This is an optimization exercise on Yosys and OpenROAD, whose aim is small area and a short achievable clock period, not a production implementation. At most, simulation tests tie the RTL to the original design; equivalence was not proved. Not every run is shown, and edits may drop behaviour that the tests do not exercise. Only the layout flow was run in run 2; the RTL was not checked for function there. Power figures rest on the tool's default switching activity, not on a simulated workload.

$ cat design/flow/run.sh
#!/bin/bash
# synth_recipe.tcl (not shown) runs the flow's synth.tcl, then flattens the netlist and writes it again
# the make line also repeats each setting of config.mk as NAME=value (left out here)
make -C /OpenROAD-flow-scripts/flow DESIGN_CONFIG=/design/flow/config.mk WORK_HOME=/design/flow/orfs CLKGATE_MAP_FILE= SYNTH_SCRIPT=/design/flow/synth_recipe.tcl finish
$ cat design/flow/config.mk
export PLATFORM = sky130hd
export DESIGN_NAME = rv32i_core
export DESIGN_NICKNAME = rv32i_core
export VERILOG_FILES = /design/flow/design.v
export SDC_FILE = /design/flow/constraint.sdc
export NUM_CORES = 4
export LEC_CHECK = 0
export CAP_MARGIN = 20
export CORE_MARGIN = 2
export CORE_UTILIZATION = 45
export SLEW_MARGIN = 20
$ cat design/flow/constraint.sdc
create_clock -name core_clock -period 9.0 [get_ports {clk}]
set_input_delay 1.8000 -clock core_clock [delete_from_list [all_inputs] [get_ports {clk}]]
set_output_delay 1.8000 -clock core_clock [all_outputs]
set_load 0.01 [all_outputs]
$ cat design/flow/design.v
`timescale 1ns / 1ps
module alu(
  input wire [31:0] a,
  input wire [31:0] b,
  input wire [2:0] funct3,
  input wire [6:0] funct7,
  input wire [6:0] opcode,
  output reg [31:0] result
);
  always @(*) begin
    case (funct3)
      3'b000: result = (opcode == 7'b0110011 && funct7 == 7'b0100000) ? a - b : a + b;   
      3'b111: result = a & b;                                                           
      3'b110: result = a | b;                                                           
      3'b100: result = a ^ b;                                                           
      3'b001: result = a << b[4:0];                                                     
      3'b101: result = (funct7 == 7'b0100000) ? $signed(a) >>> b[4:0] : a >> b[4:0];     
      3'b010: result = ($signed(a) < $signed(b)) ? 32'b1 : 32'b0;                        
      3'b011: result = (a < b) ? 32'b1 : 32'b0;                                           
      default: result = 32'hDEAD_BEEF;
    endcase
  end
endmodule
`timescale 1ns/1ps
module reg_file (input wire clk, input wire [4:0] rs1, rs2, rd, input wire we, input wire [31:0] wd, output wire [31:0] rd1, rd2);
  reg [31:0] regs [0:31];
  assign rd1=(rs1==0)?0:regs[rs1];
  assign rd2=(rs2==0)?0:regs[rs2];
  always @(posedge clk) begin
    if (we && rd!=0)
      regs[rd]<=wd;
  end
endmodule
`timescale 1ns / 1ps
module rv32i_core #(parameter XLEN=32, REG_COUNT=32)(
  input wire clk,
  input wire rst,
  input wire [31:0] instr,
  input wire [31:0] mem_rdata,
  output reg signed [31:0] pc,
  output wire [31:0] mem_addr,
  output wire [31:0] mem_wdata,
  output wire mem_we
);
  reg [31:0] instr_reg;
  reg [31:0] pc_reg;
  wire [6:0] opcode = instr_reg[6:0];
  wire [4:0] rd     = instr_reg[11:7];
  wire [2:0] funct3 = instr_reg[14:12];
  wire [4:0] rs1    = instr_reg[19:15];
  wire [4:0] rs2    = instr_reg[24:20];
  wire [6:0] funct7 = instr_reg[31:25];
  wire signed [31:0] imm_i = $signed({{20{instr_reg[31]}}, instr_reg[31:20]});
  wire signed [31:0] imm_s = $signed({{20{instr_reg[31]}}, instr_reg[31:25], instr_reg[11:7]});
  wire signed [31:0] imm_b = $signed({{19{instr_reg[31]}}, instr_reg[31], instr_reg[7], instr_reg[30:25], instr_reg[11:8], 1'b0});
  wire [31:0]         imm_u = {instr_reg[31:12], 12'b0};
  wire signed [31:0] imm_j = $signed({{11{instr_reg[31]}}, instr_reg[31], instr_reg[19:12], instr_reg[20], instr_reg[30:21], 1'b0});
  wire [31:0] reg_rdata1, reg_rdata2;
  wire [31:0] writeback_data;
  wire writeback_en;
  reg_file regfile (
    .clk(clk),
    .rs1(rs1),
    .rs2(rs2),
    .rd(rd),
    .we(writeback_en),
    .wd(writeback_data),
    .rd1(reg_rdata1),
    .rd2(reg_rdata2)
  );
  wire [31:0] alu_operand_b = (opcode == 7'b0010011 || opcode == 7'b0000011 || opcode == 7'b1100111) ? imm_i :
                              (opcode == 7'b0100011) ? imm_s :
                              reg_rdata2;
  wire [31:0] alu_result;
  alu alu_inst (
    .a(reg_rdata1),
    .b(alu_operand_b),
    .funct3(funct3),
    .funct7(funct7),
    .opcode(opcode),
    .result(alu_result)
  );
  assign writeback_en = (opcode == 7'b0010011 ||   
                         opcode == 7'b0110011 ||   
                         opcode == 7'b0000011 ||   
                         opcode == 7'b1101111 ||   
                         opcode == 7'b1100111 ||   
                         opcode == 7'b0010111 ||   
                         opcode == 7'b0110111);    
  assign writeback_data = (opcode == 7'b0000011) ? mem_rdata :
                          (opcode == 7'b1101111 || opcode == 7'b1100111) ? pc_reg + 4 :
                          (opcode == 7'b0010111 || opcode == 7'b0110111) ? imm_u :
                          alu_result;
  reg [31:0] mem_addr_reg, mem_wdata_reg;
  reg mem_we_reg;
  assign mem_addr  = mem_addr_reg;
  assign mem_wdata = mem_wdata_reg;
  assign mem_we    = mem_we_reg;
  reg branch_taken;
  reg signed [31:0] branch_target;
  always @(*) begin
    branch_taken  = 0;
    branch_target = pc_reg + 4;
    if (opcode == 7'b1100011) begin
      case (funct3)
        3'b000: branch_taken = (reg_rdata1 == reg_rdata2);
        3'b001: branch_taken = (reg_rdata1 != reg_rdata2);
        3'b100: branch_taken = ($signed(reg_rdata1) < $signed(reg_rdata2));
        3'b101: branch_taken = ($signed(reg_rdata1) >= $signed(reg_rdata2));
        3'b110: branch_taken = (reg_rdata1 < reg_rdata2);
        3'b111: branch_taken = (reg_rdata1 >= reg_rdata2);
      endcase
      branch_target = pc_reg + imm_b;
    end
  end
  always @(posedge clk or posedge rst) begin
    if (rst) begin
      pc <= 0;
      pc_reg <= 0;
      instr_reg <= 0;
      mem_addr_reg <= 0;
      mem_wdata_reg <= 0;
      mem_we_reg <= 0;
    end else begin
      pc_reg <= pc;
      instr_reg <= instr;
      case (opcode)
        7'b1100011: pc <= branch_taken ? branch_target : pc_reg + 4;
        7'b1101111: pc <= pc_reg + imm_j;
        7'b1100111: pc <= (reg_rdata1 + imm_i) & ~32'b1;
        default:    pc <= pc_reg + 4;
      endcase
      mem_we_reg <= 0;
      case (opcode)
        7'b0100011: begin
          mem_addr_reg  <= reg_rdata1 + imm_s;
          mem_wdata_reg <= reg_rdata2;
          mem_we_reg    <= 1;
        end
        7'b0000011: begin
          mem_addr_reg <= reg_rdata1 + imm_i;
        end
      endcase
    end
  end
endmodule
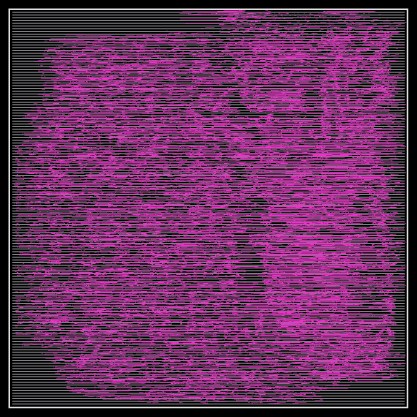
*Met1 routing, run 1*
Drawn at 1 px/um. Supply wires on this layer in grey.
- share of all routed wire: 38%
- wire length on this layer: 113 mm
- longest straight run: 185 um
- main direction: horizontal

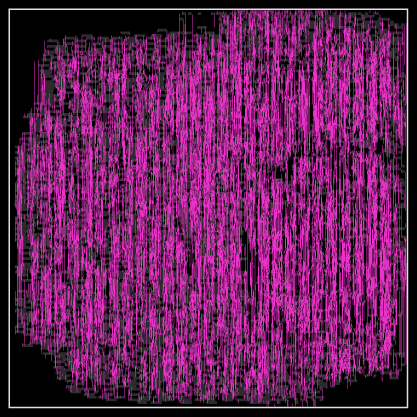
*Metal 2, run 1*
Drawn at 1 px/um. Cells faint in the background.
- wire length on this layer: 133 mm
- nets with wire on the layer: 5232
- longest straight run: 186 um
- share of all routed wire: 45%
- main direction: vertical

==> results.toml, run 1 <==
[route]
first_pass_iters = 6
drt_iter0_drc = 8004
via_per_inst = 6.90
antenna_left = 0
drt-total-wl_mm = 297
route.detailed.drc = 0
wl_per_cell_um = 36.9

[job]
drv_cap = 0

[timing]
finalSetupViolations = 0
tightestPinTransition_ns = 1.23
final_max_slew_viol_count = 0
post-route-period-util_pct = 95.5
skew_ns = 0.0554
hold_violations = 0
fmax_ghz = 0.116
slew_headroom_pct = 17.9
period_minus_slack_ns = 8.59

[clock_network]
max-clock-path-buffers = 3
cts_tree = "built"
clk_latency_ns = 0.80
root_buffer = "clkbuf_16"
h-tree-depth = 4
cts_buffers = 134
post_cts_buffers = 0
cts_resized = 0
hold_buffers = 0
cts.sinks = 1185

[worst_setup_path]
cp.required_ns = 9.49
startpoint_type = "flop"
cp_slowest_cell = "dfrtp_4"
ff2ff_setup_slack_ns = 0.41
cp.arrival_ns = 9.09
cp_max_fo = 65
path_cells = "buf_12 -> mux2_2 -> a221oi_1 -> a22oi_1 -> o2111ai_1 -> inv_1 -> ha_1 -> inv_1 -> nor3_1 -> nand3_1 -> a211oi_1 -> o21ai_0 -> a211oi_1 -> a211oi_1 -> a21oi_1 -> xnor2_1 -> a211oi_1 -> o221ai_2 -> buf_4"
max_stage_delay_ns = 0.86
worstSetupStartpoint = "instr_reg[15]$_DFF_PP0_"
reg2reg_to = "regfile.regs[21][26]$_DFFE_PP_"
path_common_cell = "a211oi_1"
crit_type = "flop to flop"
timing.rr.start = "instr_reg[15]$_DFF_PP0_"
end_kind = "flop"

[final_layout]
largest_register_ffs = 1024
register_area_um2 = 34800
finalNonFillerCells = 8040
top_area_cell_class = "registers"
drive_gt1_share_pct = 16.8
nFlopsAndLatches = 1185
multi_input_area_share_pct = 41.6
stdcell_area_um2 = 79000
nonClkBufAreaFrac_pct = 4.66
syn2layout_area_growth_pct = 13.8
clock_area_share_pct = 5.71
final_util_pct = 51.4
final_nets = 6164
seq_area_share_pct = 44.0
multi_input_area_um2 = 32900
clock_buffers = 160
multi_input_gates = 4010

[floorplanning]
pin_count = 163
chipHeight_um = 397
start_util_pct = 45.2
design.die.area_um2 = 157000
fp.dieW_um = 397
core-area_um2 = 154000
rows = 144

[place]
port_buffers = 162
dp_cells = 7789
place_congestion = 1.06
hpwl_mm = 197

[min_path]
hold_depth = 0
min_from = "pc[20]$_DFF_PP0_"
min_to = "pc_reg[20]$_DFF_PP0_"
hp-class = "flop to flop"

[grt]
grt_pass1_wl_mm = 411
grt_pass1_vias = 53600
antenna_found_initial = 13
overflow = 0
grt_usage_pct = 37.0
grt_max_degree = 132

[synth]
syn_avg_cell_area_um2 = 12.1
netlist_instances = 5720
yosys.area.top_type = "edfxtp_1"
synth.distinct_cells = 99
yosysSeqAreaShare_pct = 50.1
ys_async_sr_fraction_pct = 13.6
synth.top_cells.by_count = "edfxtp_1, a21oi_1, mux2i_1"
synth_warnings = 3
syn_area_um2 = 69400
yosysMostFrequentCell = "edfxtp_1"
yosysTopAreaCellShare_pct = 44.3
synth.area.top_cells = "edfxtp_1, mux4_2, mux2i_1"
synth_top_flop_cell = "edfxtp_1"
ys_ff_latch = 1185

[power_and_ir_drop]
p_leak_nw = 28.4
powerDensity_nw_per_um2 = 212
peakVddDrop_mv = 0.186

[outcome]
outcome = "no timing/DRC/antenna violations"
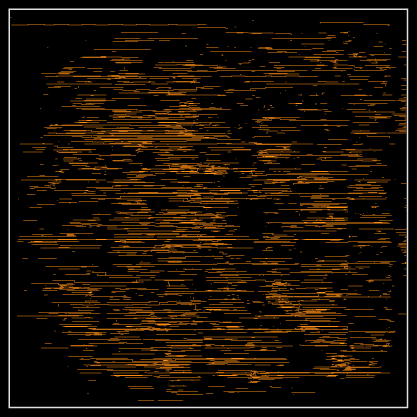
*M3 wires, run 1*
Drawn at 1 px/um.
- wire length on this layer: 31.4 mm
- share of all routed wire: 11%
- longest straight run: 201 um

[run 1: logic make-up after synthesis]
family	share of synthesized area, %
compound gates	15.1
xor+xnor	2.09
fa+ha+maj	3.92
buf+inv	3.37
flops	50.1
mux	17.7
other cells	0.00540
simple gates	7.74
[run 1: where the power goes]
group          switching (W)  total, W  internal (W)
combinational        0.00301   0.00456       0.00155
sequential          0.000211   0.00661       0.00640
clock                0.00239   0.00559       0.00321
total                0.00561    0.0168        0.0112
[run 1: stage by stage]
step / worst slack [ns] / hold slack (ns) / power (W)
global placement: 0.611 / 0.359 / 0.0111
finish: 0.407 / 0.374 / 0.0168
global route: 0.281 / 0.381 / 0.0173
floorplan: 1.35 / 0.416 / 0.00925
CTS: 0.656 / 0.376 / 0.0167
detailed placement: 0.712 / 0.358 / 0.0111
[run 1: worst max-delay path by stage]
stage	endpoint	depth (start not counted)
2_1_floorplan	regfile.regs[0][24]$_DFFE_PP_	25
3_3_place_gp	regfile.regs[20][26]$_DFFE_PP_	19
3_5_place_dp	regfile.regs[21][26]$_DFFE_PP_	19
4_1_cts	regfile.regs[21][26]$_DFFE_PP_	19
5_1_grt	regfile.regs[21][26]$_DFFE_PP_	22
6_report	regfile.regs[21][26]$_DFFE_PP_	19
[run 1: metal layers]
metal	up-vias	GRT usage [%]	share of wire [%]
li1	22800	-	-
met1	28200	48.8	38
met2	3640	56.8	45
met3	763	8.20	11
met4	10	20.6	6.4
met5	-	0	0.024
[run 1: worst register-to-register path, cell delays in order (launching register included)]
cell,delay [ns]
dfrtp_4,0.86
buf_12,0.45
mux2_2,0.54
a221oi_1,0.46
a22oi_1,0.16
o2111ai_1,0.72
inv_1,0.55
ha_1,0.62
inv_1,0.20
nor3_1,0.29
nand3_1,0.25
a211oi_1,0.64
o21ai_0,0.27
a211oi_1,0.42
a211oi_1,0.10
a21oi_1,0.21
xnor2_1,0.14
a211oi_1,0.59
o221ai_2,0.44
buf_4,0.37
[run 1: cells in the final DEF, fill, tap and decap left out, drive strengths merged, types with 162 or more instances in the layout]
| cell type | n |
|---|---|
| edfxtp | 1024 |
| a21oi | 441 |
| mux2i | 405 |
| o21ai | 381 |
| nand2 | 358 |
| mux4 | 301 |
| nor2 | 298 |
| buf | 240 |
| ha | 208 |
| clkdlybuf4s50 | 162 |
--- run 2 (changed files replaced; the others as in run 1) ---
==> design/flow/design.v <==
`timescale 1ns / 1ps
module alu(
  input  wire [31:0] a,
  input  wire [31:0] b,
  input  wire [2:0]  funct3,
  input  wire        sub,
  output reg  [31:0] result,
  output wire        eq,
  output wire        lt,
  output wire        ltu
);
  wire [32:0] sum = {1'b0, a} + {1'b0, b ^ {32{sub}}} + {32'b0, sub};
  assign ltu = ~sum[32];
  assign lt  = ltu ^ a[31] ^ b[31];
  assign eq  = (a == b);
  wire [31:0] sll = a << b[4:0];
  wire [31:0] sr  = a >> b[4:0];
  always @(*) begin
    case (funct3)
      3'b000: result = sum[31:0];
      3'b001: result = sll;
      3'b010: result = {31'b0, lt};
      3'b011: result = {31'b0, ltu};
      3'b100: result = a ^ b;
      3'b101: result = sr;
      3'b110: result = a | b;
      default: result = a & b;
    endcase
  end
endmodule
`timescale 1ns/1ps
module reg_file (
  input  wire        clk,
  input  wire [4:0]  rs1,
  input  wire [4:0]  rs2,
  input  wire [4:0]  rd,
  input  wire        we,
  input  wire [31:0] wd,
  output reg  [31:0] rd1,
  output reg  [31:0] rd2
);
  wire [32*32-1:0] q;
  assign q[31:0] = 32'b0;
  genvar g;
  generate
    for (g = 1; g < 32; g = g + 1) begin : r
      reg [31:0] x;
      always @(posedge clk)
        if (we && rd == g)
          x <= wd;
      assign q[32*g +: 32] = x;
    end
  endgenerate
  integer k;
  always @(*) begin
    rd1 = 32'b0;
    rd2 = 32'b0;
    for (k = 1; k < 32; k = k + 1) begin
      rd1 = rd1 | (q[32*k +: 32] & {32{rs1 == k}});
      rd2 = rd2 | (q[32*k +: 32] & {32{rs2 == k}});
    end
  end
endmodule
`timescale 1ns / 1ps
module rv32i_core #(parameter XLEN=32, REG_COUNT=32)(
  input  wire        clk,
  input  wire        rst,
  input  wire [31:0] instr,
  input  wire [31:0] mem_rdata,
  output wire [31:0] pc,
  output wire [31:0] mem_addr,
  output wire [31:0] mem_wdata,
  output wire        mem_we
);
  localparam OP_IMM = 7'b0010011, OP   = 7'b0110011, LOAD  = 7'b0000011,
             STORE  = 7'b0100011, BRANCH = 7'b1100011, JAL = 7'b1101111,
             JALR   = 7'b1100111, AUIPC = 7'b0010111, LUI   = 7'b0110111;
  reg  [31:0] instr_reg;
  reg  [31:1] pc_q;        
  reg  [31:1] pc_reg;
  reg  [31:0] op_a, op_b;  
  reg         sub_q;
  reg  [31:0] mem_addr_reg, mem_wdata_reg;
  reg         mem_we_reg;
  assign pc        = {pc_q, 1'b0};
  assign mem_addr  = mem_addr_reg;
  assign mem_wdata = mem_wdata_reg;
  assign mem_we    = mem_we_reg;
  wire [6:0] opcode = instr_reg[6:0];
  wire [4:0] rd     = instr_reg[11:7];
  wire [2:0] funct3 = instr_reg[14:12];
  wire is_opimm  = opcode == OP_IMM;
  wire is_op     = opcode == OP;
  wire is_load   = opcode == LOAD;
  wire is_store  = opcode == STORE;
  wire is_branch = opcode == BRANCH;
  wire is_jal    = opcode == JAL;
  wire is_jalr   = opcode == JALR;
  wire is_auipc  = opcode == AUIPC;
  wire is_lui    = opcode == LUI;
  wire [31:0] imm_i = {{20{instr_reg[31]}}, instr_reg[31:20]};
  wire [31:0] imm_s = {{20{instr_reg[31]}}, instr_reg[31:25], instr_reg[11:7]};
  wire [31:0] imm_b = {{19{instr_reg[31]}}, instr_reg[31], instr_reg[7], instr_reg[30:25], instr_reg[11:8], 1'b0};
  wire [31:0] imm_u = {instr_reg[31:12], 12'b0};
  wire [31:0] imm_j = {{11{instr_reg[31]}}, instr_reg[31], instr_reg[19:12], instr_reg[20], instr_reg[30:21], 1'b0};
  wire [31:0] alu_result;
  wire        eq, lt, ltu;
  alu alu_inst (
    .a(op_a), .b(op_b), .funct3(funct3), .sub(sub_q),
    .result(alu_result), .eq(eq), .lt(lt), .ltu(ltu)
  );
  wire [31:1] pc_plus4 = {pc_reg[31:2] + 30'd1, pc_reg[1]};
  wire wb_en = is_opimm | is_op | is_load | is_jal | is_jalr | is_auipc | is_lui;
  wire we    = wb_en & (rd != 5'd0);
  wire [31:0] wd = is_load            ? mem_rdata :
                   (is_jal | is_jalr) ? {pc_plus4, 1'b0} :
                   (is_auipc | is_lui) ? imm_u :
                   alu_result;
  wire [4:0] rs1_n = instr[19:15];
  wire [4:0] rs2_n = instr[24:20];
  wire [31:0] rf_rd1, rf_rd2;
  reg_file regfile (
    .clk(clk), .rs1(rs1_n), .rs2(rs2_n), .rd(rd), .we(we), .wd(wd),
    .rd1(rf_rd1), .rd2(rf_rd2)
  );
  wire fwd1 = we & (rd == rs1_n);
  wire fwd2 = we & (rd == rs2_n);
  wire opimm_n = instr[6:0] == OP_IMM;
  always @(posedge clk) begin
    op_a <= fwd1 ? wd : rf_rd1;
    op_b <= opimm_n ? {{20{instr[31]}}, instr[31:20]} : fwd2 ? wd : rf_rd2;
  end
  wire sub_n   = instr[6:0] == BRANCH || instr[14:13] == 2'b01 ||
                 (instr[14:12] == 3'b000 && instr[6:0] == OP && instr[31:25] == 7'b0100000);
  reg cond;
  always @(*) begin
    case (funct3)
      3'b000:  cond = eq;
      3'b001:  cond = ~eq;
      3'b100:  cond = lt;
      3'b101:  cond = ~lt;
      3'b110:  cond = ltu;
      3'b111:  cond = ~ltu;
      default: cond = 1'b0;
    endcase
  end
  wire [31:0] base = (is_jalr | is_load | is_store) ? op_a : {pc_reg, 1'b0};
  wire [31:0] timm = is_jal ? imm_j : is_branch ? imm_b : is_store ? imm_s : imm_i;
  wire [31:0] tgt  = base + timm;
  wire redirect = is_jal | is_jalr | (is_branch & cond);
  wire [31:1] pc_next = redirect ? tgt[31:1] : pc_plus4;
  always @(posedge clk or posedge rst) begin
    if (rst) begin
      pc_q          <= 31'b0;
      pc_reg        <= 31'b0;
      instr_reg     <= 32'b0;
      sub_q         <= 1'b0;
      mem_addr_reg  <= 32'b0;
      mem_wdata_reg <= 32'b0;
      mem_we_reg    <= 1'b0;
    end else begin
      pc_reg    <= pc_q;
      instr_reg <= instr;
      sub_q     <= sub_n;
      pc_q      <= pc_next;
      mem_we_reg <= is_store;
      if (is_load | is_store)
        mem_addr_reg <= tgt;
      if (is_store)
        mem_wdata_reg <= op_b;
    end
  end
endmodule
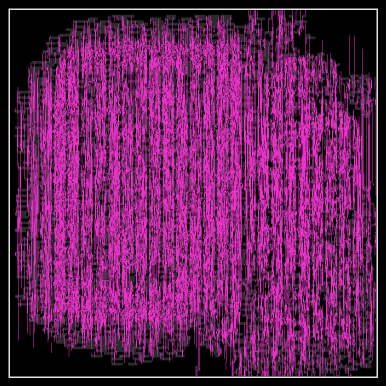
*Metal 2, run 2*
Drawn at 1 px/um. Cells faint in the background.
- longest straight run: 170 um
- nets with wire on the layer: 4290
- wire length on this layer: 122 mm
- main direction: vertical
- share of all routed wire: 40%

==> run 2 against run 1 <==
Net effect:
- still clean
- largest power group unchanged
- clock skew rose by 0.021 ns
- synthesized cell count shrank 20%
- clock-buffer cell count down 8
- global-route usage is 7.0 points higher
- register-to-register slack better by 2.8 ns
- largest cell class unchanged
==> results.toml, run 2 <==
[clock_network]
cts_tree = "built"
cts.sinks = 1216
root_buffer = "clkbuf_16"
cts_resized = 0
max-clock-path-buffers = 3
post_cts_buffers = 0
cts_buffers = 131
hold_buffers = 0
h-tree-depth = 4

[timing]
period_minus_slack_ns = 5.77
slew_headroom_pct = 11.1
hold_violations = 0
skew_ns = 0.0765
fmax_ghz = 0.173
final_max_slew_viol_count = 0
tightestPinTransition_ns = 1.33
whs_ns = 0.372
finalWorstSetupSlack_ns = 3.23
post-route-period-util_pct = 64.1

[place]
port_buffers = 161
hpwl_mm = 180
dp_slack_ns = 3.42
dp_cells = 6384

[synth]
syn_area_um2 = 59100
ys_ff_latch = 1216
ys_async_sr_fraction_pct = 13.2
netlist_instances = 4596
synth.distinct_cells = 100
synth.area.top_cells = "edfxtp_1, dfrtp_1, a22o_1"
yosysTopAreaCellShare_pct = 50.4
yosysMostFrequentCell = "edfxtp_1"
syn_avg_cell_area_um2 = 12.9
synth_top_flop_cell = "edfxtp_1"
synth_warnings = 3
synth.top_cells.by_count = "edfxtp_1, a22oi_1, a22o_1"
yosys.area.top_type = "edfxtp_1"

[worst_setup_path]
startpoint_type = "flop"
cp.required_ns = 9.63
max_stage_delay_ns = 0.96
end_kind = "flop"
path_common_cell = "a21oi_1"
path_cells = "nand2b_1 -> or3_1 -> o21a_2 -> nor2_1 -> ha_1 -> fa_1 -> a211oi_1 -> o211ai_1 -> a21oi_1 -> nor3_1 -> o31ai_1 -> a21oi_1 -> mux2i_1 -> o2111ai_1 -> mux2_1"

[outcome]
outcome = "no timing/DRC/antenna violations"

[grt]
grt_util_met2_pct = 61.2
grt_pass1_vias = 48900
grt_pass1_wl_mm = 408
gr-usage-met3_pct = 21.9
grt_usage_pct = 44.0
grt_util_met1_pct = 52.2

[power_and_ir_drop]
p_leak_nw = 23.6
peakVddDrop_mv = 0.175
powerDensity_nw_per_um2 = 234
design_power_total_w = 0.0160

[floorplanning]
fp.dieW_um = 366
core-area_um2 = 130000
chipHeight_um = 366
rows = 132
design.die.area_um2 = 134000

[final_layout]
final_cell_mix = "edfxtp_1, a22oi_1, a22o_1"
finalNonFillerCells = 6636
largest_register_ffs = 992
final_nets = 4973
register_area_um2 = 35100
multi_input_area_um2 = 23200
layout.cells.most_common = "edfxtp_1"
syn2layout_area_growth_pct = 15.9
stdcell_area_um2 = 68500
final_util_pct = 52.7

[route]
drt-total-wl_mm = 306
via_per_inst = 7.95
wl_per_cell_um = 46.1
first_pass_iters = 20
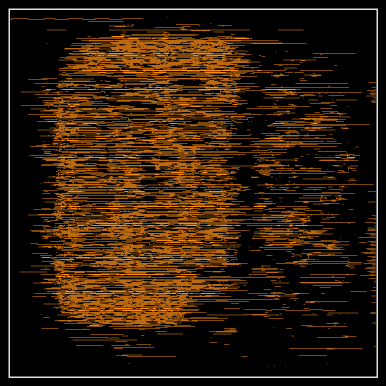
*M3 wires, run 2*
Drawn at 1 px/um.
- main direction: horizontal
- longest straight run: 234 um
- wire length on this layer: 52.5 mm

==> run 2: cell count changes after synthesis, moves of 65 or more <==
cell,change
mux2i_1,-352
a22o_1,+291
a21oi_1,-277
a221oi_1,+277
a22oi_1,+262
mux4_2,-242
o21ai_0,-217
nand2_1,-164
o22ai_1,-129
nand4_1,+95
o221ai_1,-86
ha_1,-80
mux2_2,-72
a222oi_1,+65
==> run 2: kinds of logic (layout without fill, tap and decap cells) <==
| logic type | after synthesis | in the layout | share of synthesized area [%] |
|---|---|---|---|
| AOI/OAI and AO/OA | 1576 | 1576 | 20.5 |
| buffers and inverters | 430 | 716 | 2.91 |
| muxes | 187 | 187 | 4.93 |
| adders and majority gates | 130 | 130 | 2.78 |
| xor gates and xnor gates | 113 | 113 | 1.69 |
| other | 1 | 13 | 0.00634 |
| and+or+nand+nor | 943 | 943 | 7.84 |
| DFF | 1216 | 1216 | 59.3 |
==> run 2: area by class of cell <==
cell class	count	share of cell area (%)
diodes	12	0.0438
clock buffers	152	4.99
clock inverters	86	1.36
inverters	98	0.544
multi-input cells	2950	33.8
flip-flops and latches	1216	51.2
well taps	1742	3.18
repair buffers	380	4.88
==> run 2: path summary, 6_finish.rpt <==
kind                                   startpoint                      to  slack, ns  depth (start not counted)
hold reg to reg                pc_q[19]$_DFF_PP0_    pc_reg[19]$_DFF_PP0_       0.37                          0
setup / recovery           instr_reg[5]$_DFF_PP0_      pc_q[30]$_DFF_PP0_       3.23                         15
setup reg to reg           instr_reg[5]$_DFF_PP0_      pc_q[30]$_DFF_PP0_       3.23                         15
max in group asynchronous                     rst         sub_q$_DFF_PP0_       6.33                          3
min in group asynchronous                     rst  instr_reg[7]$_DFF_PP0_       1.43                          2
hold / removal                 pc_q[19]$_DFF_PP0_    pc_reg[19]$_DFF_PP0_       0.37                          0
==> run 2: power breakdown <==
group	internal (W)	total (W)	switching, W
Combinational	0.00125	0.00352	0.00227
Sequential	0.00660	0.00696	0.000360
Clock	0.00302	0.00552	0.00250
==> run 2: metal layers <==
layer	up-vias	share of wire, %
met5	-	0.12
li1	19300	-
met3	2026	17
met4	28	10
met2	6153	40
met1	25200	33
==> run 3: a larger rewrite; changed files in full <==
removed: design/flow/run.sh
==> design/flow/design.v <==
`timescale 1ns / 1ps
module add32 #(parameter KS = 1) (
  input  wire [31:0] a,
  input  wire [31:0] b,
  input  wire        ci,
  output wire [31:0] s,
  output wire        co
);
  wire [32*6-1:0] G, P;
  assign G[31:0] = (a & b) | {31'b0, (a[0] ^ b[0]) & ci};
  assign P[31:0] = a ^ b;
  genvar l, i;
  generate
    for (l = 0; l < 5; l = l + 1) begin : lv
      for (i = 0; i < 32; i = i + 1) begin : bt
        if (KS ? (i >= (1 << l)) : ((i >> l) & 1)) begin : node
          localparam integer J = KS ? i - (1 << l) : ((i >> l) << l) - 1;
          assign G[32*(l+1)+i] = G[32*l+i] | (P[32*l+i] & G[32*l+J]);
          assign P[32*(l+1)+i] = P[32*l+i] & P[32*l+J];
        end else begin : pass
          assign G[32*(l+1)+i] = G[32*l+i];
          assign P[32*(l+1)+i] = P[32*l+i];
        end
      end
    end
  endgenerate
  assign s  = P[31:0] ^ {G[32*5+30 : 32*5], ci};
  assign co = G[32*5+31];
endmodule
module alu(
  input  wire [31:0] a,
  input  wire [31:0] b,
  input  wire [2:0]  funct3,
  input  wire        sub,
  output wire [31:0] result,
  output wire        eq,
  output wire        lt,
  output wire        ltu
);
  wire [31:0] sum;
  wire        co;
  add32 #(.KS(1)) adder (.a(a), .b(b ^ {32{sub}}), .ci(sub), .s(sum), .co(co));
  assign ltu = ~co;
  assign lt  = ltu ^ a[31] ^ b[31];
  assign eq  = (a == b);
  wire [31:0] sll = a << b[4:0];
  wire [31:0] srl = a >> b[4:0];
  wire [7:0] f = 8'b1 << funct3;
  assign result = ({32{f[0]}} & sum)
                | ({32{f[1]}} & sll)
                | ({32{f[2]}} & {31'b0, lt})
                | ({32{f[3]}} & {31'b0, ltu})
                | ({32{f[4]}} & (a ^ b))
                | ({32{f[5]}} & srl)
                | ({32{f[6]}} & (a | b))
                | ({32{f[7]}} & (a & b));
endmodule
`timescale 1ns/1ps
module reg_file (
  input  wire        clk,
  input  wire [4:0]  rs1,
  input  wire [4:0]  rs2,
  input  wire [4:0]  rd,
  input  wire        we,
  input  wire [31:0] wd,
  output reg  [31:0] rd1,
  output reg  [31:0] rd2
);
  wire [32*32-1:0] q;
  assign q[31:0] = 32'b0;
  genvar g;
  generate
    for (g = 1; g < 32; g = g + 1) begin : r
      reg [31:0] x;
      always @(posedge clk)
        if (we && rd == g)
          x <= wd;
      assign q[32*g +: 32] = x;
    end
  endgenerate
  integer k;
  always @(*) begin
    rd1 = 32'b0;
    rd2 = 32'b0;
    for (k = 1; k < 32; k = k + 1) begin
      rd1 = rd1 | (q[32*k +: 32] & {32{rs1 == k}});
      rd2 = rd2 | (q[32*k +: 32] & {32{rs2 == k}});
    end
  end
endmodule
`timescale 1ns / 1ps
module rv32i_core #(parameter XLEN=32, REG_COUNT=32)(
  input  wire        clk,
  input  wire        rst,
  input  wire [31:0] instr,
  input  wire [31:0] mem_rdata,
  output wire [31:0] pc,
  output wire [31:0] mem_addr,
  output wire [31:0] mem_wdata,
  output wire        mem_we
);
  localparam OP_IMM = 7'b0010011, OP   = 7'b0110011, LOAD  = 7'b0000011,
             STORE  = 7'b0100011, BRANCH = 7'b1100011, JAL = 7'b1101111,
             JALR   = 7'b1100111, AUIPC = 7'b0010111, LUI   = 7'b0110111;
  reg  [31:7] instr_reg;   
  reg  [31:1] pc_q;        
  reg  [31:1] pc_reg;
  reg  [31:0] op_a, op_b;  
  reg  [31:0] mem_addr_reg, mem_wdata_reg;
  reg         mem_we_reg;
  reg c_we;       
  reg c_load, c_store, c_ls, c_branch, c_jump;
  reg c_sub, c_base_a, c_ti_j, c_ti_b, c_ti_s, c_u, c_alu;
  assign pc        = {pc_q, 1'b0};
  assign mem_addr  = mem_addr_reg;
  assign mem_wdata = mem_wdata_reg;
  assign mem_we    = mem_we_reg;
  wire [4:0] rd     = instr_reg[11:7];
  wire [2:0] funct3 = instr_reg[14:12];
  wire [31:0] imm_i = {{20{instr_reg[31]}}, instr_reg[31:20]};
  wire [31:0] imm_s = {{20{instr_reg[31]}}, instr_reg[31:25], instr_reg[11:7]};
  wire [31:0] imm_b = {{19{instr_reg[31]}}, instr_reg[31], instr_reg[7], instr_reg[30:25], instr_reg[11:8], 1'b0};
  wire [31:0] imm_u = {instr_reg[31:12], 12'b0};
  wire [31:0] imm_j = {{11{instr_reg[31]}}, instr_reg[31], instr_reg[19:12], instr_reg[20], instr_reg[30:21], 1'b0};
  wire [31:0] alu_result;
  wire        eq, lt, ltu;
  alu alu_inst (
    .a(op_a), .b(op_b), .funct3(funct3), .sub(c_sub),
    .result(alu_result), .eq(eq), .lt(lt), .ltu(ltu)
  );
  wire [31:1] pc_plus4 = {pc_reg[31:2] + 30'd1, pc_reg[1]};
  wire [31:0] wd = ({32{c_load}} & mem_rdata)
                 | ({32{c_jump}} & {pc_plus4, 1'b0})
                 | ({32{c_u}}    & imm_u)
                 | ({32{c_alu}}  & alu_result);
  wire [6:0] op_n  = instr[6:0];
  wire [2:0] f3_n  = instr[14:12];
  wire [4:0] rs1_n = instr[19:15];
  wire [4:0] rs2_n = instr[24:20];
  wire [31:0] rf_rd1, rf_rd2;
  reg_file regfile (
    .clk(clk), .rs1(rs1_n), .rs2(rs2_n), .rd(rd), .we(c_we), .wd(wd),
    .rd1(rf_rd1), .rd2(rf_rd2)
  );
  wire fwd1 = c_we & (rd == rs1_n);
  wire fwd2 = c_we & (rd == rs2_n);
  always @(posedge clk) begin
    op_a <= fwd1 ? wd : rf_rd1;
    op_b <= (op_n == OP_IMM) ? {{20{instr[31]}}, instr[31:20]} : fwd2 ? wd : rf_rd2;
  end
  reg cond;
  always @(*) begin
    case (funct3)
      3'b000:  cond = eq;
      3'b001:  cond = ~eq;
      3'b100:  cond = lt;
      3'b101:  cond = ~lt;
      3'b110:  cond = ltu;
      3'b111:  cond = ~ltu;
      default: cond = 1'b0;
    endcase
  end
  wire [31:0] base = c_base_a ? op_a : {pc_reg, 1'b0};
  wire [31:0] timm = c_ti_j ? imm_j : c_ti_b ? imm_b : c_ti_s ? imm_s : imm_i;
  wire [31:0] tgt;
  add32 #(.KS(1)) tgt_adder (.a(base), .b(timm), .ci(1'b0), .s(tgt), .co());
  wire redirect = c_jump | (c_branch & cond);
  wire [31:1] pc_next = redirect ? tgt[31:1] : pc_plus4;
  always @(posedge clk) begin
    instr_reg <= instr[31:7];
    c_sub     <= op_n == BRANCH || f3_n[2:1] == 2'b01 ||
                 (f3_n == 3'b000 && op_n == OP && instr[31:25] == 7'b0100000);
    c_base_a  <= op_n == JALR || op_n == LOAD || op_n == STORE;
    c_ti_j    <= op_n == JAL;
    c_ti_b    <= op_n == BRANCH;
    c_ti_s    <= op_n == STORE;
    c_u       <= op_n == LUI || op_n == AUIPC;
    c_alu     <= op_n == OP || op_n == OP_IMM;
  end
  always @(posedge clk or posedge rst) begin
    if (rst) begin
      pc_q          <= 31'b0;
      pc_reg        <= 31'b0;
      c_we          <= 1'b0;
      c_load        <= 1'b0;
      c_store       <= 1'b0;
      c_ls          <= 1'b0;
      c_branch      <= 1'b0;
      c_jump        <= 1'b0;
      mem_addr_reg  <= 32'b0;
      mem_wdata_reg <= 32'b0;
      mem_we_reg    <= 1'b0;
    end else begin
      pc_reg   <= pc_q;
      pc_q     <= pc_next;
      c_we     <= (op_n == OP_IMM || op_n == OP || op_n == LOAD || op_n == JAL ||
                   op_n == JALR || op_n == AUIPC || op_n == LUI) && instr[11:7] != 5'd0;
      c_load   <= op_n == LOAD;
      c_store  <= op_n == STORE;
      c_ls     <= op_n == LOAD || op_n == STORE;
      c_branch <= op_n == BRANCH;
      c_jump   <= op_n == JAL || op_n == JALR;
      mem_we_reg <= c_store;
      if (c_ls)
        mem_addr_reg <= tgt;
      if (c_store)
        mem_wdata_reg <= op_b;
    end
  end
endmodule
==> design/flow/flow/run.sh <==
#!/bin/bash
set -euo pipefail
MARGIN=6.5
sed "s/\"\${@:-finish}\"/SETUP_SLACK_MARGIN=$MARGIN 'BUFFER_PORTS_ARGS=-buffer_cell sky130_fd_sc_hd__buf_4' \"\${@:-finish}\"/" standard.sh > standard_tuned.sh
grep -q "SETUP_SLACK_MARGIN=$MARGIN" standard_tuned.sh
bash standard_tuned.sh > flow_make.log 2>&1
==> design/flow/standard.sh <==
#!/bin/bash
# synth_recipe.tcl (not shown) runs the flow's synth.tcl, then flattens the netlist and writes it again
# the make line also repeats each setting of config.mk as NAME=value (left out here)
make -C /OpenROAD-flow-scripts/flow DESIGN_CONFIG=/design/flow/config.mk WORK_HOME=/design/flow/orfs CLKGATE_MAP_FILE= SYNTH_SCRIPT=/design/flow/synth_recipe.tcl "${@:-finish}"
==> design/flow/config.mk <==
export PLATFORM = sky130hd
export DESIGN_NAME = rv32i_core
export DESIGN_NICKNAME = rv32i_core
export VERILOG_FILES = /design/flow/design.v
export SDC_FILE = /design/flow/constraint.sdc
export NUM_CORES = 4
export LEC_CHECK = 0
export CAP_MARGIN = 20
export CORE_MARGIN = 2
export CORE_UTILIZATION = 45
export CTS_BUF_LIST = sky130_fd_sc_hd__clkbuf_4 sky130_fd_sc_hd__clkbuf_8
export SETUP_SLACK_MARGIN = 5
export SLEW_MARGIN = 20
export TNS_END_PERCENT = 5
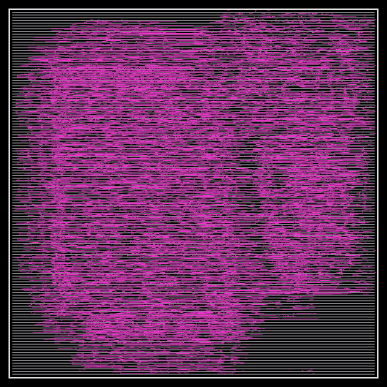
*Met1 routing, run 3*
Drawn at 1 px/um. Supply wires on this layer in grey.
- longest straight run: 162 um
- share of all routed wire: 32%
- wire length on this layer: 99.4 mm
- nets with wire on the layer: 5083
- main direction: horizontal

==> run 3 against run 2 <==
Net effect:
- still clean on timing, DRC and antenna
- clock-buffer cell count is 143 higher
- worst setup slack gained 2.0 ns
- clock skew is 0.0015 ns higher
- sequential share of layout area shrank 3.3 points
- synthesized cell count is 2.7% higher
- register-to-register slack improved by 2.0 ns
- non-clock buffer count up 224
- critical path depth fell by 5
==> results.toml, run 3 <==
[outcome]
outcome = "no timing/DRC/antenna violations"

[route]
via_per_inst = 7.68
num_vias = 54900
drt_iter0_drc = 14600
wl_per_cell_um = 43.4
first_pass_iters = 14
antenna_left = 0
drt-total-wl_mm = 311
route.detailed.drc = 0

[timing]
setup-tns-final_ns = 0
slew_headroom_pct = 13.3
grt_setup_unrepaired = "true"
skew_ns = 0.0780
tightestPinTransition_ns = 1.29
hold_violations = 0
finalSetupViolations = 0
post-route-period-util_pct = 41.9
final_max_slew_viol_count = 0
fmax_ghz = 0.265
period_minus_slack_ns = 3.77

[final_layout]
largest_register_ffs = 992
multi_input_gates = 3045
clock_area_share_pct = 6.08
nonClkBufAreaFrac_pct = 8.07
top_area_cell_class = "registers"
seq_area_share_pct = 47.9
multi_input_area_um2 = 25000
nFlopsAndLatches = 1221
final_nets = 5401
largest-register = "regfile.r.x"
final_cell_mix = "edfxtp_1, a22oi_1, buf_4"
register_area_um2 = 35100
layout.cells.most_common = "edfxtp_1"
n_fill_cell = 10700
clock_buffers = 295
drive_gt1_share_pct = 28.3
antenna_cells = 16
syn2layout_area_growth_pct = 23.6
inv_count = 135
signal_buffers = 604
multi_input_area_share_pct = 34.1
stdcell_area_um2 = 73200

[worst_setup_path]
cp_max_fo = 17
crit_type = "flop to flop"
max_stage_delay_ns = 0.56
end_kind = "flop"
cp.required_ns = 9.84
cp.arrival_ns = 4.61
startpoint_type = "flop"
critPathBufInv = 3
path_common_cell = "mux4_2"
path_cells = "mux4_2 -> mux4_2 -> nand2_1 -> o211ai_1 -> a222oi_1 -> buf_4 -> o221ai_2 -> buf_6 -> buf_12 -> o22a_1"
cp_top_family = "compound AO/OA/AOI/OAI gates"
cp_slowest_cell = "mux4_2"

[synth]
ys_ff_latch = 1221
synth.distinct_cells = 89
ys_async_sr_fraction_pct = 10.9
synth_warnings = 2
synth_top_flop_cell = "edfxtp_1"
yosysSeqAreaShare_pct = 59.1
yosys.area.top_type = "edfxtp_1"
synth-edff-count = 992
netlist_instances = 4720
synth.top_cells.by_count = "edfxtp_1, a22oi_1, nand2_1"
syn_area_um2 = 59300
yosysMostFrequentCell = "edfxtp_1"
yosysTopAreaCellShare_pct = 50.3
syn_avg_cell_area_um2 = 12.6
synth.area.top_cells = "edfxtp_1, a22oi_1, dfrtp_1"

[floorplanning]
core-area_um2 = 131000
tap_cells = 1755
fp.dieW_um = 367
design.die.area_um2 = 135000
rows = 133
chipHeight_um = 367
start_util_pct = 45.2
pin_count = 163

[place]
hpwl_mm = 169
place_congestion = 1.02
port_buffers = 161
dpl_cell_area_um2 = 63600

[grt]
overflow = 0
antenna_found_initial = 13
grt_max_degree = 73
grt_usage_pct = 43.7
grt_pass1_wl_mm = 408
grt_pass1_vias = 50300

[job]
drv_cap = 0

[clock_network]
root_buffer = "clkbuf_8"
max-clock-path-buffers = 3
cts.sinks = 1221
h-tree-depth = 4
cts_tree = "built"
cts_buffers = 198
clk_pin_slew_ns = 0.06
clk_latency_ns = 1.02

[min_path]
hp-class = "flop to flop"

[power_and_ir_drop]
peakVddDrop_mv = 0.165
powerDensity_nw_per_um2 = 213
p_leak_nw = 26.6
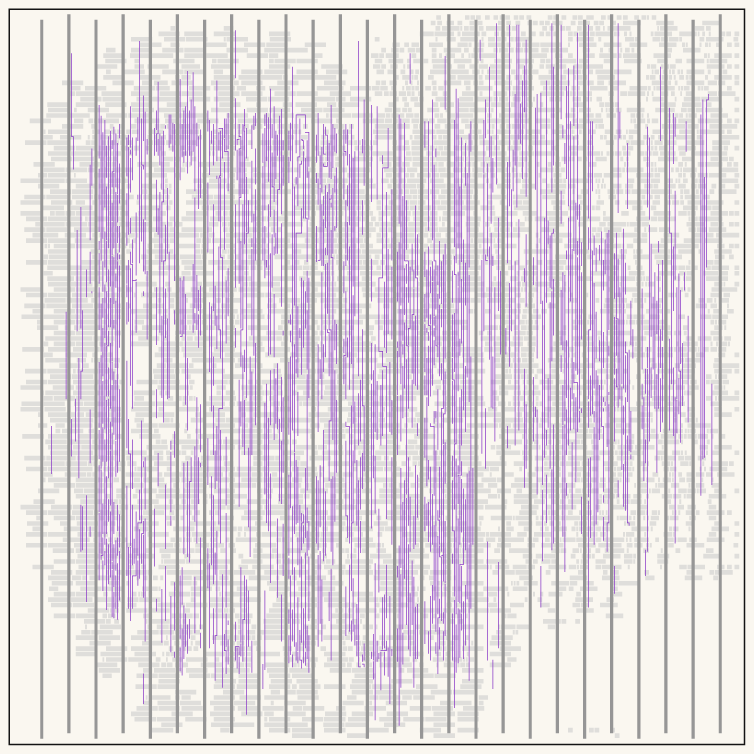
*Met4 routing, run 3*
Drawn at 2 px/um. Supply wires on this layer in grey. Cells faint in the background.
- nets with wire on the layer: 459
- longest straight run: 190 um
- wire length on this layer: 32.0 mm

-- run 3: cell count changes after synthesis, moves of 32 or more --
cell and change:
a22o_1 -132, mux2_2 +45, a221oi_1 -152, nand4_1 -40, nand3_1 +34, a22oi_1 +309, dfxtp_1 +32, nand2_1 +96
-- run 3: final timing paths --
| check | depth (start not counted) | end | slack, ns | start |
|---|---|---|---|---|
| max in group asynchronous | 4 | mem_wdata_reg[27]$_DFFE_PP0P_ | 6.50 | rst |
| worst min-delay path | 0 | pc_reg[27]$_DFF_PP0_ | 0.37 | pc_q[27]$_DFF_PP0_ |
| worst max register to register | 10 | op_b[28]$_DFF_P_ | 5.23 | op_a[19]$_DFF_P_ |
| worst min register to register | 0 | pc_reg[27]$_DFF_PP0_ | 0.37 | pc_q[27]$_DFF_PP0_ |
| worst max-delay path | 10 | op_b[28]$_DFF_P_ | 5.23 | op_a[19]$_DFF_P_ |
| min in group asynchronous | 3 | mem_addr_reg[28]$_DFFE_PP0P_ | 1.12 | rst |
-- run 3: timing repair --
item,in CTS,in global routing
setup endpoints to repair,1546,2192
hold buffers,0,0
gates resized for setup,265,323
pin swaps,65,101
cloned,20,18
setup buffers,100,128
-- run 3: report_power, final --
group	switching [W]	internal [W]
clock	0.00246	0.00298
sequential	0.000340	0.00628
combinational	0.00206	0.00148
-- run 3: cells by family after synthesis --
family          count (synthesis)  synth area share (%)
flops                        1221                  59.1
other cells                     1               0.00633
buf+inv                       463                  3.10
mux                           247                  5.90
simple gates                 1044                  8.31
xor+xnor                      112                  1.66
fa+ha+maj                     130                  2.77
compound gates               1502                  19.1
-- run 3: routing by layer --
layer,track usage (%),routed length [um],vias up
li1,-,-,20100
met1,51.9,99400,26100
met2,61.3,123000,6471
met3,21.3,55600,2168
met4,31.4,32000,19
met5,0.605,657,-
-- run 3: per-stage QoR --
step           total power [W]  instances  setup slack, ns  hold slack (ns)  util [%]
2_1_floorplan          0.00832       4720             5.45            0.352         -
3_3_place_gp           0.00946       6492             3.97            0.359      48.5
3_5_place_dp           0.00947       6492             4.01            0.362      48.5
4_1_cts                 0.0151       6986             5.43            0.373      53.7
5_1_grt                 0.0160       7140             5.32            0.392      55.8
6_report                0.0156       7150             5.23            0.371      55.9
--- run 4 (diff from run 3) ---
--- a/design/flow/config.mk
+++ b/design/flow/config.mk
@@ -8,7 +8,6 @@
 export CAP_MARGIN = 20
 export CORE_MARGIN = 2
 export CORE_UTILIZATION = 45
-export CTS_BUF_LIST = sky130_fd_sc_hd__clkbuf_4 sky130_fd_sc_hd__clkbuf_8
 export SETUP_SLACK_MARGIN = 5
 export SLEW_MARGIN = 20
 export TNS_END_PERCENT = 5
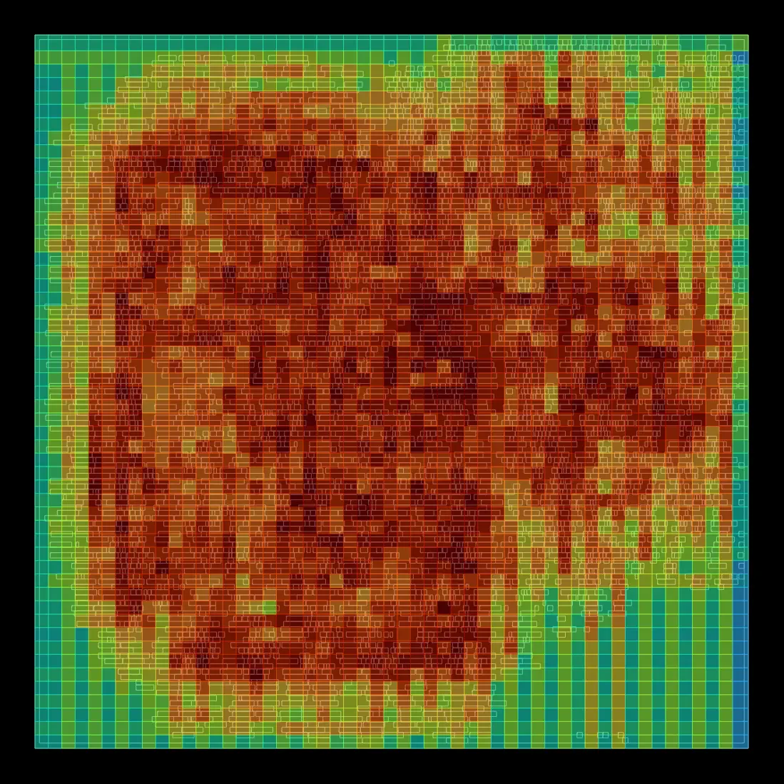
*Routing congestion map, run 4*
Total Routing Usage GR: 43.7%
met1 Use GR: 51.7%
fin util: 55.9%
global routing's busiest layer: met2
DR WL/cell: 44.5 um

==> run 4 against run 3 <==
Net effect:
- still clean on timing, DRC and antenna
- final cell count down 1.7%
- critical path depth unchanged
- sequential cell count unchanged
- cell area about the same
- die area unchanged
- sequential power about the same
- first-iteration DRC count down 4.9%
- synthesized area unchanged
- sequential share of layout area about the same
- clock-buffer cell count down 119
- critical path type unchanged
- largest cell class unchanged
- highest routed layer unchanged
==> results.toml, run 4 <==
[worst_setup_path]
path_cells = "mux4_2 -> mux4_2 -> nand2_1 -> o211ai_1 -> a222oi_1 -> buf_4 -> o221ai_2 -> buf_6 -> buf_12 -> o22a_1"
reg2reg_to = "op_b[28]$_DFF_P_"
ff2ff_setup_slack_ns = 5.08
cp_max_fo = 12
timing.rr.start = "op_a[19]$_DFF_P_"
max_stage_delay_ns = 0.71
startpoint_type = "flop"
end_kind = "flop"

[route]
via_per_inst = 7.77
drt_iter0_drc = 13900
route.detailed.drc = 0
num_vias = 54600

[synth]
yosysTopAreaCellShare_pct = 50.3
yosys.area.top_type = "edfxtp_1"
synth_warnings = 2
synth-edff-count = 992
synth_top_family_by_area = "compound AO/OA/AOI/OAI gates"
netlist_instances = 4720
synth-simple-area-share_pct = 8.31
syn_avg_cell_area_um2 = 12.6
synth_top_flop_cell = "edfxtp_1"
synth-xor-area-share_pct = 1.66
yosysMostFrequentCell = "edfxtp_1"
synth_mux_area_share_pct = 5.90

[min_path]
min_from = "pc_q[27]$_DFF_PP0_"
hp-class = "flop to flop"
hold_depth = 0
min_to = "pc_reg[27]$_DFF_PP0_"

[timing]
finalSetupViolations = 0
final_max_slew_viol_count = 0
slew_headroom_pct = 15.1
skew_ns = 0.0601
hold_violations = 0

[floorplanning]
fp.dieW_um = 367
start_util_pct = 45.2
design.die.area_um2 = 135000

[final_layout]
finalNonFillerCells = 7025
layout.cells.most_common = "edfxtp_1"
final_nets = 5347
syn2layout_area_growth_pct = 23.6
largest-register = "regfile.r.x"

[place]
dp_cells = 6492

[power_and_ir_drop]
switchingPower_w = 0.00476
pwr-share-seq_pct = 41.9
clkPwrFrac_pct = 36.5
peakVddDrop_mv = 0.202
intPower_w = 0.0110

[clock_network]
hold_buffers = 0
max-clock-path-buffers = 3
cts_tree = "built"

[outcome]
outcome = "no timing/DRC/antenna violations"
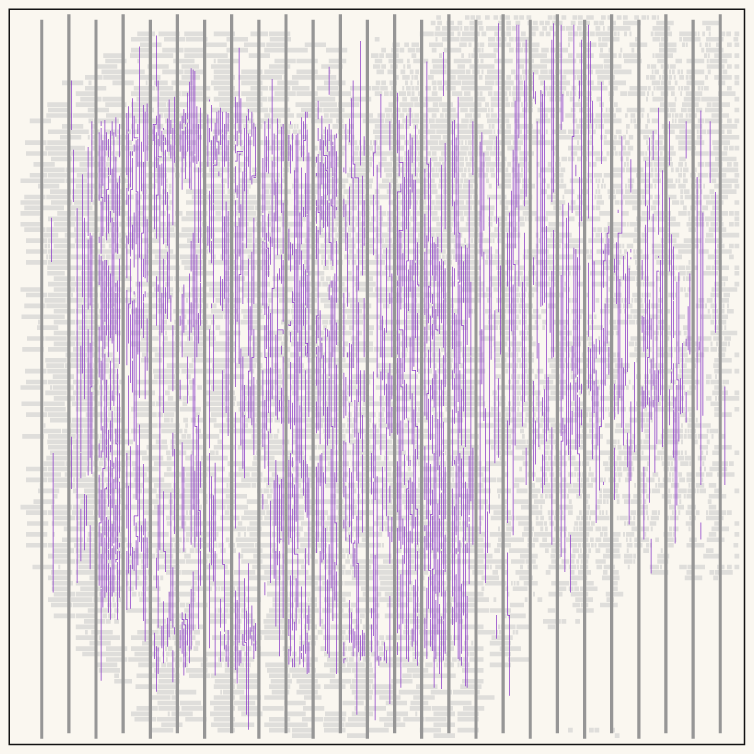
*Met4 routing, run 4*
Drawn at 2 px/um. Supply wires on this layer in grey. Cells faint in the background.
- nets with wire on the layer: 441
- wire length on this layer: 33.7 mm
- share of all routed wire: 11%
- main direction: vertical

[run 4: repair_timing]
item                                     CTS  global route
setup buffers                             98           139
endpoints found under the setup margin  1537          2201
pin swaps                                 58            71
gates cloned                              18            21
resized for setup                        269           287
endpoints found under the hold margin      0             0
[run 4: worst max path at each step]
| stage | endpoint | slack (ns) | depth (start not counted) |
|---|---|---|---|
| after global placement | op_b[17]$_DFF_P_ | 3.97 | 11 |
| after CTS | op_b[28]$_DFF_P_ | 5.43 | 12 |
| after floorplan | op_b[21]$_DFF_P_ | 5.45 | 10 |
| final | op_b[28]$_DFF_P_ | 5.08 | 10 |
| after global routing | op_b[28]$_DFF_P_ | 5.18 | 12 |
| after detailed placement | op_b[24]$_DFF_P_ | 4.01 | 10 |
[run 4: stage by stage]
stage	hold slack [ns]	cell area, um2	total power, W	util (%)	worst slack (ns)
finish	0.372	73300	0.0158	55.9	5.08
global route	0.392	73300	0.0161	55.9	5.18
CTS	0.373	70400	0.0154	53.7	5.43
detailed placement	0.362	63600	0.00947	48.5	4.01
global placement	0.359	63600	0.00946	48.5	3.97
floorplan	0.352	59600	0.00832	-	5.45
[run 4: power groups by stage]
stage                     combinational (W)  clock (W)  sequential, W
after floorplan                     0.00171          0        0.00661
after global placement              0.00275          0        0.00671
after detailed placement            0.00276          0        0.00671
after CTS                           0.00306    0.00576        0.00658
after global routing                0.00354    0.00599        0.00661
final                               0.00341    0.00577        0.00661
[run 4: layer usage]
| metal | vias to the layer above | global-route usage [%] | part of all wire (%) |
|---|---|---|---|
| met1 | 25800 | 51.7 | 31 |
| met5 | - | 0.605 | 0.14 |
| met4 | 27 | 30.7 | 11 |
| li1 | 20000 | - | - |
| met3 | 2199 | 21.9 | 18 |
| met2 | 6507 | 61.4 | 40 |
[run 4: worst max-delay path, delay by kind of cell (launching register included)]
family | cells | cell delay (ns)
flip-flops | 1 | 0.55
AO/OA/AOI/OAI | 4 | 1.43
multiplexers | 2 | 1.03
buffers and inverters | 3 | 0.61
AND/OR/NAND/NOR | 1 | 0.08
[run 4: area by class of cell]
cell class / instances / area (um2)
inverters: 125 / 497
well taps: 1755 / 2200
repair buffers: 620 / 6190
multi-input cells: 3041 / 24600
clock buffers: 176 / 3670
fillers: 10700 / 57900
diodes: 9 / 22.5
repair inverters: 9 / 67.6
flip-flops and latches: 1221 / 35100
clock inverters: 69 / 910
--- run 5 (diff from run 4) ---
--- a/design/flow/config.mk
+++ b/design/flow/config.mk
@@ -5,6 +5,7 @@
 export SDC_FILE = /design/flow/constraint.sdc
 export NUM_CORES = 4
 export LEC_CHECK = 0
+export ABC_AREA = 1
 export CAP_MARGIN = 20
 export CORE_MARGIN = 2
 export CORE_UTILIZATION = 45
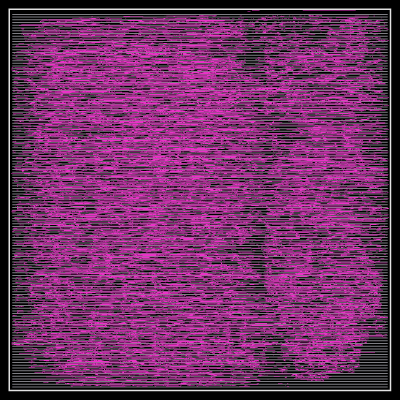
*Met1 routing, run 5*
Drawn at 1 px/um. Supply wires on this layer in grey.
- main direction: horizontal
- longest straight run: 82.8 um
- nets with wire on the layer: 7311
- wire length on this layer: 123 mm
- share of all routed wire: 33%

==> run 5 against run 4 <==
Net effect:
- still clean
- cell area up 5.1%
- worst setup slack improved by 0.41 ns
- final cell count grew 36%
- clock-buffer cell count grew 4
- sequential share of layout area decreased by 2.3 points
- largest power group unchanged
- highest routed layer unchanged
==> results.toml, run 5 <==
[synth]
yosys.area.top_type = "edfxtp_1"
netlist_instances = 7188
synth.area.top_cells = "edfxtp_1, nand2_1, inv_1"
synth-edff-count = 992
yosysMostFrequentCell = "nand2_1"
synth_warnings = 2
syn_avg_cell_area_um2 = 8.84
synth_top_flop_cell = "edfxtp_1"
syn_area_um2 = 63500
ys_async_sr_fraction_pct = 10.9
yosysTopAreaCellShare_pct = 46.9

[floorplanning]
chipHeight_um = 380
design.die.area_um2 = 144000
start_util_pct = 45.4
fp.dieW_um = 380

[final_layout]
finalNonFillerCells = 9581
final_nets = 7734
final_cell_mix = "nand2_1, edfxtp_1, inv_1"
syn2layout_area_growth_pct = 21.2
largest-register = "regfile.r.x"
layout.cells.most_common = "nand2_1"

[grt]
grt_pass1_wl_mm = 480
grt_max_degree = 71
grt_util_met2_pct = 68.6
busiest_layer = "met2"
antenna_found_initial = 32
gr-usage-met3_pct = 20.5

[clock_network]
cts_buffers = 136
post_cts_buffers = 56
cts_tree = "built"
hold_buffers = 0
max-clock-path-buffers = 3
cts_resized = 414
clk_latency_ns = 0.83

[route]
first_pass_iters = 10
dr_wl_met3_mm = 59.3
drt_iter0_drc = 11500
wl_met1_mm = 123
num_vias = 64200
met2_length_mm = 149
highest_layer = "met5"
via_per_inst = 6.70
route.detailed.drc = 0
antenna_left = 0

[timing]
finalSetupViolations = 0
hold_violations = 0
final_max_slew_viol_count = 0
tightestPinTransition_ns = 1.36
slew_headroom_pct = 9.18
skew_ns = 0.0589

[worst_setup_path]
cp_max_fo = 11
ff2ff_path_depth = 14
timing.rr.start = "op_b[13]$_DFF_P_"
ff2ff_setup_slack_ns = 5.67
critPathCapture = "op_b[31]$_DFF_P_"
end_kind = "flop"
reg2reg_to = "regfile.r[12].x[16]$_DFFE_PP_"
startpoint_type = "input pin"

[place]
dp_cells = 9101
hpwl_mm = 221
port_buffers = 161

[power_and_ir_drop]
p_leak_nw = 32.3
design_power_total_w = 0.0155
peakVddDrop_mv = 0.173

[outcome]
outcome = "no timing/DRC/antenna violations"

[min_path]
min_from = "pc_q[16]$_DFF_PP0_"
hp-class = "flop to flop"
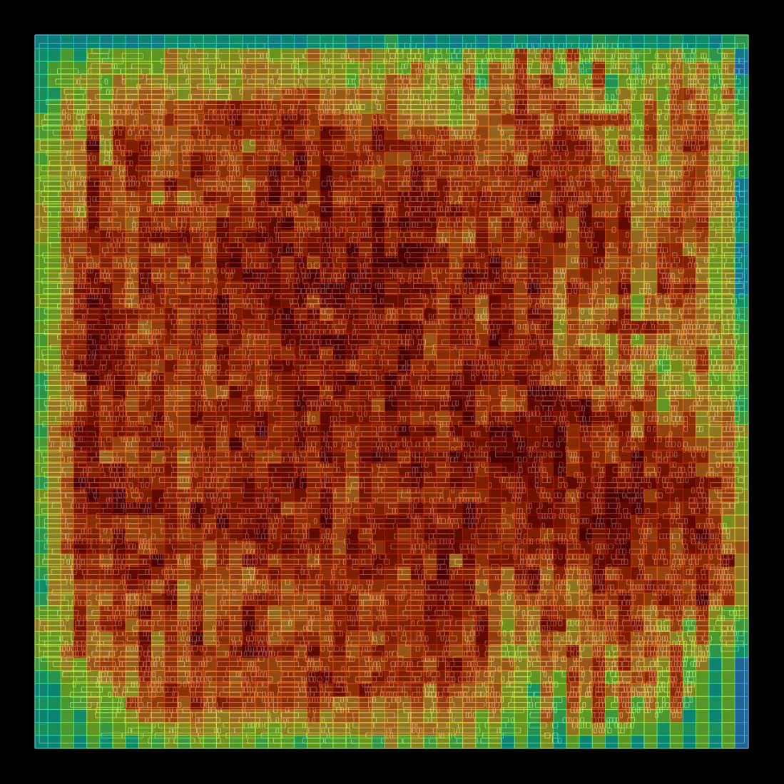
*Routing congestion map, run 5*
met1 Use GR: 57.9%
Total Routing Usage GR: 48.9%
fin util: 55.1%
DR WL/cell: 38.8 um

run 5: cell count changes after synthesis, sizes merged, moves of 95 or more:
cell    before   now
a211oi      12   121
a221oi     160    31
a22o       183    17
a22oi      625    35
clkbuf     265   138
inv        123   926
mux2       100     0
nand2      289  1969
nand3      139   534
nor2       264   617
o21ai      130   225
o22ai        6   315
run 5: how the worst min path moves through the flow:
stage,cells after the start,endpoint,slack [ns]
after detailed placement,0,pc_reg[30]$_DFF_PP0_,0.37
after global routing,0,pc_reg[27]$_DFF_PP0_,0.39
after floorplan,0,mem_we_reg$_DFF_PP0_,0.35
after CTS,0,pc_reg[17]$_DFF_PP0_,0.38
final,0,pc_reg[16]$_DFF_PP0_,0.38
after global placement,0,pc_reg[26]$_DFF_PP0_,0.36
run 5: where the power goes:
group / internal (W) / total [W] / switching (W)
registers: 0.00628 / 0.00663 / 0.000346
logic: 0.00102 / 0.00310 / 0.00208
clock network: 0.00328 / 0.00581 / 0.00253
total: 0.0106 / 0.0155 / 0.00496
run 5: cell type report:
class	count	area [um2]
clock buffers	180	3740
repair buffers	481	5280
fillers	12900	62900
flip-flops and latches	1221	35100
clock inverters	68	821
well taps	1876	2350
diodes	57	143
inverters	949	3820
multi-input cells	4746	25700
repair inverters	3	25.0
run 5: cell families after synthesis:
logic type / after synthesis / share of synthesized area (%)
AO/OA/AOI/OAI: 1174 / 11.8
multiplexers: 2 / 0.0315
adder cells (fa/ha/maj): 130 / 2.58
AND/OR/NAND/NOR: 3349 / 21.8
buffers and inverters: 1235 / 7.60
XOR/XNOR: 76 / 1.05
other: 1 / 0.00590
flip-flops: 1221 / 55.1
run 5: through the flow:
step / cell area (um2) / hold WS [ns] / setup slack (ns)
final: 77000 / 0.376 / 5.50
after global routing: 76900 / 0.394 / 5.63
after CTS: 74400 / 0.377 / 5.76
after detailed placement: 67400 / 0.369 / 3.70
after global placement: 67400 / 0.364 / 3.76
after floorplan: 63500 / 0.352 / 5.55
run 5: worst max-delay path: stages:
cell     delay (ns)
buf_4          0.16
inv_2          0.08
nor2_1         0.08
nand3_4        0.20
buf_6          0.30
buf_12         0.29
o22ai_1        0.15
nor2_1         0.17
nand2_1        0.08
nor2_1         0.18
nand3_2        0.16
nand2_1        0.12
inv_1          0.17
nand2_1        0.10
nand2_1        0.05
--- run 6 (diff from run 5) ---
--- a/design/flow/config.mk
+++ b/design/flow/config.mk
@@ -9,6 +9,7 @@
 export CAP_MARGIN = 20
 export CORE_MARGIN = 2
 export CORE_UTILIZATION = 45
+export CTS_BUF_LIST = sky130_fd_sc_hd__clkbuf_4 sky130_fd_sc_hd__clkbuf_8
 export SETUP_SLACK_MARGIN = 5
 export SLEW_MARGIN = 20
 export TNS_END_PERCENT = 5
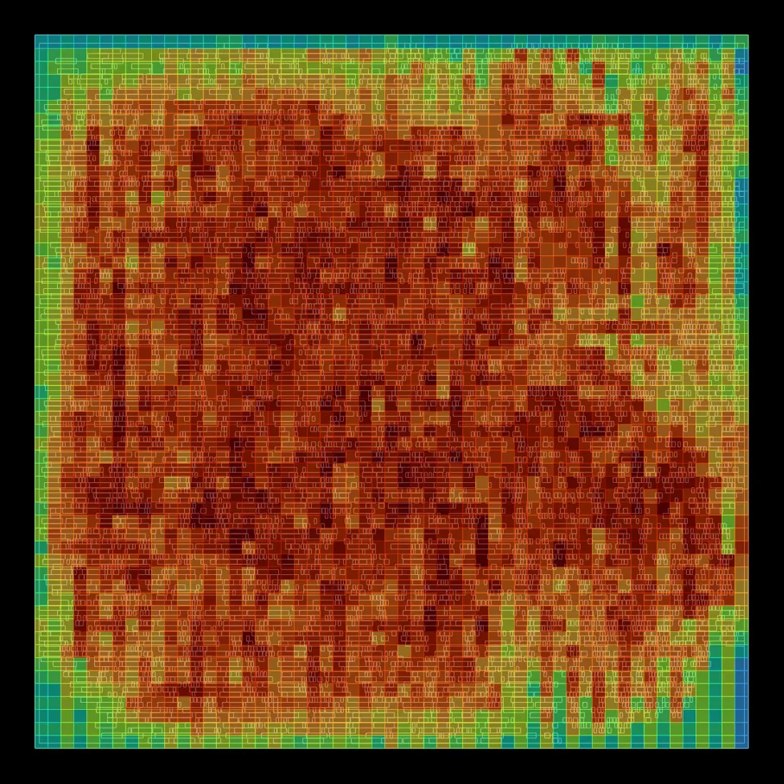
*Routing congestion map, run 6*
GRT met3 Usage: 20.3%
met1 Use GR: 58.0%
fin util: 54.7%

==> run 6 against run 5 <==
Net effect:
- still clean on timing, DRC and antenna
- register-to-register slack lost 0.10 ns
- clock power fell by 9.0%
- synthesized area unchanged
- sequential cell count unchanged
- core utilization decreased by 0.39 points
- via count is 0.35% lower
- power fell by 3.1%
- wire length down 0.82%
- worst setup slack improved by 0.070 ns
- final cell count up 1.1%
- first-iteration DRC count grew 5.0%
- largest power group unchanged
==> results.toml, run 6 <==
[clock_network]
max-clock-path-buffers = 3
root_buffer = "clkbuf_8"
h-tree-depth = 4
clk_latency_ns = 0.99
cts_tree = "built"
cts_buffers = 201

[grt]
grt_max_degree = 71
grt_usage_pct = 48.8
antenna_found_initial = 24
overflow = 0
grt_pass1_vias = 58200
grt_pass1_wl_mm = 480

[worst_setup_path]
ff2ff_setup_slack_ns = 5.57
ff2ff_path_depth = 15
timing.rr.start = "c_sub$_DFF_P_"
critPathCapture = "regfile.r[20].x[16]$_DFFE_PP_"
startpoint_type = "flop"
cp_max_fo = 32
path_common_cell = "nand2_1"
cp_slowest_cell = "dfxtp_4"
reg2reg_to = "regfile.r[20].x[16]$_DFFE_PP_"
cp.required_ns = 9.68
max_stage_delay_ns = 0.47
path_cells = "buf_6 -> xor2_4 -> ha_4 -> nand2_1 -> nand2_1 -> inv_1 -> nand2_1 -> a21oi_2 -> nand2_2 -> buf_4 -> o21ai_2 -> nand4_1 -> nand2_2 -> nand2_1 -> buf_12"
end_kind = "flop"

[final_layout]
seq_area_share_pct = 45.9
register_area_um2 = 35100
nFlopsAndLatches = 1221
antenna_cells = 28
syn2layout_area_growth_pct = 20.3
largest-register = "regfile.r.x"
top_area_cell_class = "registers"
multi_input_area_share_pct = 33.7
multi_input_area_um2 = 25700
signal_buffers = 491
final_nets = 7810
n_fill_cell = 13000
finalNonFillerCells = 9684
final_cell_mix = "nand2_1, edfxtp_1, inv_1"
layout.cells.most_common = "nand2_1"
clock_buffers = 314
inv_count = 952
multi_input_gates = 4747
nonClkBufAreaFrac_pct = 6.66
clock_area_share_pct = 5.58

[power_and_ir_drop]
design_power_total_w = 0.0151
peakVddDrop_mv = 0.144
p_leak_nw = 32.3

[synth]
syn_avg_cell_area_um2 = 8.84
yosysMostFrequentCell = "nand2_1"
synth_top_flop_cell = "edfxtp_1"
ys_ff_latch = 1221
synth_mux_area_share_pct = 0.0315
synth_warnings = 2
synth_top_family_by_area = "simple AND/OR/NAND/NOR gates"
netlist_instances = 7188
synth-xor-area-share_pct = 1.05
synth-edff-count = 992
synth_compound_area_share_pct = 11.8
synth.top_cells.by_count = "nand2_1, edfxtp_1, inv_1"
yosys.area.top_type = "edfxtp_1"
yosysTopAreaCellShare_pct = 46.9
ys_async_sr_fraction_pct = 10.9
synth.area.top_cells = "edfxtp_1, nand2_1, inv_1"
synth-simple-area-share_pct = 21.8
syn_area_um2 = 63500
synth_fa_ha_area_share_pct = 2.58

[route]
via_per_inst = 6.61
antenna_left = 0
drt_iter0_drc = 12100
first_pass_iters = 9
num_vias = 64000
wl_per_cell_um = 38.1
route.detailed.drc = 0

[floorplanning]
design.die.area_um2 = 144000
tap_cells = 1876
chipHeight_um = 380
core-area_um2 = 140000
fp.dieW_um = 380
start_util_pct = 45.4

[min_path]
hp-class = "flop to flop"

[timing]
whs_ns = 0.378
skew_ns = 0.0853
final_max_slew_viol_count = 0
finalSetupViolations = 0
tightestPinTransition_ns = 1.40
hold_violations = 0
finalWorstSetupSlack_ns = 5.57
slew_headroom_pct = 6.75
setup-tns-final_ns = 0
period_minus_slack_ns = 3.43

[place]
dp_slack_ns = 3.70
port_buffers = 161
dp_cells = 9101
hpwl_mm = 221

[outcome]
outcome = "no timing/DRC/antenna violations"
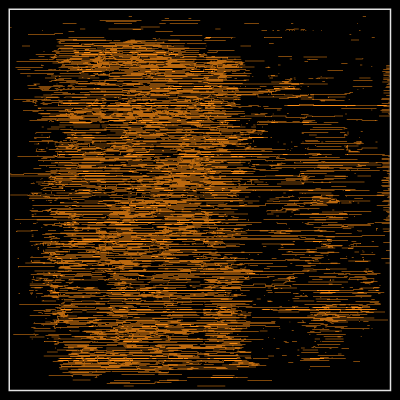
*M3 wires, run 6*
Drawn at 1 px/um.
- main direction: horizontal
- nets with wire on the layer: 1224

run 6: changes by cell type in the layout (fill, tap and decap cells not counted), sizes merged:
cell and change:
diode -29, bufinv -6, buf +20, clkbuf +125, clkinv -11, clkinvlp +1, inv +3, nand2 +1
bufbuf -1
run 6: power breakdown:
group / internal [W] / total (W) / switching [W]
Sequential: 0.00628 / 0.00663 / 0.000344
Clock: 0.00282 / 0.00529 / 0.00247
Combinational: 0.00105 / 0.00314 / 0.00210
Total: 0.0101 / 0.0151 / 0.00491
run 6: worst min-delay path by stage:
stage	start	endpoint	slack, ns	cells past startpoint
6_report	pc_q[17]$_DFF_PP0_	pc_reg[17]$_DFF_PP0_	0.38	0
5_1_grt	pc_q[27]$_DFF_PP0_	pc_reg[27]$_DFF_PP0_	0.39	0
4_1_cts	pc_q[17]$_DFF_PP0_	pc_reg[17]$_DFF_PP0_	0.37	0
3_5_place_dp	pc_q[30]$_DFF_PP0_	pc_reg[30]$_DFF_PP0_	0.37	0
3_3_place_gp	pc_q[26]$_DFF_PP0_	pc_reg[26]$_DFF_PP0_	0.36	0
2_1_floorplan	c_store$_DFF_PP0_	mem_we_reg$_DFF_PP0_	0.35	0
run 6: metrics by stage:
step | utilization, % | instance area, um2
after global routing | 54.6 | 76400
after global placement | 48.2 | 67400
after CTS | 52.8 | 73900
final | 54.7 | 76500
after detailed placement | 48.2 | 67400
after floorplan | - | 63500
run 6: what timing repair did:
action | in CTS | in global routing
gates cloned | 20 | 18
setup buffers | 58 | 90
hold buffers | 0 | 0
setup endpoints to repair | 2084 | 1896
resized for setup | 375 | 356
pin swaps | 40 | 38
run 6: critical path: cells and delay by family (launching register included):
kind	cells	cell delay (ns)
flip-flops	1	0.47
adder cells (fa/ha/maj)	1	0.29
XOR/XNOR	1	0.38
buffers and inverters	4	0.56
AND/OR/NAND/NOR	7	1.09
AO/OA/AOI/OAI	2	0.33
run 6: per-layer routing:
metal / wire (um) / share of wire, % / vias up / track usage, %
met3: 59800 / 16 / 1945 / 20.3
met2: 147000 / 40 / 6331 / 68.5
met5: 254 / 0.069 / - / 0
met1: 122000 / 33 / 30100 / 58.0
met4: 39300 / 11 / 22 / 41.0
li1: - / - / 25500 / -
--- run 7 (diff from run 6) ---
--- a/design/flow/config.mk
+++ b/design/flow/config.mk
@@ -12,4 +12,4 @@
 export CTS_BUF_LIST = sky130_fd_sc_hd__clkbuf_4 sky130_fd_sc_hd__clkbuf_8
 export SETUP_SLACK_MARGIN = 5
 export SLEW_MARGIN = 20
-export TNS_END_PERCENT = 5
+export TNS_END_PERCENT = 0
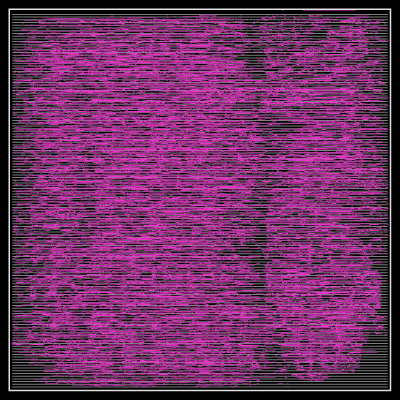
*Met1 routing, run 7*
Drawn at 1 px/um. Supply wires on this layer in grey.
- nets with wire on the layer: 7240
- main direction: horizontal
- share of all routed wire: 34%
- wire length on this layer: 121 mm
- longest straight run: 157 um

==> run 7 against run 6 <==
Net effect:
- power down 1.6%
- non-clock buffer count down 122
- sequential share of layout area grew 1.8 points
- synthesized cell count is the same
- combinational power fell by 7.0%
- die area unchanged
- critical endpoint is now op_b[31]$_DFF_P_
==> results.toml, run 7 <==
[synth]
synth-edff-count = 992
ys_ff_latch = 1221
netlist_instances = 7188
synth.area.top_cells = "edfxtp_1, nand2_1, inv_1"
synth_top_flop_cell = "edfxtp_1"
synth_warnings = 2
syn_avg_cell_area_um2 = 8.84
yosysMostFrequentCell = "nand2_1"
ys_async_sr_fraction_pct = 10.9
yosys.area.top_type = "edfxtp_1"
yosysTopAreaCellShare_pct = 46.9
syn_area_um2 = 63500
synth.top_cells.by_count = "nand2_1, edfxtp_1, inv_1"

[floorplanning]
start_util_pct = 45.4
fp.dieW_um = 380
design.die.area_um2 = 144000
chipHeight_um = 380
core-area_um2 = 140000

[timing]
hold_violations = 0
finalSetupViolations = 0
setup-tns-final_ns = 0
skew_ns = 0.0832
period_minus_slack_ns = 3.57
whs_ns = 0.375
slew_headroom_pct = 14.8
finalWorstSetupSlack_ns = 5.43
final_max_slew_viol_count = 0
grt_setup_unrepaired = "true"
tightestPinTransition_ns = 1.28

[final_layout]
stdcell_area_um2 = 73600
drive_gt1_share_pct = 13.2
syn2layout_area_growth_pct = 15.8
layout.cells.most_common = "nand2_1"
largest-register = "regfile.r.x"
final_nets = 7680
n_fill_cell = 13300
final_util_pct = 52.6
finalNonFillerCells = 9557
final_cell_mix = "nand2_1, edfxtp_1, inv_1"

[route]
antenna_left = 0
drt_iter0_drc = 11900
first_pass_iters = 8
wl_per_cell_um = 37.7
route.detailed.drc = 0
num_vias = 62800
via_per_inst = 6.57

[job]
drv_cap = 0

[power_and_ir_drop]
design_power_total_w = 0.0148
p_leak_nw = 31.2
powerDensity_nw_per_um2 = 201
peakVddDrop_mv = 0.144

[worst_setup_path]
ff2ff_setup_slack_ns = 5.56
ff2ff_path_depth = 17
cp_slowest_cell = "buf_8"
cp_top_family = "simple AND/OR/NAND/NOR gates"
path_common_cell = "nand2_1"
max_stage_delay_ns = 0.40
timing.rr.start = "op_a[26]$_DFF_P_"
critPathBufInv = 5
reg2reg_to = "pc_q[25]$_DFF_PP0_"
cp.required_ns = 9.81
end_kind = "flop"
startpoint_type = "input pin"
path_cells = "buf_4 -> inv_2 -> nand2_1 -> nor2_1 -> nand2_1 -> buf_8 -> inv_4 -> a211oi_1 -> nand2_1 -> nor2_1 -> nand3_1 -> nand2_1 -> inv_1 -> nand2_1 -> nand2_1"
cp_max_fo = 23

[grt]
grt_usage_pct = 48.2
grt_max_degree = 71
grt_pass1_vias = 57400
antenna_found_initial = 34
grt_pass1_wl_mm = 475
overflow = 0

[place]
port_buffers = 161
hpwl_mm = 221
dp_slack_ns = 3.70
dp_cells = 9101
dpl_cell_area_um2 = 67400

[min_path]
min_from = "pc_q[17]$_DFF_PP0_"
min_to = "pc_reg[17]$_DFF_PP0_"
hold_depth = 0
hp-class = "flop to flop"

[clock_network]
cts_tree = "built"
h-tree-depth = 4
root_buffer = "clkbuf_8"
max-clock-path-buffers = 3
cts_buffers = 201
clk_latency_ns = 0.99

[outcome]
outcome = "no timing/DRC/antenna violations"
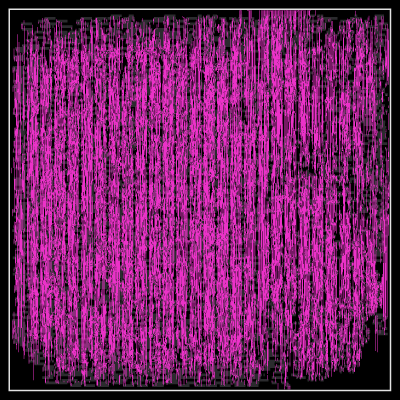
*Metal 2, run 7*
Drawn at 1 px/um. Cells faint in the background.
- nets with wire on the layer: 6069
- main direction: vertical

-- run 7: final cells by class --
cell class | instances | area (um2) | share of cell area (%)
Tap cell | 1876 | 2350 | 3.19
Inverter | 949 | 3690 | 5.01
Clock inverter | 55 | 504 | 0.685
Timing Repair Buffer | 369 | 3320 | 4.52
Antenna cell | 31 | 77.6 | 0.105
Multi-Input combinational cell | 4739 | 24700 | 33.6
Timing Repair inverter | 3 | 25.0 | 0.0340
Clock buffer | 314 | 3760 | 5.12
Sequential cell | 1221 | 35100 | 47.7
-- run 7: metal layers --
| metal | vias to the layer above | global-route usage [%] | share of wire (%) |
|---|---|---|---|
| met3 | 1820 | 19.4 | 16 |
| met1 | 29500 | 57.6 | 34 |
| met4 | 32 | 39.9 | 10 |
| met5 | - | 0 | 0.092 |
| met2 | 6182 | 68.0 | 41 |
| li1 | 25300 | - | - |
-- run 7: cells by family (layout without fill, tap and decap cells) --
| kind of cell | Yosys count | in the layout | synth area share [%] |
|---|---|---|---|
| xor+xnor | 76 | 76 | 1.05 |
| mux | 2 | 2 | 0.0315 |
| fa+ha+maj | 130 | 130 | 2.58 |
| other cells | 1 | 32 | 0.00590 |
| flops | 1221 | 1221 | 55.1 |
| compound gates | 1174 | 1174 | 11.8 |
| simple gates | 3349 | 3356 | 21.8 |
| buf+inv | 1235 | 1690 | 7.60 |
-- run 7: where the power goes --
part           switching [W]  internal (W)
Sequential          0.000339       0.00628
Clock                0.00246       0.00282
Combinational        0.00199      0.000929
Total                0.00479        0.0100
-- run 7: repair_timing --
item | in CTS | in global routing
pin swaps | 6 | 10
setup buffers | 20 | 19
endpoints found under the setup margin | 2084 | 2083
hold buffers | 0 | 0
resized for setup | 198 | 152
gates cloned | 7 | 10
-- run 7: worst max-delay path by stage --
stage | startpoint | end | slack (ns) | depth (start not counted)
finish | instr[23] | op_b[31]$_DFF_P_ | 5.43 | 15
global route | instr[23] | op_b[31]$_DFF_P_ | 5.57 | 15
CTS | mem_wdata_reg[30]$_DFFE_PP0P_ | mem_wdata[30] | 5.61 | 1
detailed placement | instr[24] | op_b[24]$_DFF_P_ | 3.70 | 14
global placement | op_b[0]$_DFF_P_ | regfile.r[10].x[12]$_DFFE_PP_ | 3.76 | 16
floorplan | rst | c_branch$_DFF_PP0_ | 5.55 | 1
--- run 8 (diff from run 7) ---
--- a/design/flow/config.mk
+++ b/design/flow/config.mk
@@ -8,7 +8,7 @@
 export ABC_AREA = 1
 export CAP_MARGIN = 20
 export CORE_MARGIN = 2
-export CORE_UTILIZATION = 45
+export CORE_UTILIZATION = 55
 export CTS_BUF_LIST = sky130_fd_sc_hd__clkbuf_4 sky130_fd_sc_hd__clkbuf_8
 export SETUP_SLACK_MARGIN = 5
 export SLEW_MARGIN = 20
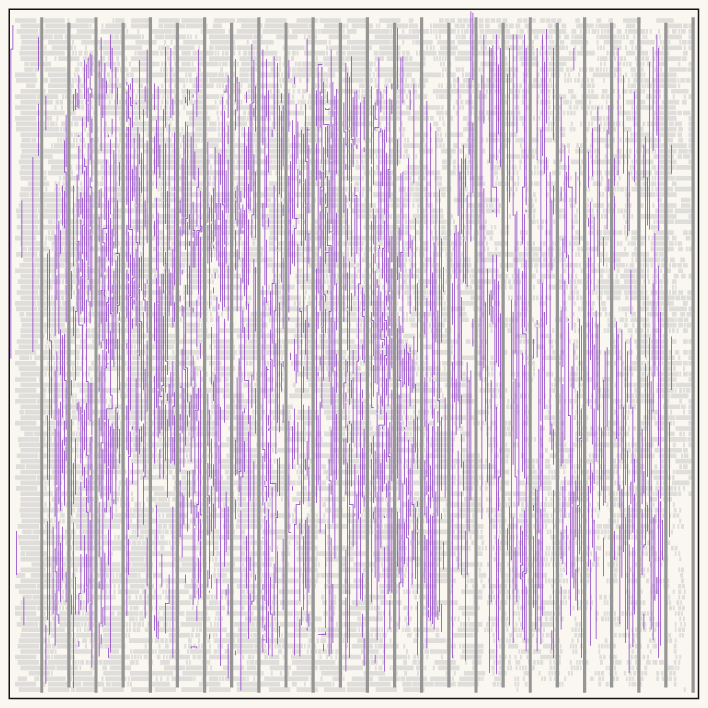
*Met4 routing, run 8*
Drawn at 2 px/um. Supply wires on this layer in grey. Cells faint in the background.
- main direction: vertical
- share of all routed wire: 11%

==> run 8 against run 7 <==
Net effect:
- non-clock buffer count up 17
- sequential power about the same
- still clean on timing, DRC and antenna
- register-to-register slack worse by 0.02 ns
- cell area down 0.11%
- clock power up 0.8%
- synthesized cell count unchanged
- clock skew up 0.011 ns
- fmax up 0.37%
- sequential share of layout area about the same
- wire length down 5.9%
- global-route usage up 7.6 points
==> results.toml, run 8 <==
[timing]
final_max_slew_viol_count = 0
tightestPinTransition_ns = 1.21
skew_ns = 0.0945
setup-tns-final_ns = 0
finalSetupViolations = 0
slew_headroom_pct = 19.3
grt_setup_unrepaired = "true"

[grt]
grt_pass1_vias = 57600
antenna_found_initial = 30
overflow = 0

[power_and_ir_drop]
peakVddDrop_mv = 0.190
clkPwrFrac_pct = 35.8
intPower_w = 0.0101
powerDensity_nw_per_um2 = 202
pwr-share-seq_pct = 44.4
p_leak_nw = 31.2
switchingPower_w = 0.00481
combPwrFrac_pct = 19.8
design_power_total_w = 0.0149

[worst_setup_path]
timing.rr.start = "op_b[0]$_DFF_P_"
critPathBufInv = 4
path_cells = "buf_4 -> nor2_2 -> nand3_1 -> buf_4 -> inv_1 -> buf_6 -> nand2_1 -> o21ai_0 -> nor2_1 -> nand3_1 -> nor4_1 -> nand2_1 -> nand2_1 -> nand2_1"
cp.required_ns = 9.87
cp_top_family = "buffers and inverters"
cp_max_fo = 17
max_stage_delay_ns = 0.54
worstSetupStartpoint = "instr[17]"

[final_layout]
final_nets = 7688
drive_gt1_share_pct = 13.4
n_fill_cell = 9723
final_util_pct = 64.2
largest-register = "regfile.r.x"
syn2layout_area_growth_pct = 15.7
final_cell_mix = "nand2_1, edfxtp_1, inv_1"
layout.cells.most_common = "nand2_1"

[route]
num_vias = 64800
route.detailed.drc = 0
first_pass_iters = 17
drt_iter0_drc = 14100
antenna_left = 0

[clock_network]
h-tree-depth = 4
max-clock-path-buffers = 3
cts_tree = "built"
cts_buffers = 197
hold_buffers = 0
clk_latency_ns = 1.00

[outcome]
outcome = "no timing/DRC/antenna violations"

[floorplanning]
chipHeight_um = 344
fp.dieW_um = 344
start_util_pct = 55.5

[place]
hpwl_mm = 206

[synth]
synth.area.top_cells = "edfxtp_1, nand2_1, inv_1"
ys_async_sr_fraction_pct = 10.9
syn_area_um2 = 63500
yosysMostFrequentCell = "nand2_1"
synth-edff-count = 992
ys_ff_latch = 1221
yosys.area.top_type = "edfxtp_1"
synth_warnings = 2

[min_path]
min_from = "pc_q[20]$_DFF_PP0_"
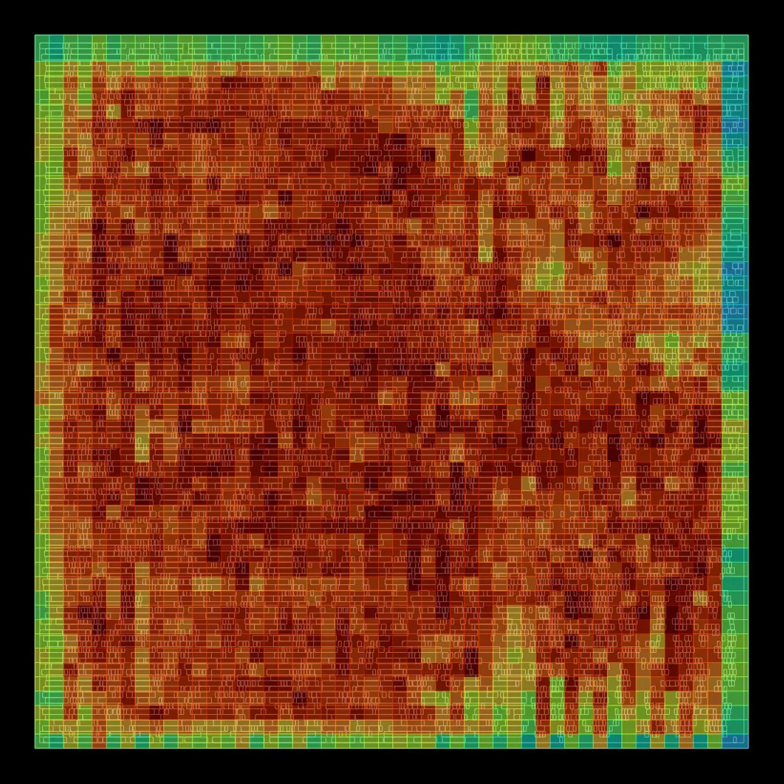
*Routing congestion map, run 8*
GRT met3 Usage: 32.6%
Total Routing Usage GR: 55.8%

-- run 8: power groups by stage --
stage / sequential [W] / combinational, W / clock (W)
2_1_floorplan: 0.00658 / 0.00157 / 0
3_3_place_gp: 0.00667 / 0.00266 / 0
3_5_place_dp: 0.00667 / 0.00267 / 0
4_1_cts: 0.00656 / 0.00276 / 0.00526
5_1_grt: 0.00659 / 0.00312 / 0.00550
6_report: 0.00659 / 0.00295 / 0.00532
-- run 8: routing by layer --
metal | vias up | GRT usage [%] | routed length (um)
li1 | 25300 | - | -
met1 | 29600 | 64.0 | 106000
met2 | 7377 | 73.4 | 128000
met3 | 2443 | 32.6 | 63900
met4 | 64 | 46.9 | 38200
met5 | - | 7.29 | 2060
-- run 8: cell families after synthesis --
kind of cell	Yosys count	share of synthesized area (%)
compound gates	1174	11.8
xor+xnor	76	1.05
fa+ha+maj	130	2.58
buf+inv	1235	7.60
flops	1221	55.1
mux	2	0.0315
other cells	1	0.00590
simple gates	3349	21.8
-- run 8: final cells by class --
cell class                      instances  area (um2)  share of cell area, %
Antenna cell                           50         125                  0.170
Clock buffer                          284        3460                   4.71
Clock inverter                         86         843                   1.15
Inverter                              949        3750                   5.10
Multi-Input combinational cell       4736       24900                   33.8
Sequential cell                      1221       35100                   47.8
Tap cell                             1512        1890                   2.57
Timing Repair Buffer                  386        3440                   4.68
Timing Repair inverter                  1        7.51                 0.0102
-- run 8: stage by stage --
stage	hold slack [ns]	cells	cell area, um2
after detailed placement	0.361	8739	66900
after global routing	0.358	9184	73400
after floorplan	0.352	7188	63500
after global placement	0.362	8738	66900
after CTS	0.372	9157	72500
final	0.363	9225	73500
-- run 8: final timing paths --
path / endpoint / slack, ns / depth (start not counted)
max in group asynchronous: mem_wdata_reg[19]$_DFFE_PP0P_ / 6.48 / 4
setup / recovery: op_a[27]$_DFF_P_ / 5.44 / 14
setup reg to reg: op_b[12]$_DFF_P_ / 5.54 / 19
hold reg to reg: pc_reg[20]$_DFF_PP0_ / 0.36 / 0
min in group asynchronous: mem_addr_reg[1]$_DFFE_PP0P_ / 1.07 / 3
hold / removal: pc_reg[20]$_DFF_PP0_ / 0.36 / 0
-- run 8: repair_timing --
action | CTS | global route
buffers inserted | 39 | 15
setup endpoints to repair | 1379 | 1578
pin swaps | 5 | 7
gates cloned | 9 | 3
resized for setup | 203 | 180
--- run 9 (diff from run 8) ---
==> design/flow/run.sh (new file) <==
#!/bin/bash
# synth_recipe.tcl (not shown) runs the flow's synth.tcl, then flattens the netlist and writes it again
# the make line also repeats each setting of config.mk as NAME=value (left out here)
make -C /OpenROAD-flow-scripts/flow DESIGN_CONFIG=/design/flow/config.mk WORK_HOME=/design/flow/orfs CLKGATE_MAP_FILE= SYNTH_SCRIPT=/design/flow/synth_recipe.tcl finish
==> design/flow/config.mk (replaced) <==
export PLATFORM = sky130hd
export DESIGN_NAME = rv32i_core
export DESIGN_NICKNAME = rv32i_core
export VERILOG_FILES = /design/flow/design.v
export SDC_FILE = /design/flow/constraint.sdc
export NUM_CORES = 4
export LEC_CHECK = 0
export CAP_MARGIN = 20
export CORE_MARGIN = 2
export CORE_UTILIZATION = 45
export SETUP_SLACK_MARGIN = 5
export SLEW_MARGIN = 20
removed: design/flow/flow/run.sh
removed: design/flow/standard.sh
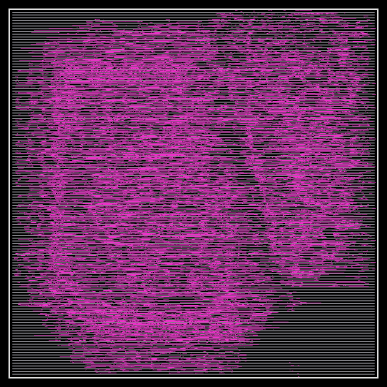
*Met1 routing, run 9*
Drawn at 1 px/um. Supply wires on this layer in grey.
- nets with wire on the layer: 4826
- wire length on this layer: 97.3 mm
- longest straight run: 122 um
- main direction: horizontal

==> run 9 against run 8 <==
Net effect:
- final cell count fell by 26%
- non-clock buffer count grew 71
- clock skew down 0.023 ns
- register-to-register slack worse by 0.60 ns
- sequential power hardly changed
- core utilization fell by 11 points
- sequential cell count did not move
- fmax down 15%
- worst hold slack better by 0.0062 ns
- synthesized area shrank 6.7%
- power is 0.20% higher
- global-route usage shrank 13 points
- critical path type unchanged
==> results.toml, run 9 <==
[worst_setup_path]
timing.rr.start = "instr_reg[14]$_DFF_P_"
cp.arrival_ns = 4.89
reg2reg_to = "op_b[18]$_DFF_P_"
ff2ff_setup_slack_ns = 4.94
ff2ff_path_depth = 11
end_kind = "flop"
startpoint_type = "input pin"
crit_type = "input pin to flop"
cp.required_ns = 9.70
cp_max_fo = 32

[power_and_ir_drop]
p_leak_nw = 24.7
peakVddDrop_mv = 0.278
powerDensity_nw_per_um2 = 214

[synth]
yosysSeqAreaShare_pct = 59.1
synth.area.top_cells = "edfxtp_1, a22oi_1, dfrtp_1"
netlist_instances = 4720
synth.distinct_cells = 89
synth.top_cells.by_count = "edfxtp_1, a22oi_1, nand2_1"
syn_avg_cell_area_um2 = 12.6
ys_async_sr_fraction_pct = 10.9
yosys.area.top_type = "edfxtp_1"
yosysTopAreaCellShare_pct = 50.3
synth_top_flop_cell = "edfxtp_1"
synth_warnings = 2
synth-edff-count = 992
ys_ff_latch = 1221
syn_area_um2 = 59300
yosysMostFrequentCell = "edfxtp_1"

[timing]
fmax_ghz = 0.239
grt_setup_unrepaired = "true"
skew_ns = 0.0717
period_minus_slack_ns = 4.19
hold_violations = 0
whs_ns = 0.369
final_max_slew_viol_count = 0
tightestPinTransition_ns = 1.23
setup-tns-final_ns = 0
slew_headroom_pct = 16.9
post-route-period-util_pct = 46.5
finalSetupViolations = 0

[final_layout]
clock_buffers = 149
antenna_cells = 8
nonClkBufAreaFrac_pct = 5.92
multi_input_area_share_pct = 33.9
clock_area_share_pct = 5.89
finalNonFillerCells = 6839
signal_buffers = 457
multi_input_gates = 3039
register_area_um2 = 35100
nFlopsAndLatches = 1221
syn2layout_area_growth_pct = 17.5
final_cell_mix = "edfxtp_1, a22oi_1, nand2_1"
largest_register_ffs = 992
seq_area_share_pct = 50.4
n_fill_cell = 11100
top_area_cell_class = "registers"
layout.cells.most_common = "edfxtp_1"
multi_input_area_um2 = 23600
inv_count = 129
final_nets = 5165
largest-register = "regfile.r.x"
drive_gt1_share_pct = 17.4

[floorplanning]
pin_count = 163
design.die.area_um2 = 135000
chipHeight_um = 367
rows = 133
tap_cells = 1755
start_util_pct = 45.2
fp.dieW_um = 367
core-area_um2 = 131000

[clock_network]
h-tree-depth = 3
hold_buffers = 0
max-clock-path-buffers = 3
cts.sinks = 1221
cts_tree = "built"
root_buffer = "clkbuf_16"
clk_pin_slew_ns = 0.06
clk_latency_ns = 0.81
cts_buffers = 121

[route]
first_pass_iters = 15
via_per_inst = 7.70
drt_iter0_drc = 13800
route.detailed.drc = 0
antenna_left = 0
wl_per_cell_um = 43.4
num_vias = 52700
drt-total-wl_mm = 297

[outcome]
outcome = "no timing/DRC/antenna violations"

[grt]
overflow = 0
grt_max_degree = 71
grt_pass1_wl_mm = 396
grt_pass1_vias = 49100
antenna_found_initial = 9
grt_usage_pct = 42.4

[place]
dp_cells = 6500
port_buffers = 161
hpwl_mm = 173
place_congestion = 1.04

[min_path]
hold_depth = 0
min_to = "pc_reg[27]$_DFF_PP0_"
min_from = "pc_q[27]$_DFF_PP0_"
hp-class = "flop to flop"

[job]
drv_cap = 0
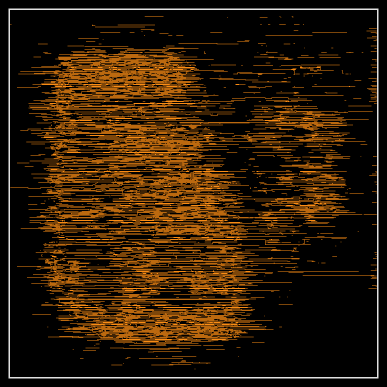
*M3 wires, run 9*
Drawn at 1 px/um.
- longest straight run: 194 um
- main direction: horizontal
- wire length on this layer: 50.8 mm
- nets with wire on the layer: 1216
- share of all routed wire: 17%

==> run 9: cell count changes in the layout (fill, tap and decap cells not counted), sizes merged, moves of 151 or more <==
cell and delta:
nand2 -1683, nor2 -353, clkdlybuf4s50 +151, a22o +166, a22oi +590, inv -800
nand3 -395, o22ai -309
==> run 9: worst max path at each step <==
stage / cells after the start / slack [ns] / start / endpoint
floorplan: 11 / 5.06 / instr[22] / op_b[20]$_DFF_P_
finish: 9 / 4.81 / instr[23] / op_b[26]$_DFF_P_
detailed placement: 10 / 3.39 / instr[24] / op_b[19]$_DFF_P_
global placement: 10 / 3.27 / instr[24] / op_b[19]$_DFF_P_
global route: 9 / 4.94 / instr[19] / op_a[4]$_DFF_P_
CTS: 12 / 4.96 / c_sub$_DFF_P_ / regfile.r[16].x[15]$_DFFE_PP_
==> run 9: logic make-up (layout without fill, tap and decap cells) <==
group	Yosys count	after routing	synth area share [%]
AO/OA/AOI/OAI	1502	1504	19.1
flip-flops	1221	1221	59.1
AND/OR/NAND/NOR	1044	1045	8.31
buffers and inverters	463	816	3.10
multiplexers	247	247	5.90
adder cells (fa/ha/maj)	130	130	2.77
XOR/XNOR	112	112	1.66
other	1	9	0.00633
==> run 9: report_power, final <==
part / switching [W] / internal [W] / total (W)
Sequential: 0.000325 / 0.00628 / 0.00660
Combinational: 0.00182 / 0.00121 / 0.00303
Clock: 0.00235 / 0.00292 / 0.00527
==> run 9: what timing repair did <==
item | CTS | global route
resized for setup | 106 | 62
endpoints found under the setup margin | 659 | 285
cloned | 5 | 2
setup buffers | 80 | 11
pin swaps | 33 | 10
==> run 9: routing by layer <==
layer	routed length, um	vias to the layer above	GRT usage, %
li1	-	19600	-
met1	97300	25200	50.7
met2	119000	5900	59.8
met3	50800	1937	19.7
met4	29700	12	30.4
met5	184	-	0.926
==> run 9: critical path, stage by stage <==
cell             delay [ns]
clkdlybuf4s15_2        0.32
or3b_2                 0.65
nor2_4                 0.11
buf_4                  0.72
a22oi_1                0.20
nand2_1                0.13
nor4_1                 0.06
a31oi_1                0.57
o22a_1                 0.26
==> run 9: through the flow <==
step	power [W]	area [um2]	utilization (%)	worst slack [ns]
after floorplan	0.00830	59300	-	5.06
after global placement	0.00950	64100	48.9	3.27
after detailed placement	0.00951	64100	48.9	3.39
after CTS	0.0147	69300	52.8	4.96
after global routing	0.0153	69600	53.1	4.94
final	0.0149	69600	53.1	4.81

==> screenshots <==
M3 wires.
Drawn at 1 px/um.
Plate I
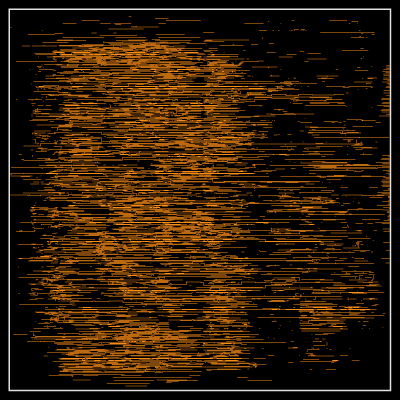
Plate II
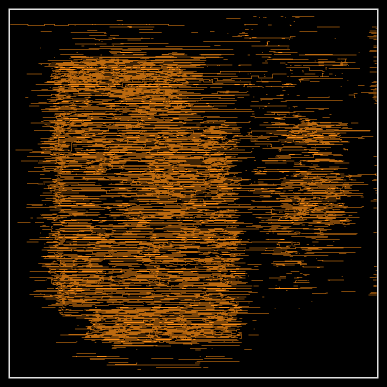
Plate I is run 7.
Plate II is run 3.


## Gallery

Routing congestion map.
image #1
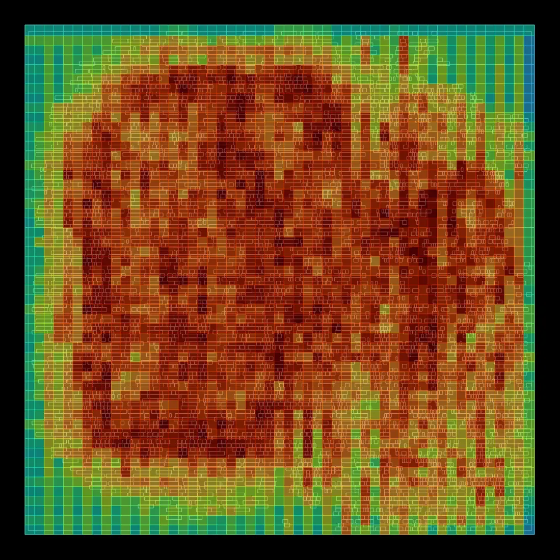
image #2
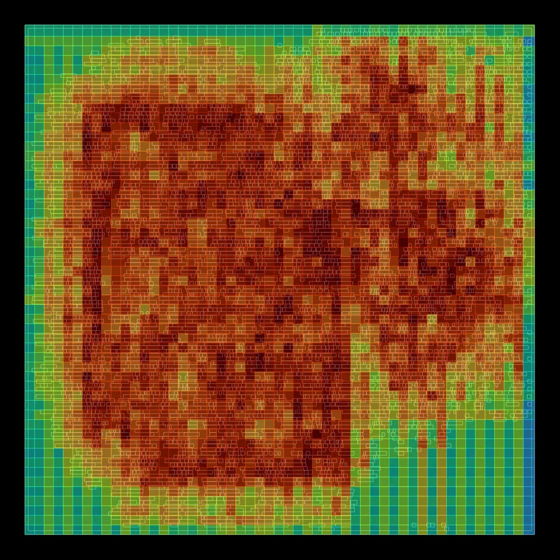
image #3
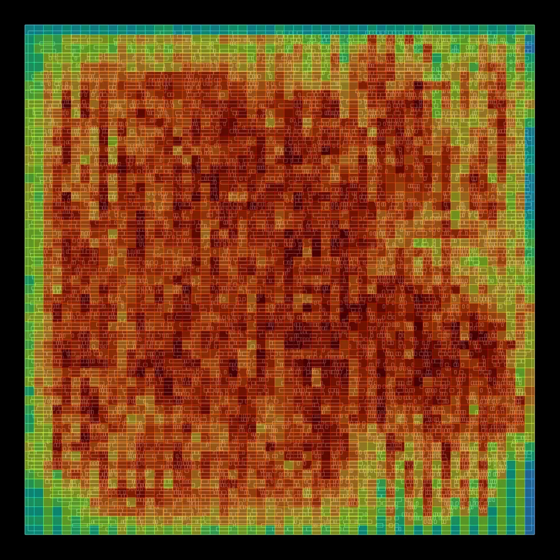
image #4
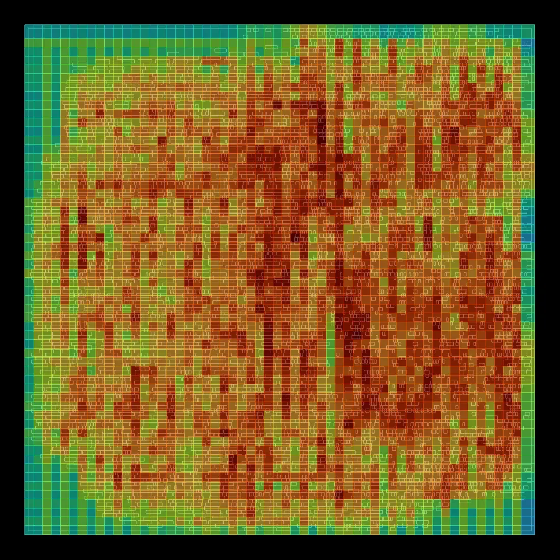
For run 7, see image #3.
For run 1, see image #4.
For run 3, see image #2.
For run 2, see image #1.
The one with the lowest track usage is image #4.

## afterwards: timing with drivers on the ports
How much do the figures lean on ideal ports? The routed layouts below were timed once more, with nothing changed but the port constraints.
Step 1: set_driving_cell puts a clkbuf_16 on clk and a buf_2 on each other input, an assumption about the parent block.
Step 2 moves the port delays by t, midway between the first and last clock arrival at a register: inputs arrive t later, outputs are due t later. That takes back most of the time a late clock gives input paths.
Slacks: ideal ports / drivers / drivers and shift; pairs: ideal ports / drivers.
run	t (ns)	slack for setup (ns)	clock arrival spread, ns
run 1	0.859	0.407 / 0.407 / 0.407	0.055 / 0.055
run 2	0.875	3.233 / 3.233 / 3.029	0.080 / 0.081
run 3	1.060	5.231 / 5.231 / 4.361	0.078 / 0.078
run 4	0.873	5.083 / 5.083 / 4.412	0.061 / 0.061
run 5	0.885	5.497 / 5.471 / 4.586	0.064 / 0.065
run 6	1.030	5.566 / 5.500 / 4.469	0.086 / 0.085
run 7	1.024	5.429 / 5.378 / 4.354	0.083 / 0.084
run 8	1.031	5.442 / 5.411 / 4.379	0.094 / 0.095
run 9	0.855	4.814 / 4.870 / 4.015	0.072 / 0.072
After both steps every run listed still meets setup and hold. The setup slack of run 6, which loses most, moves by -0.066 ns with the drivers and by -1.097 ns with both steps.
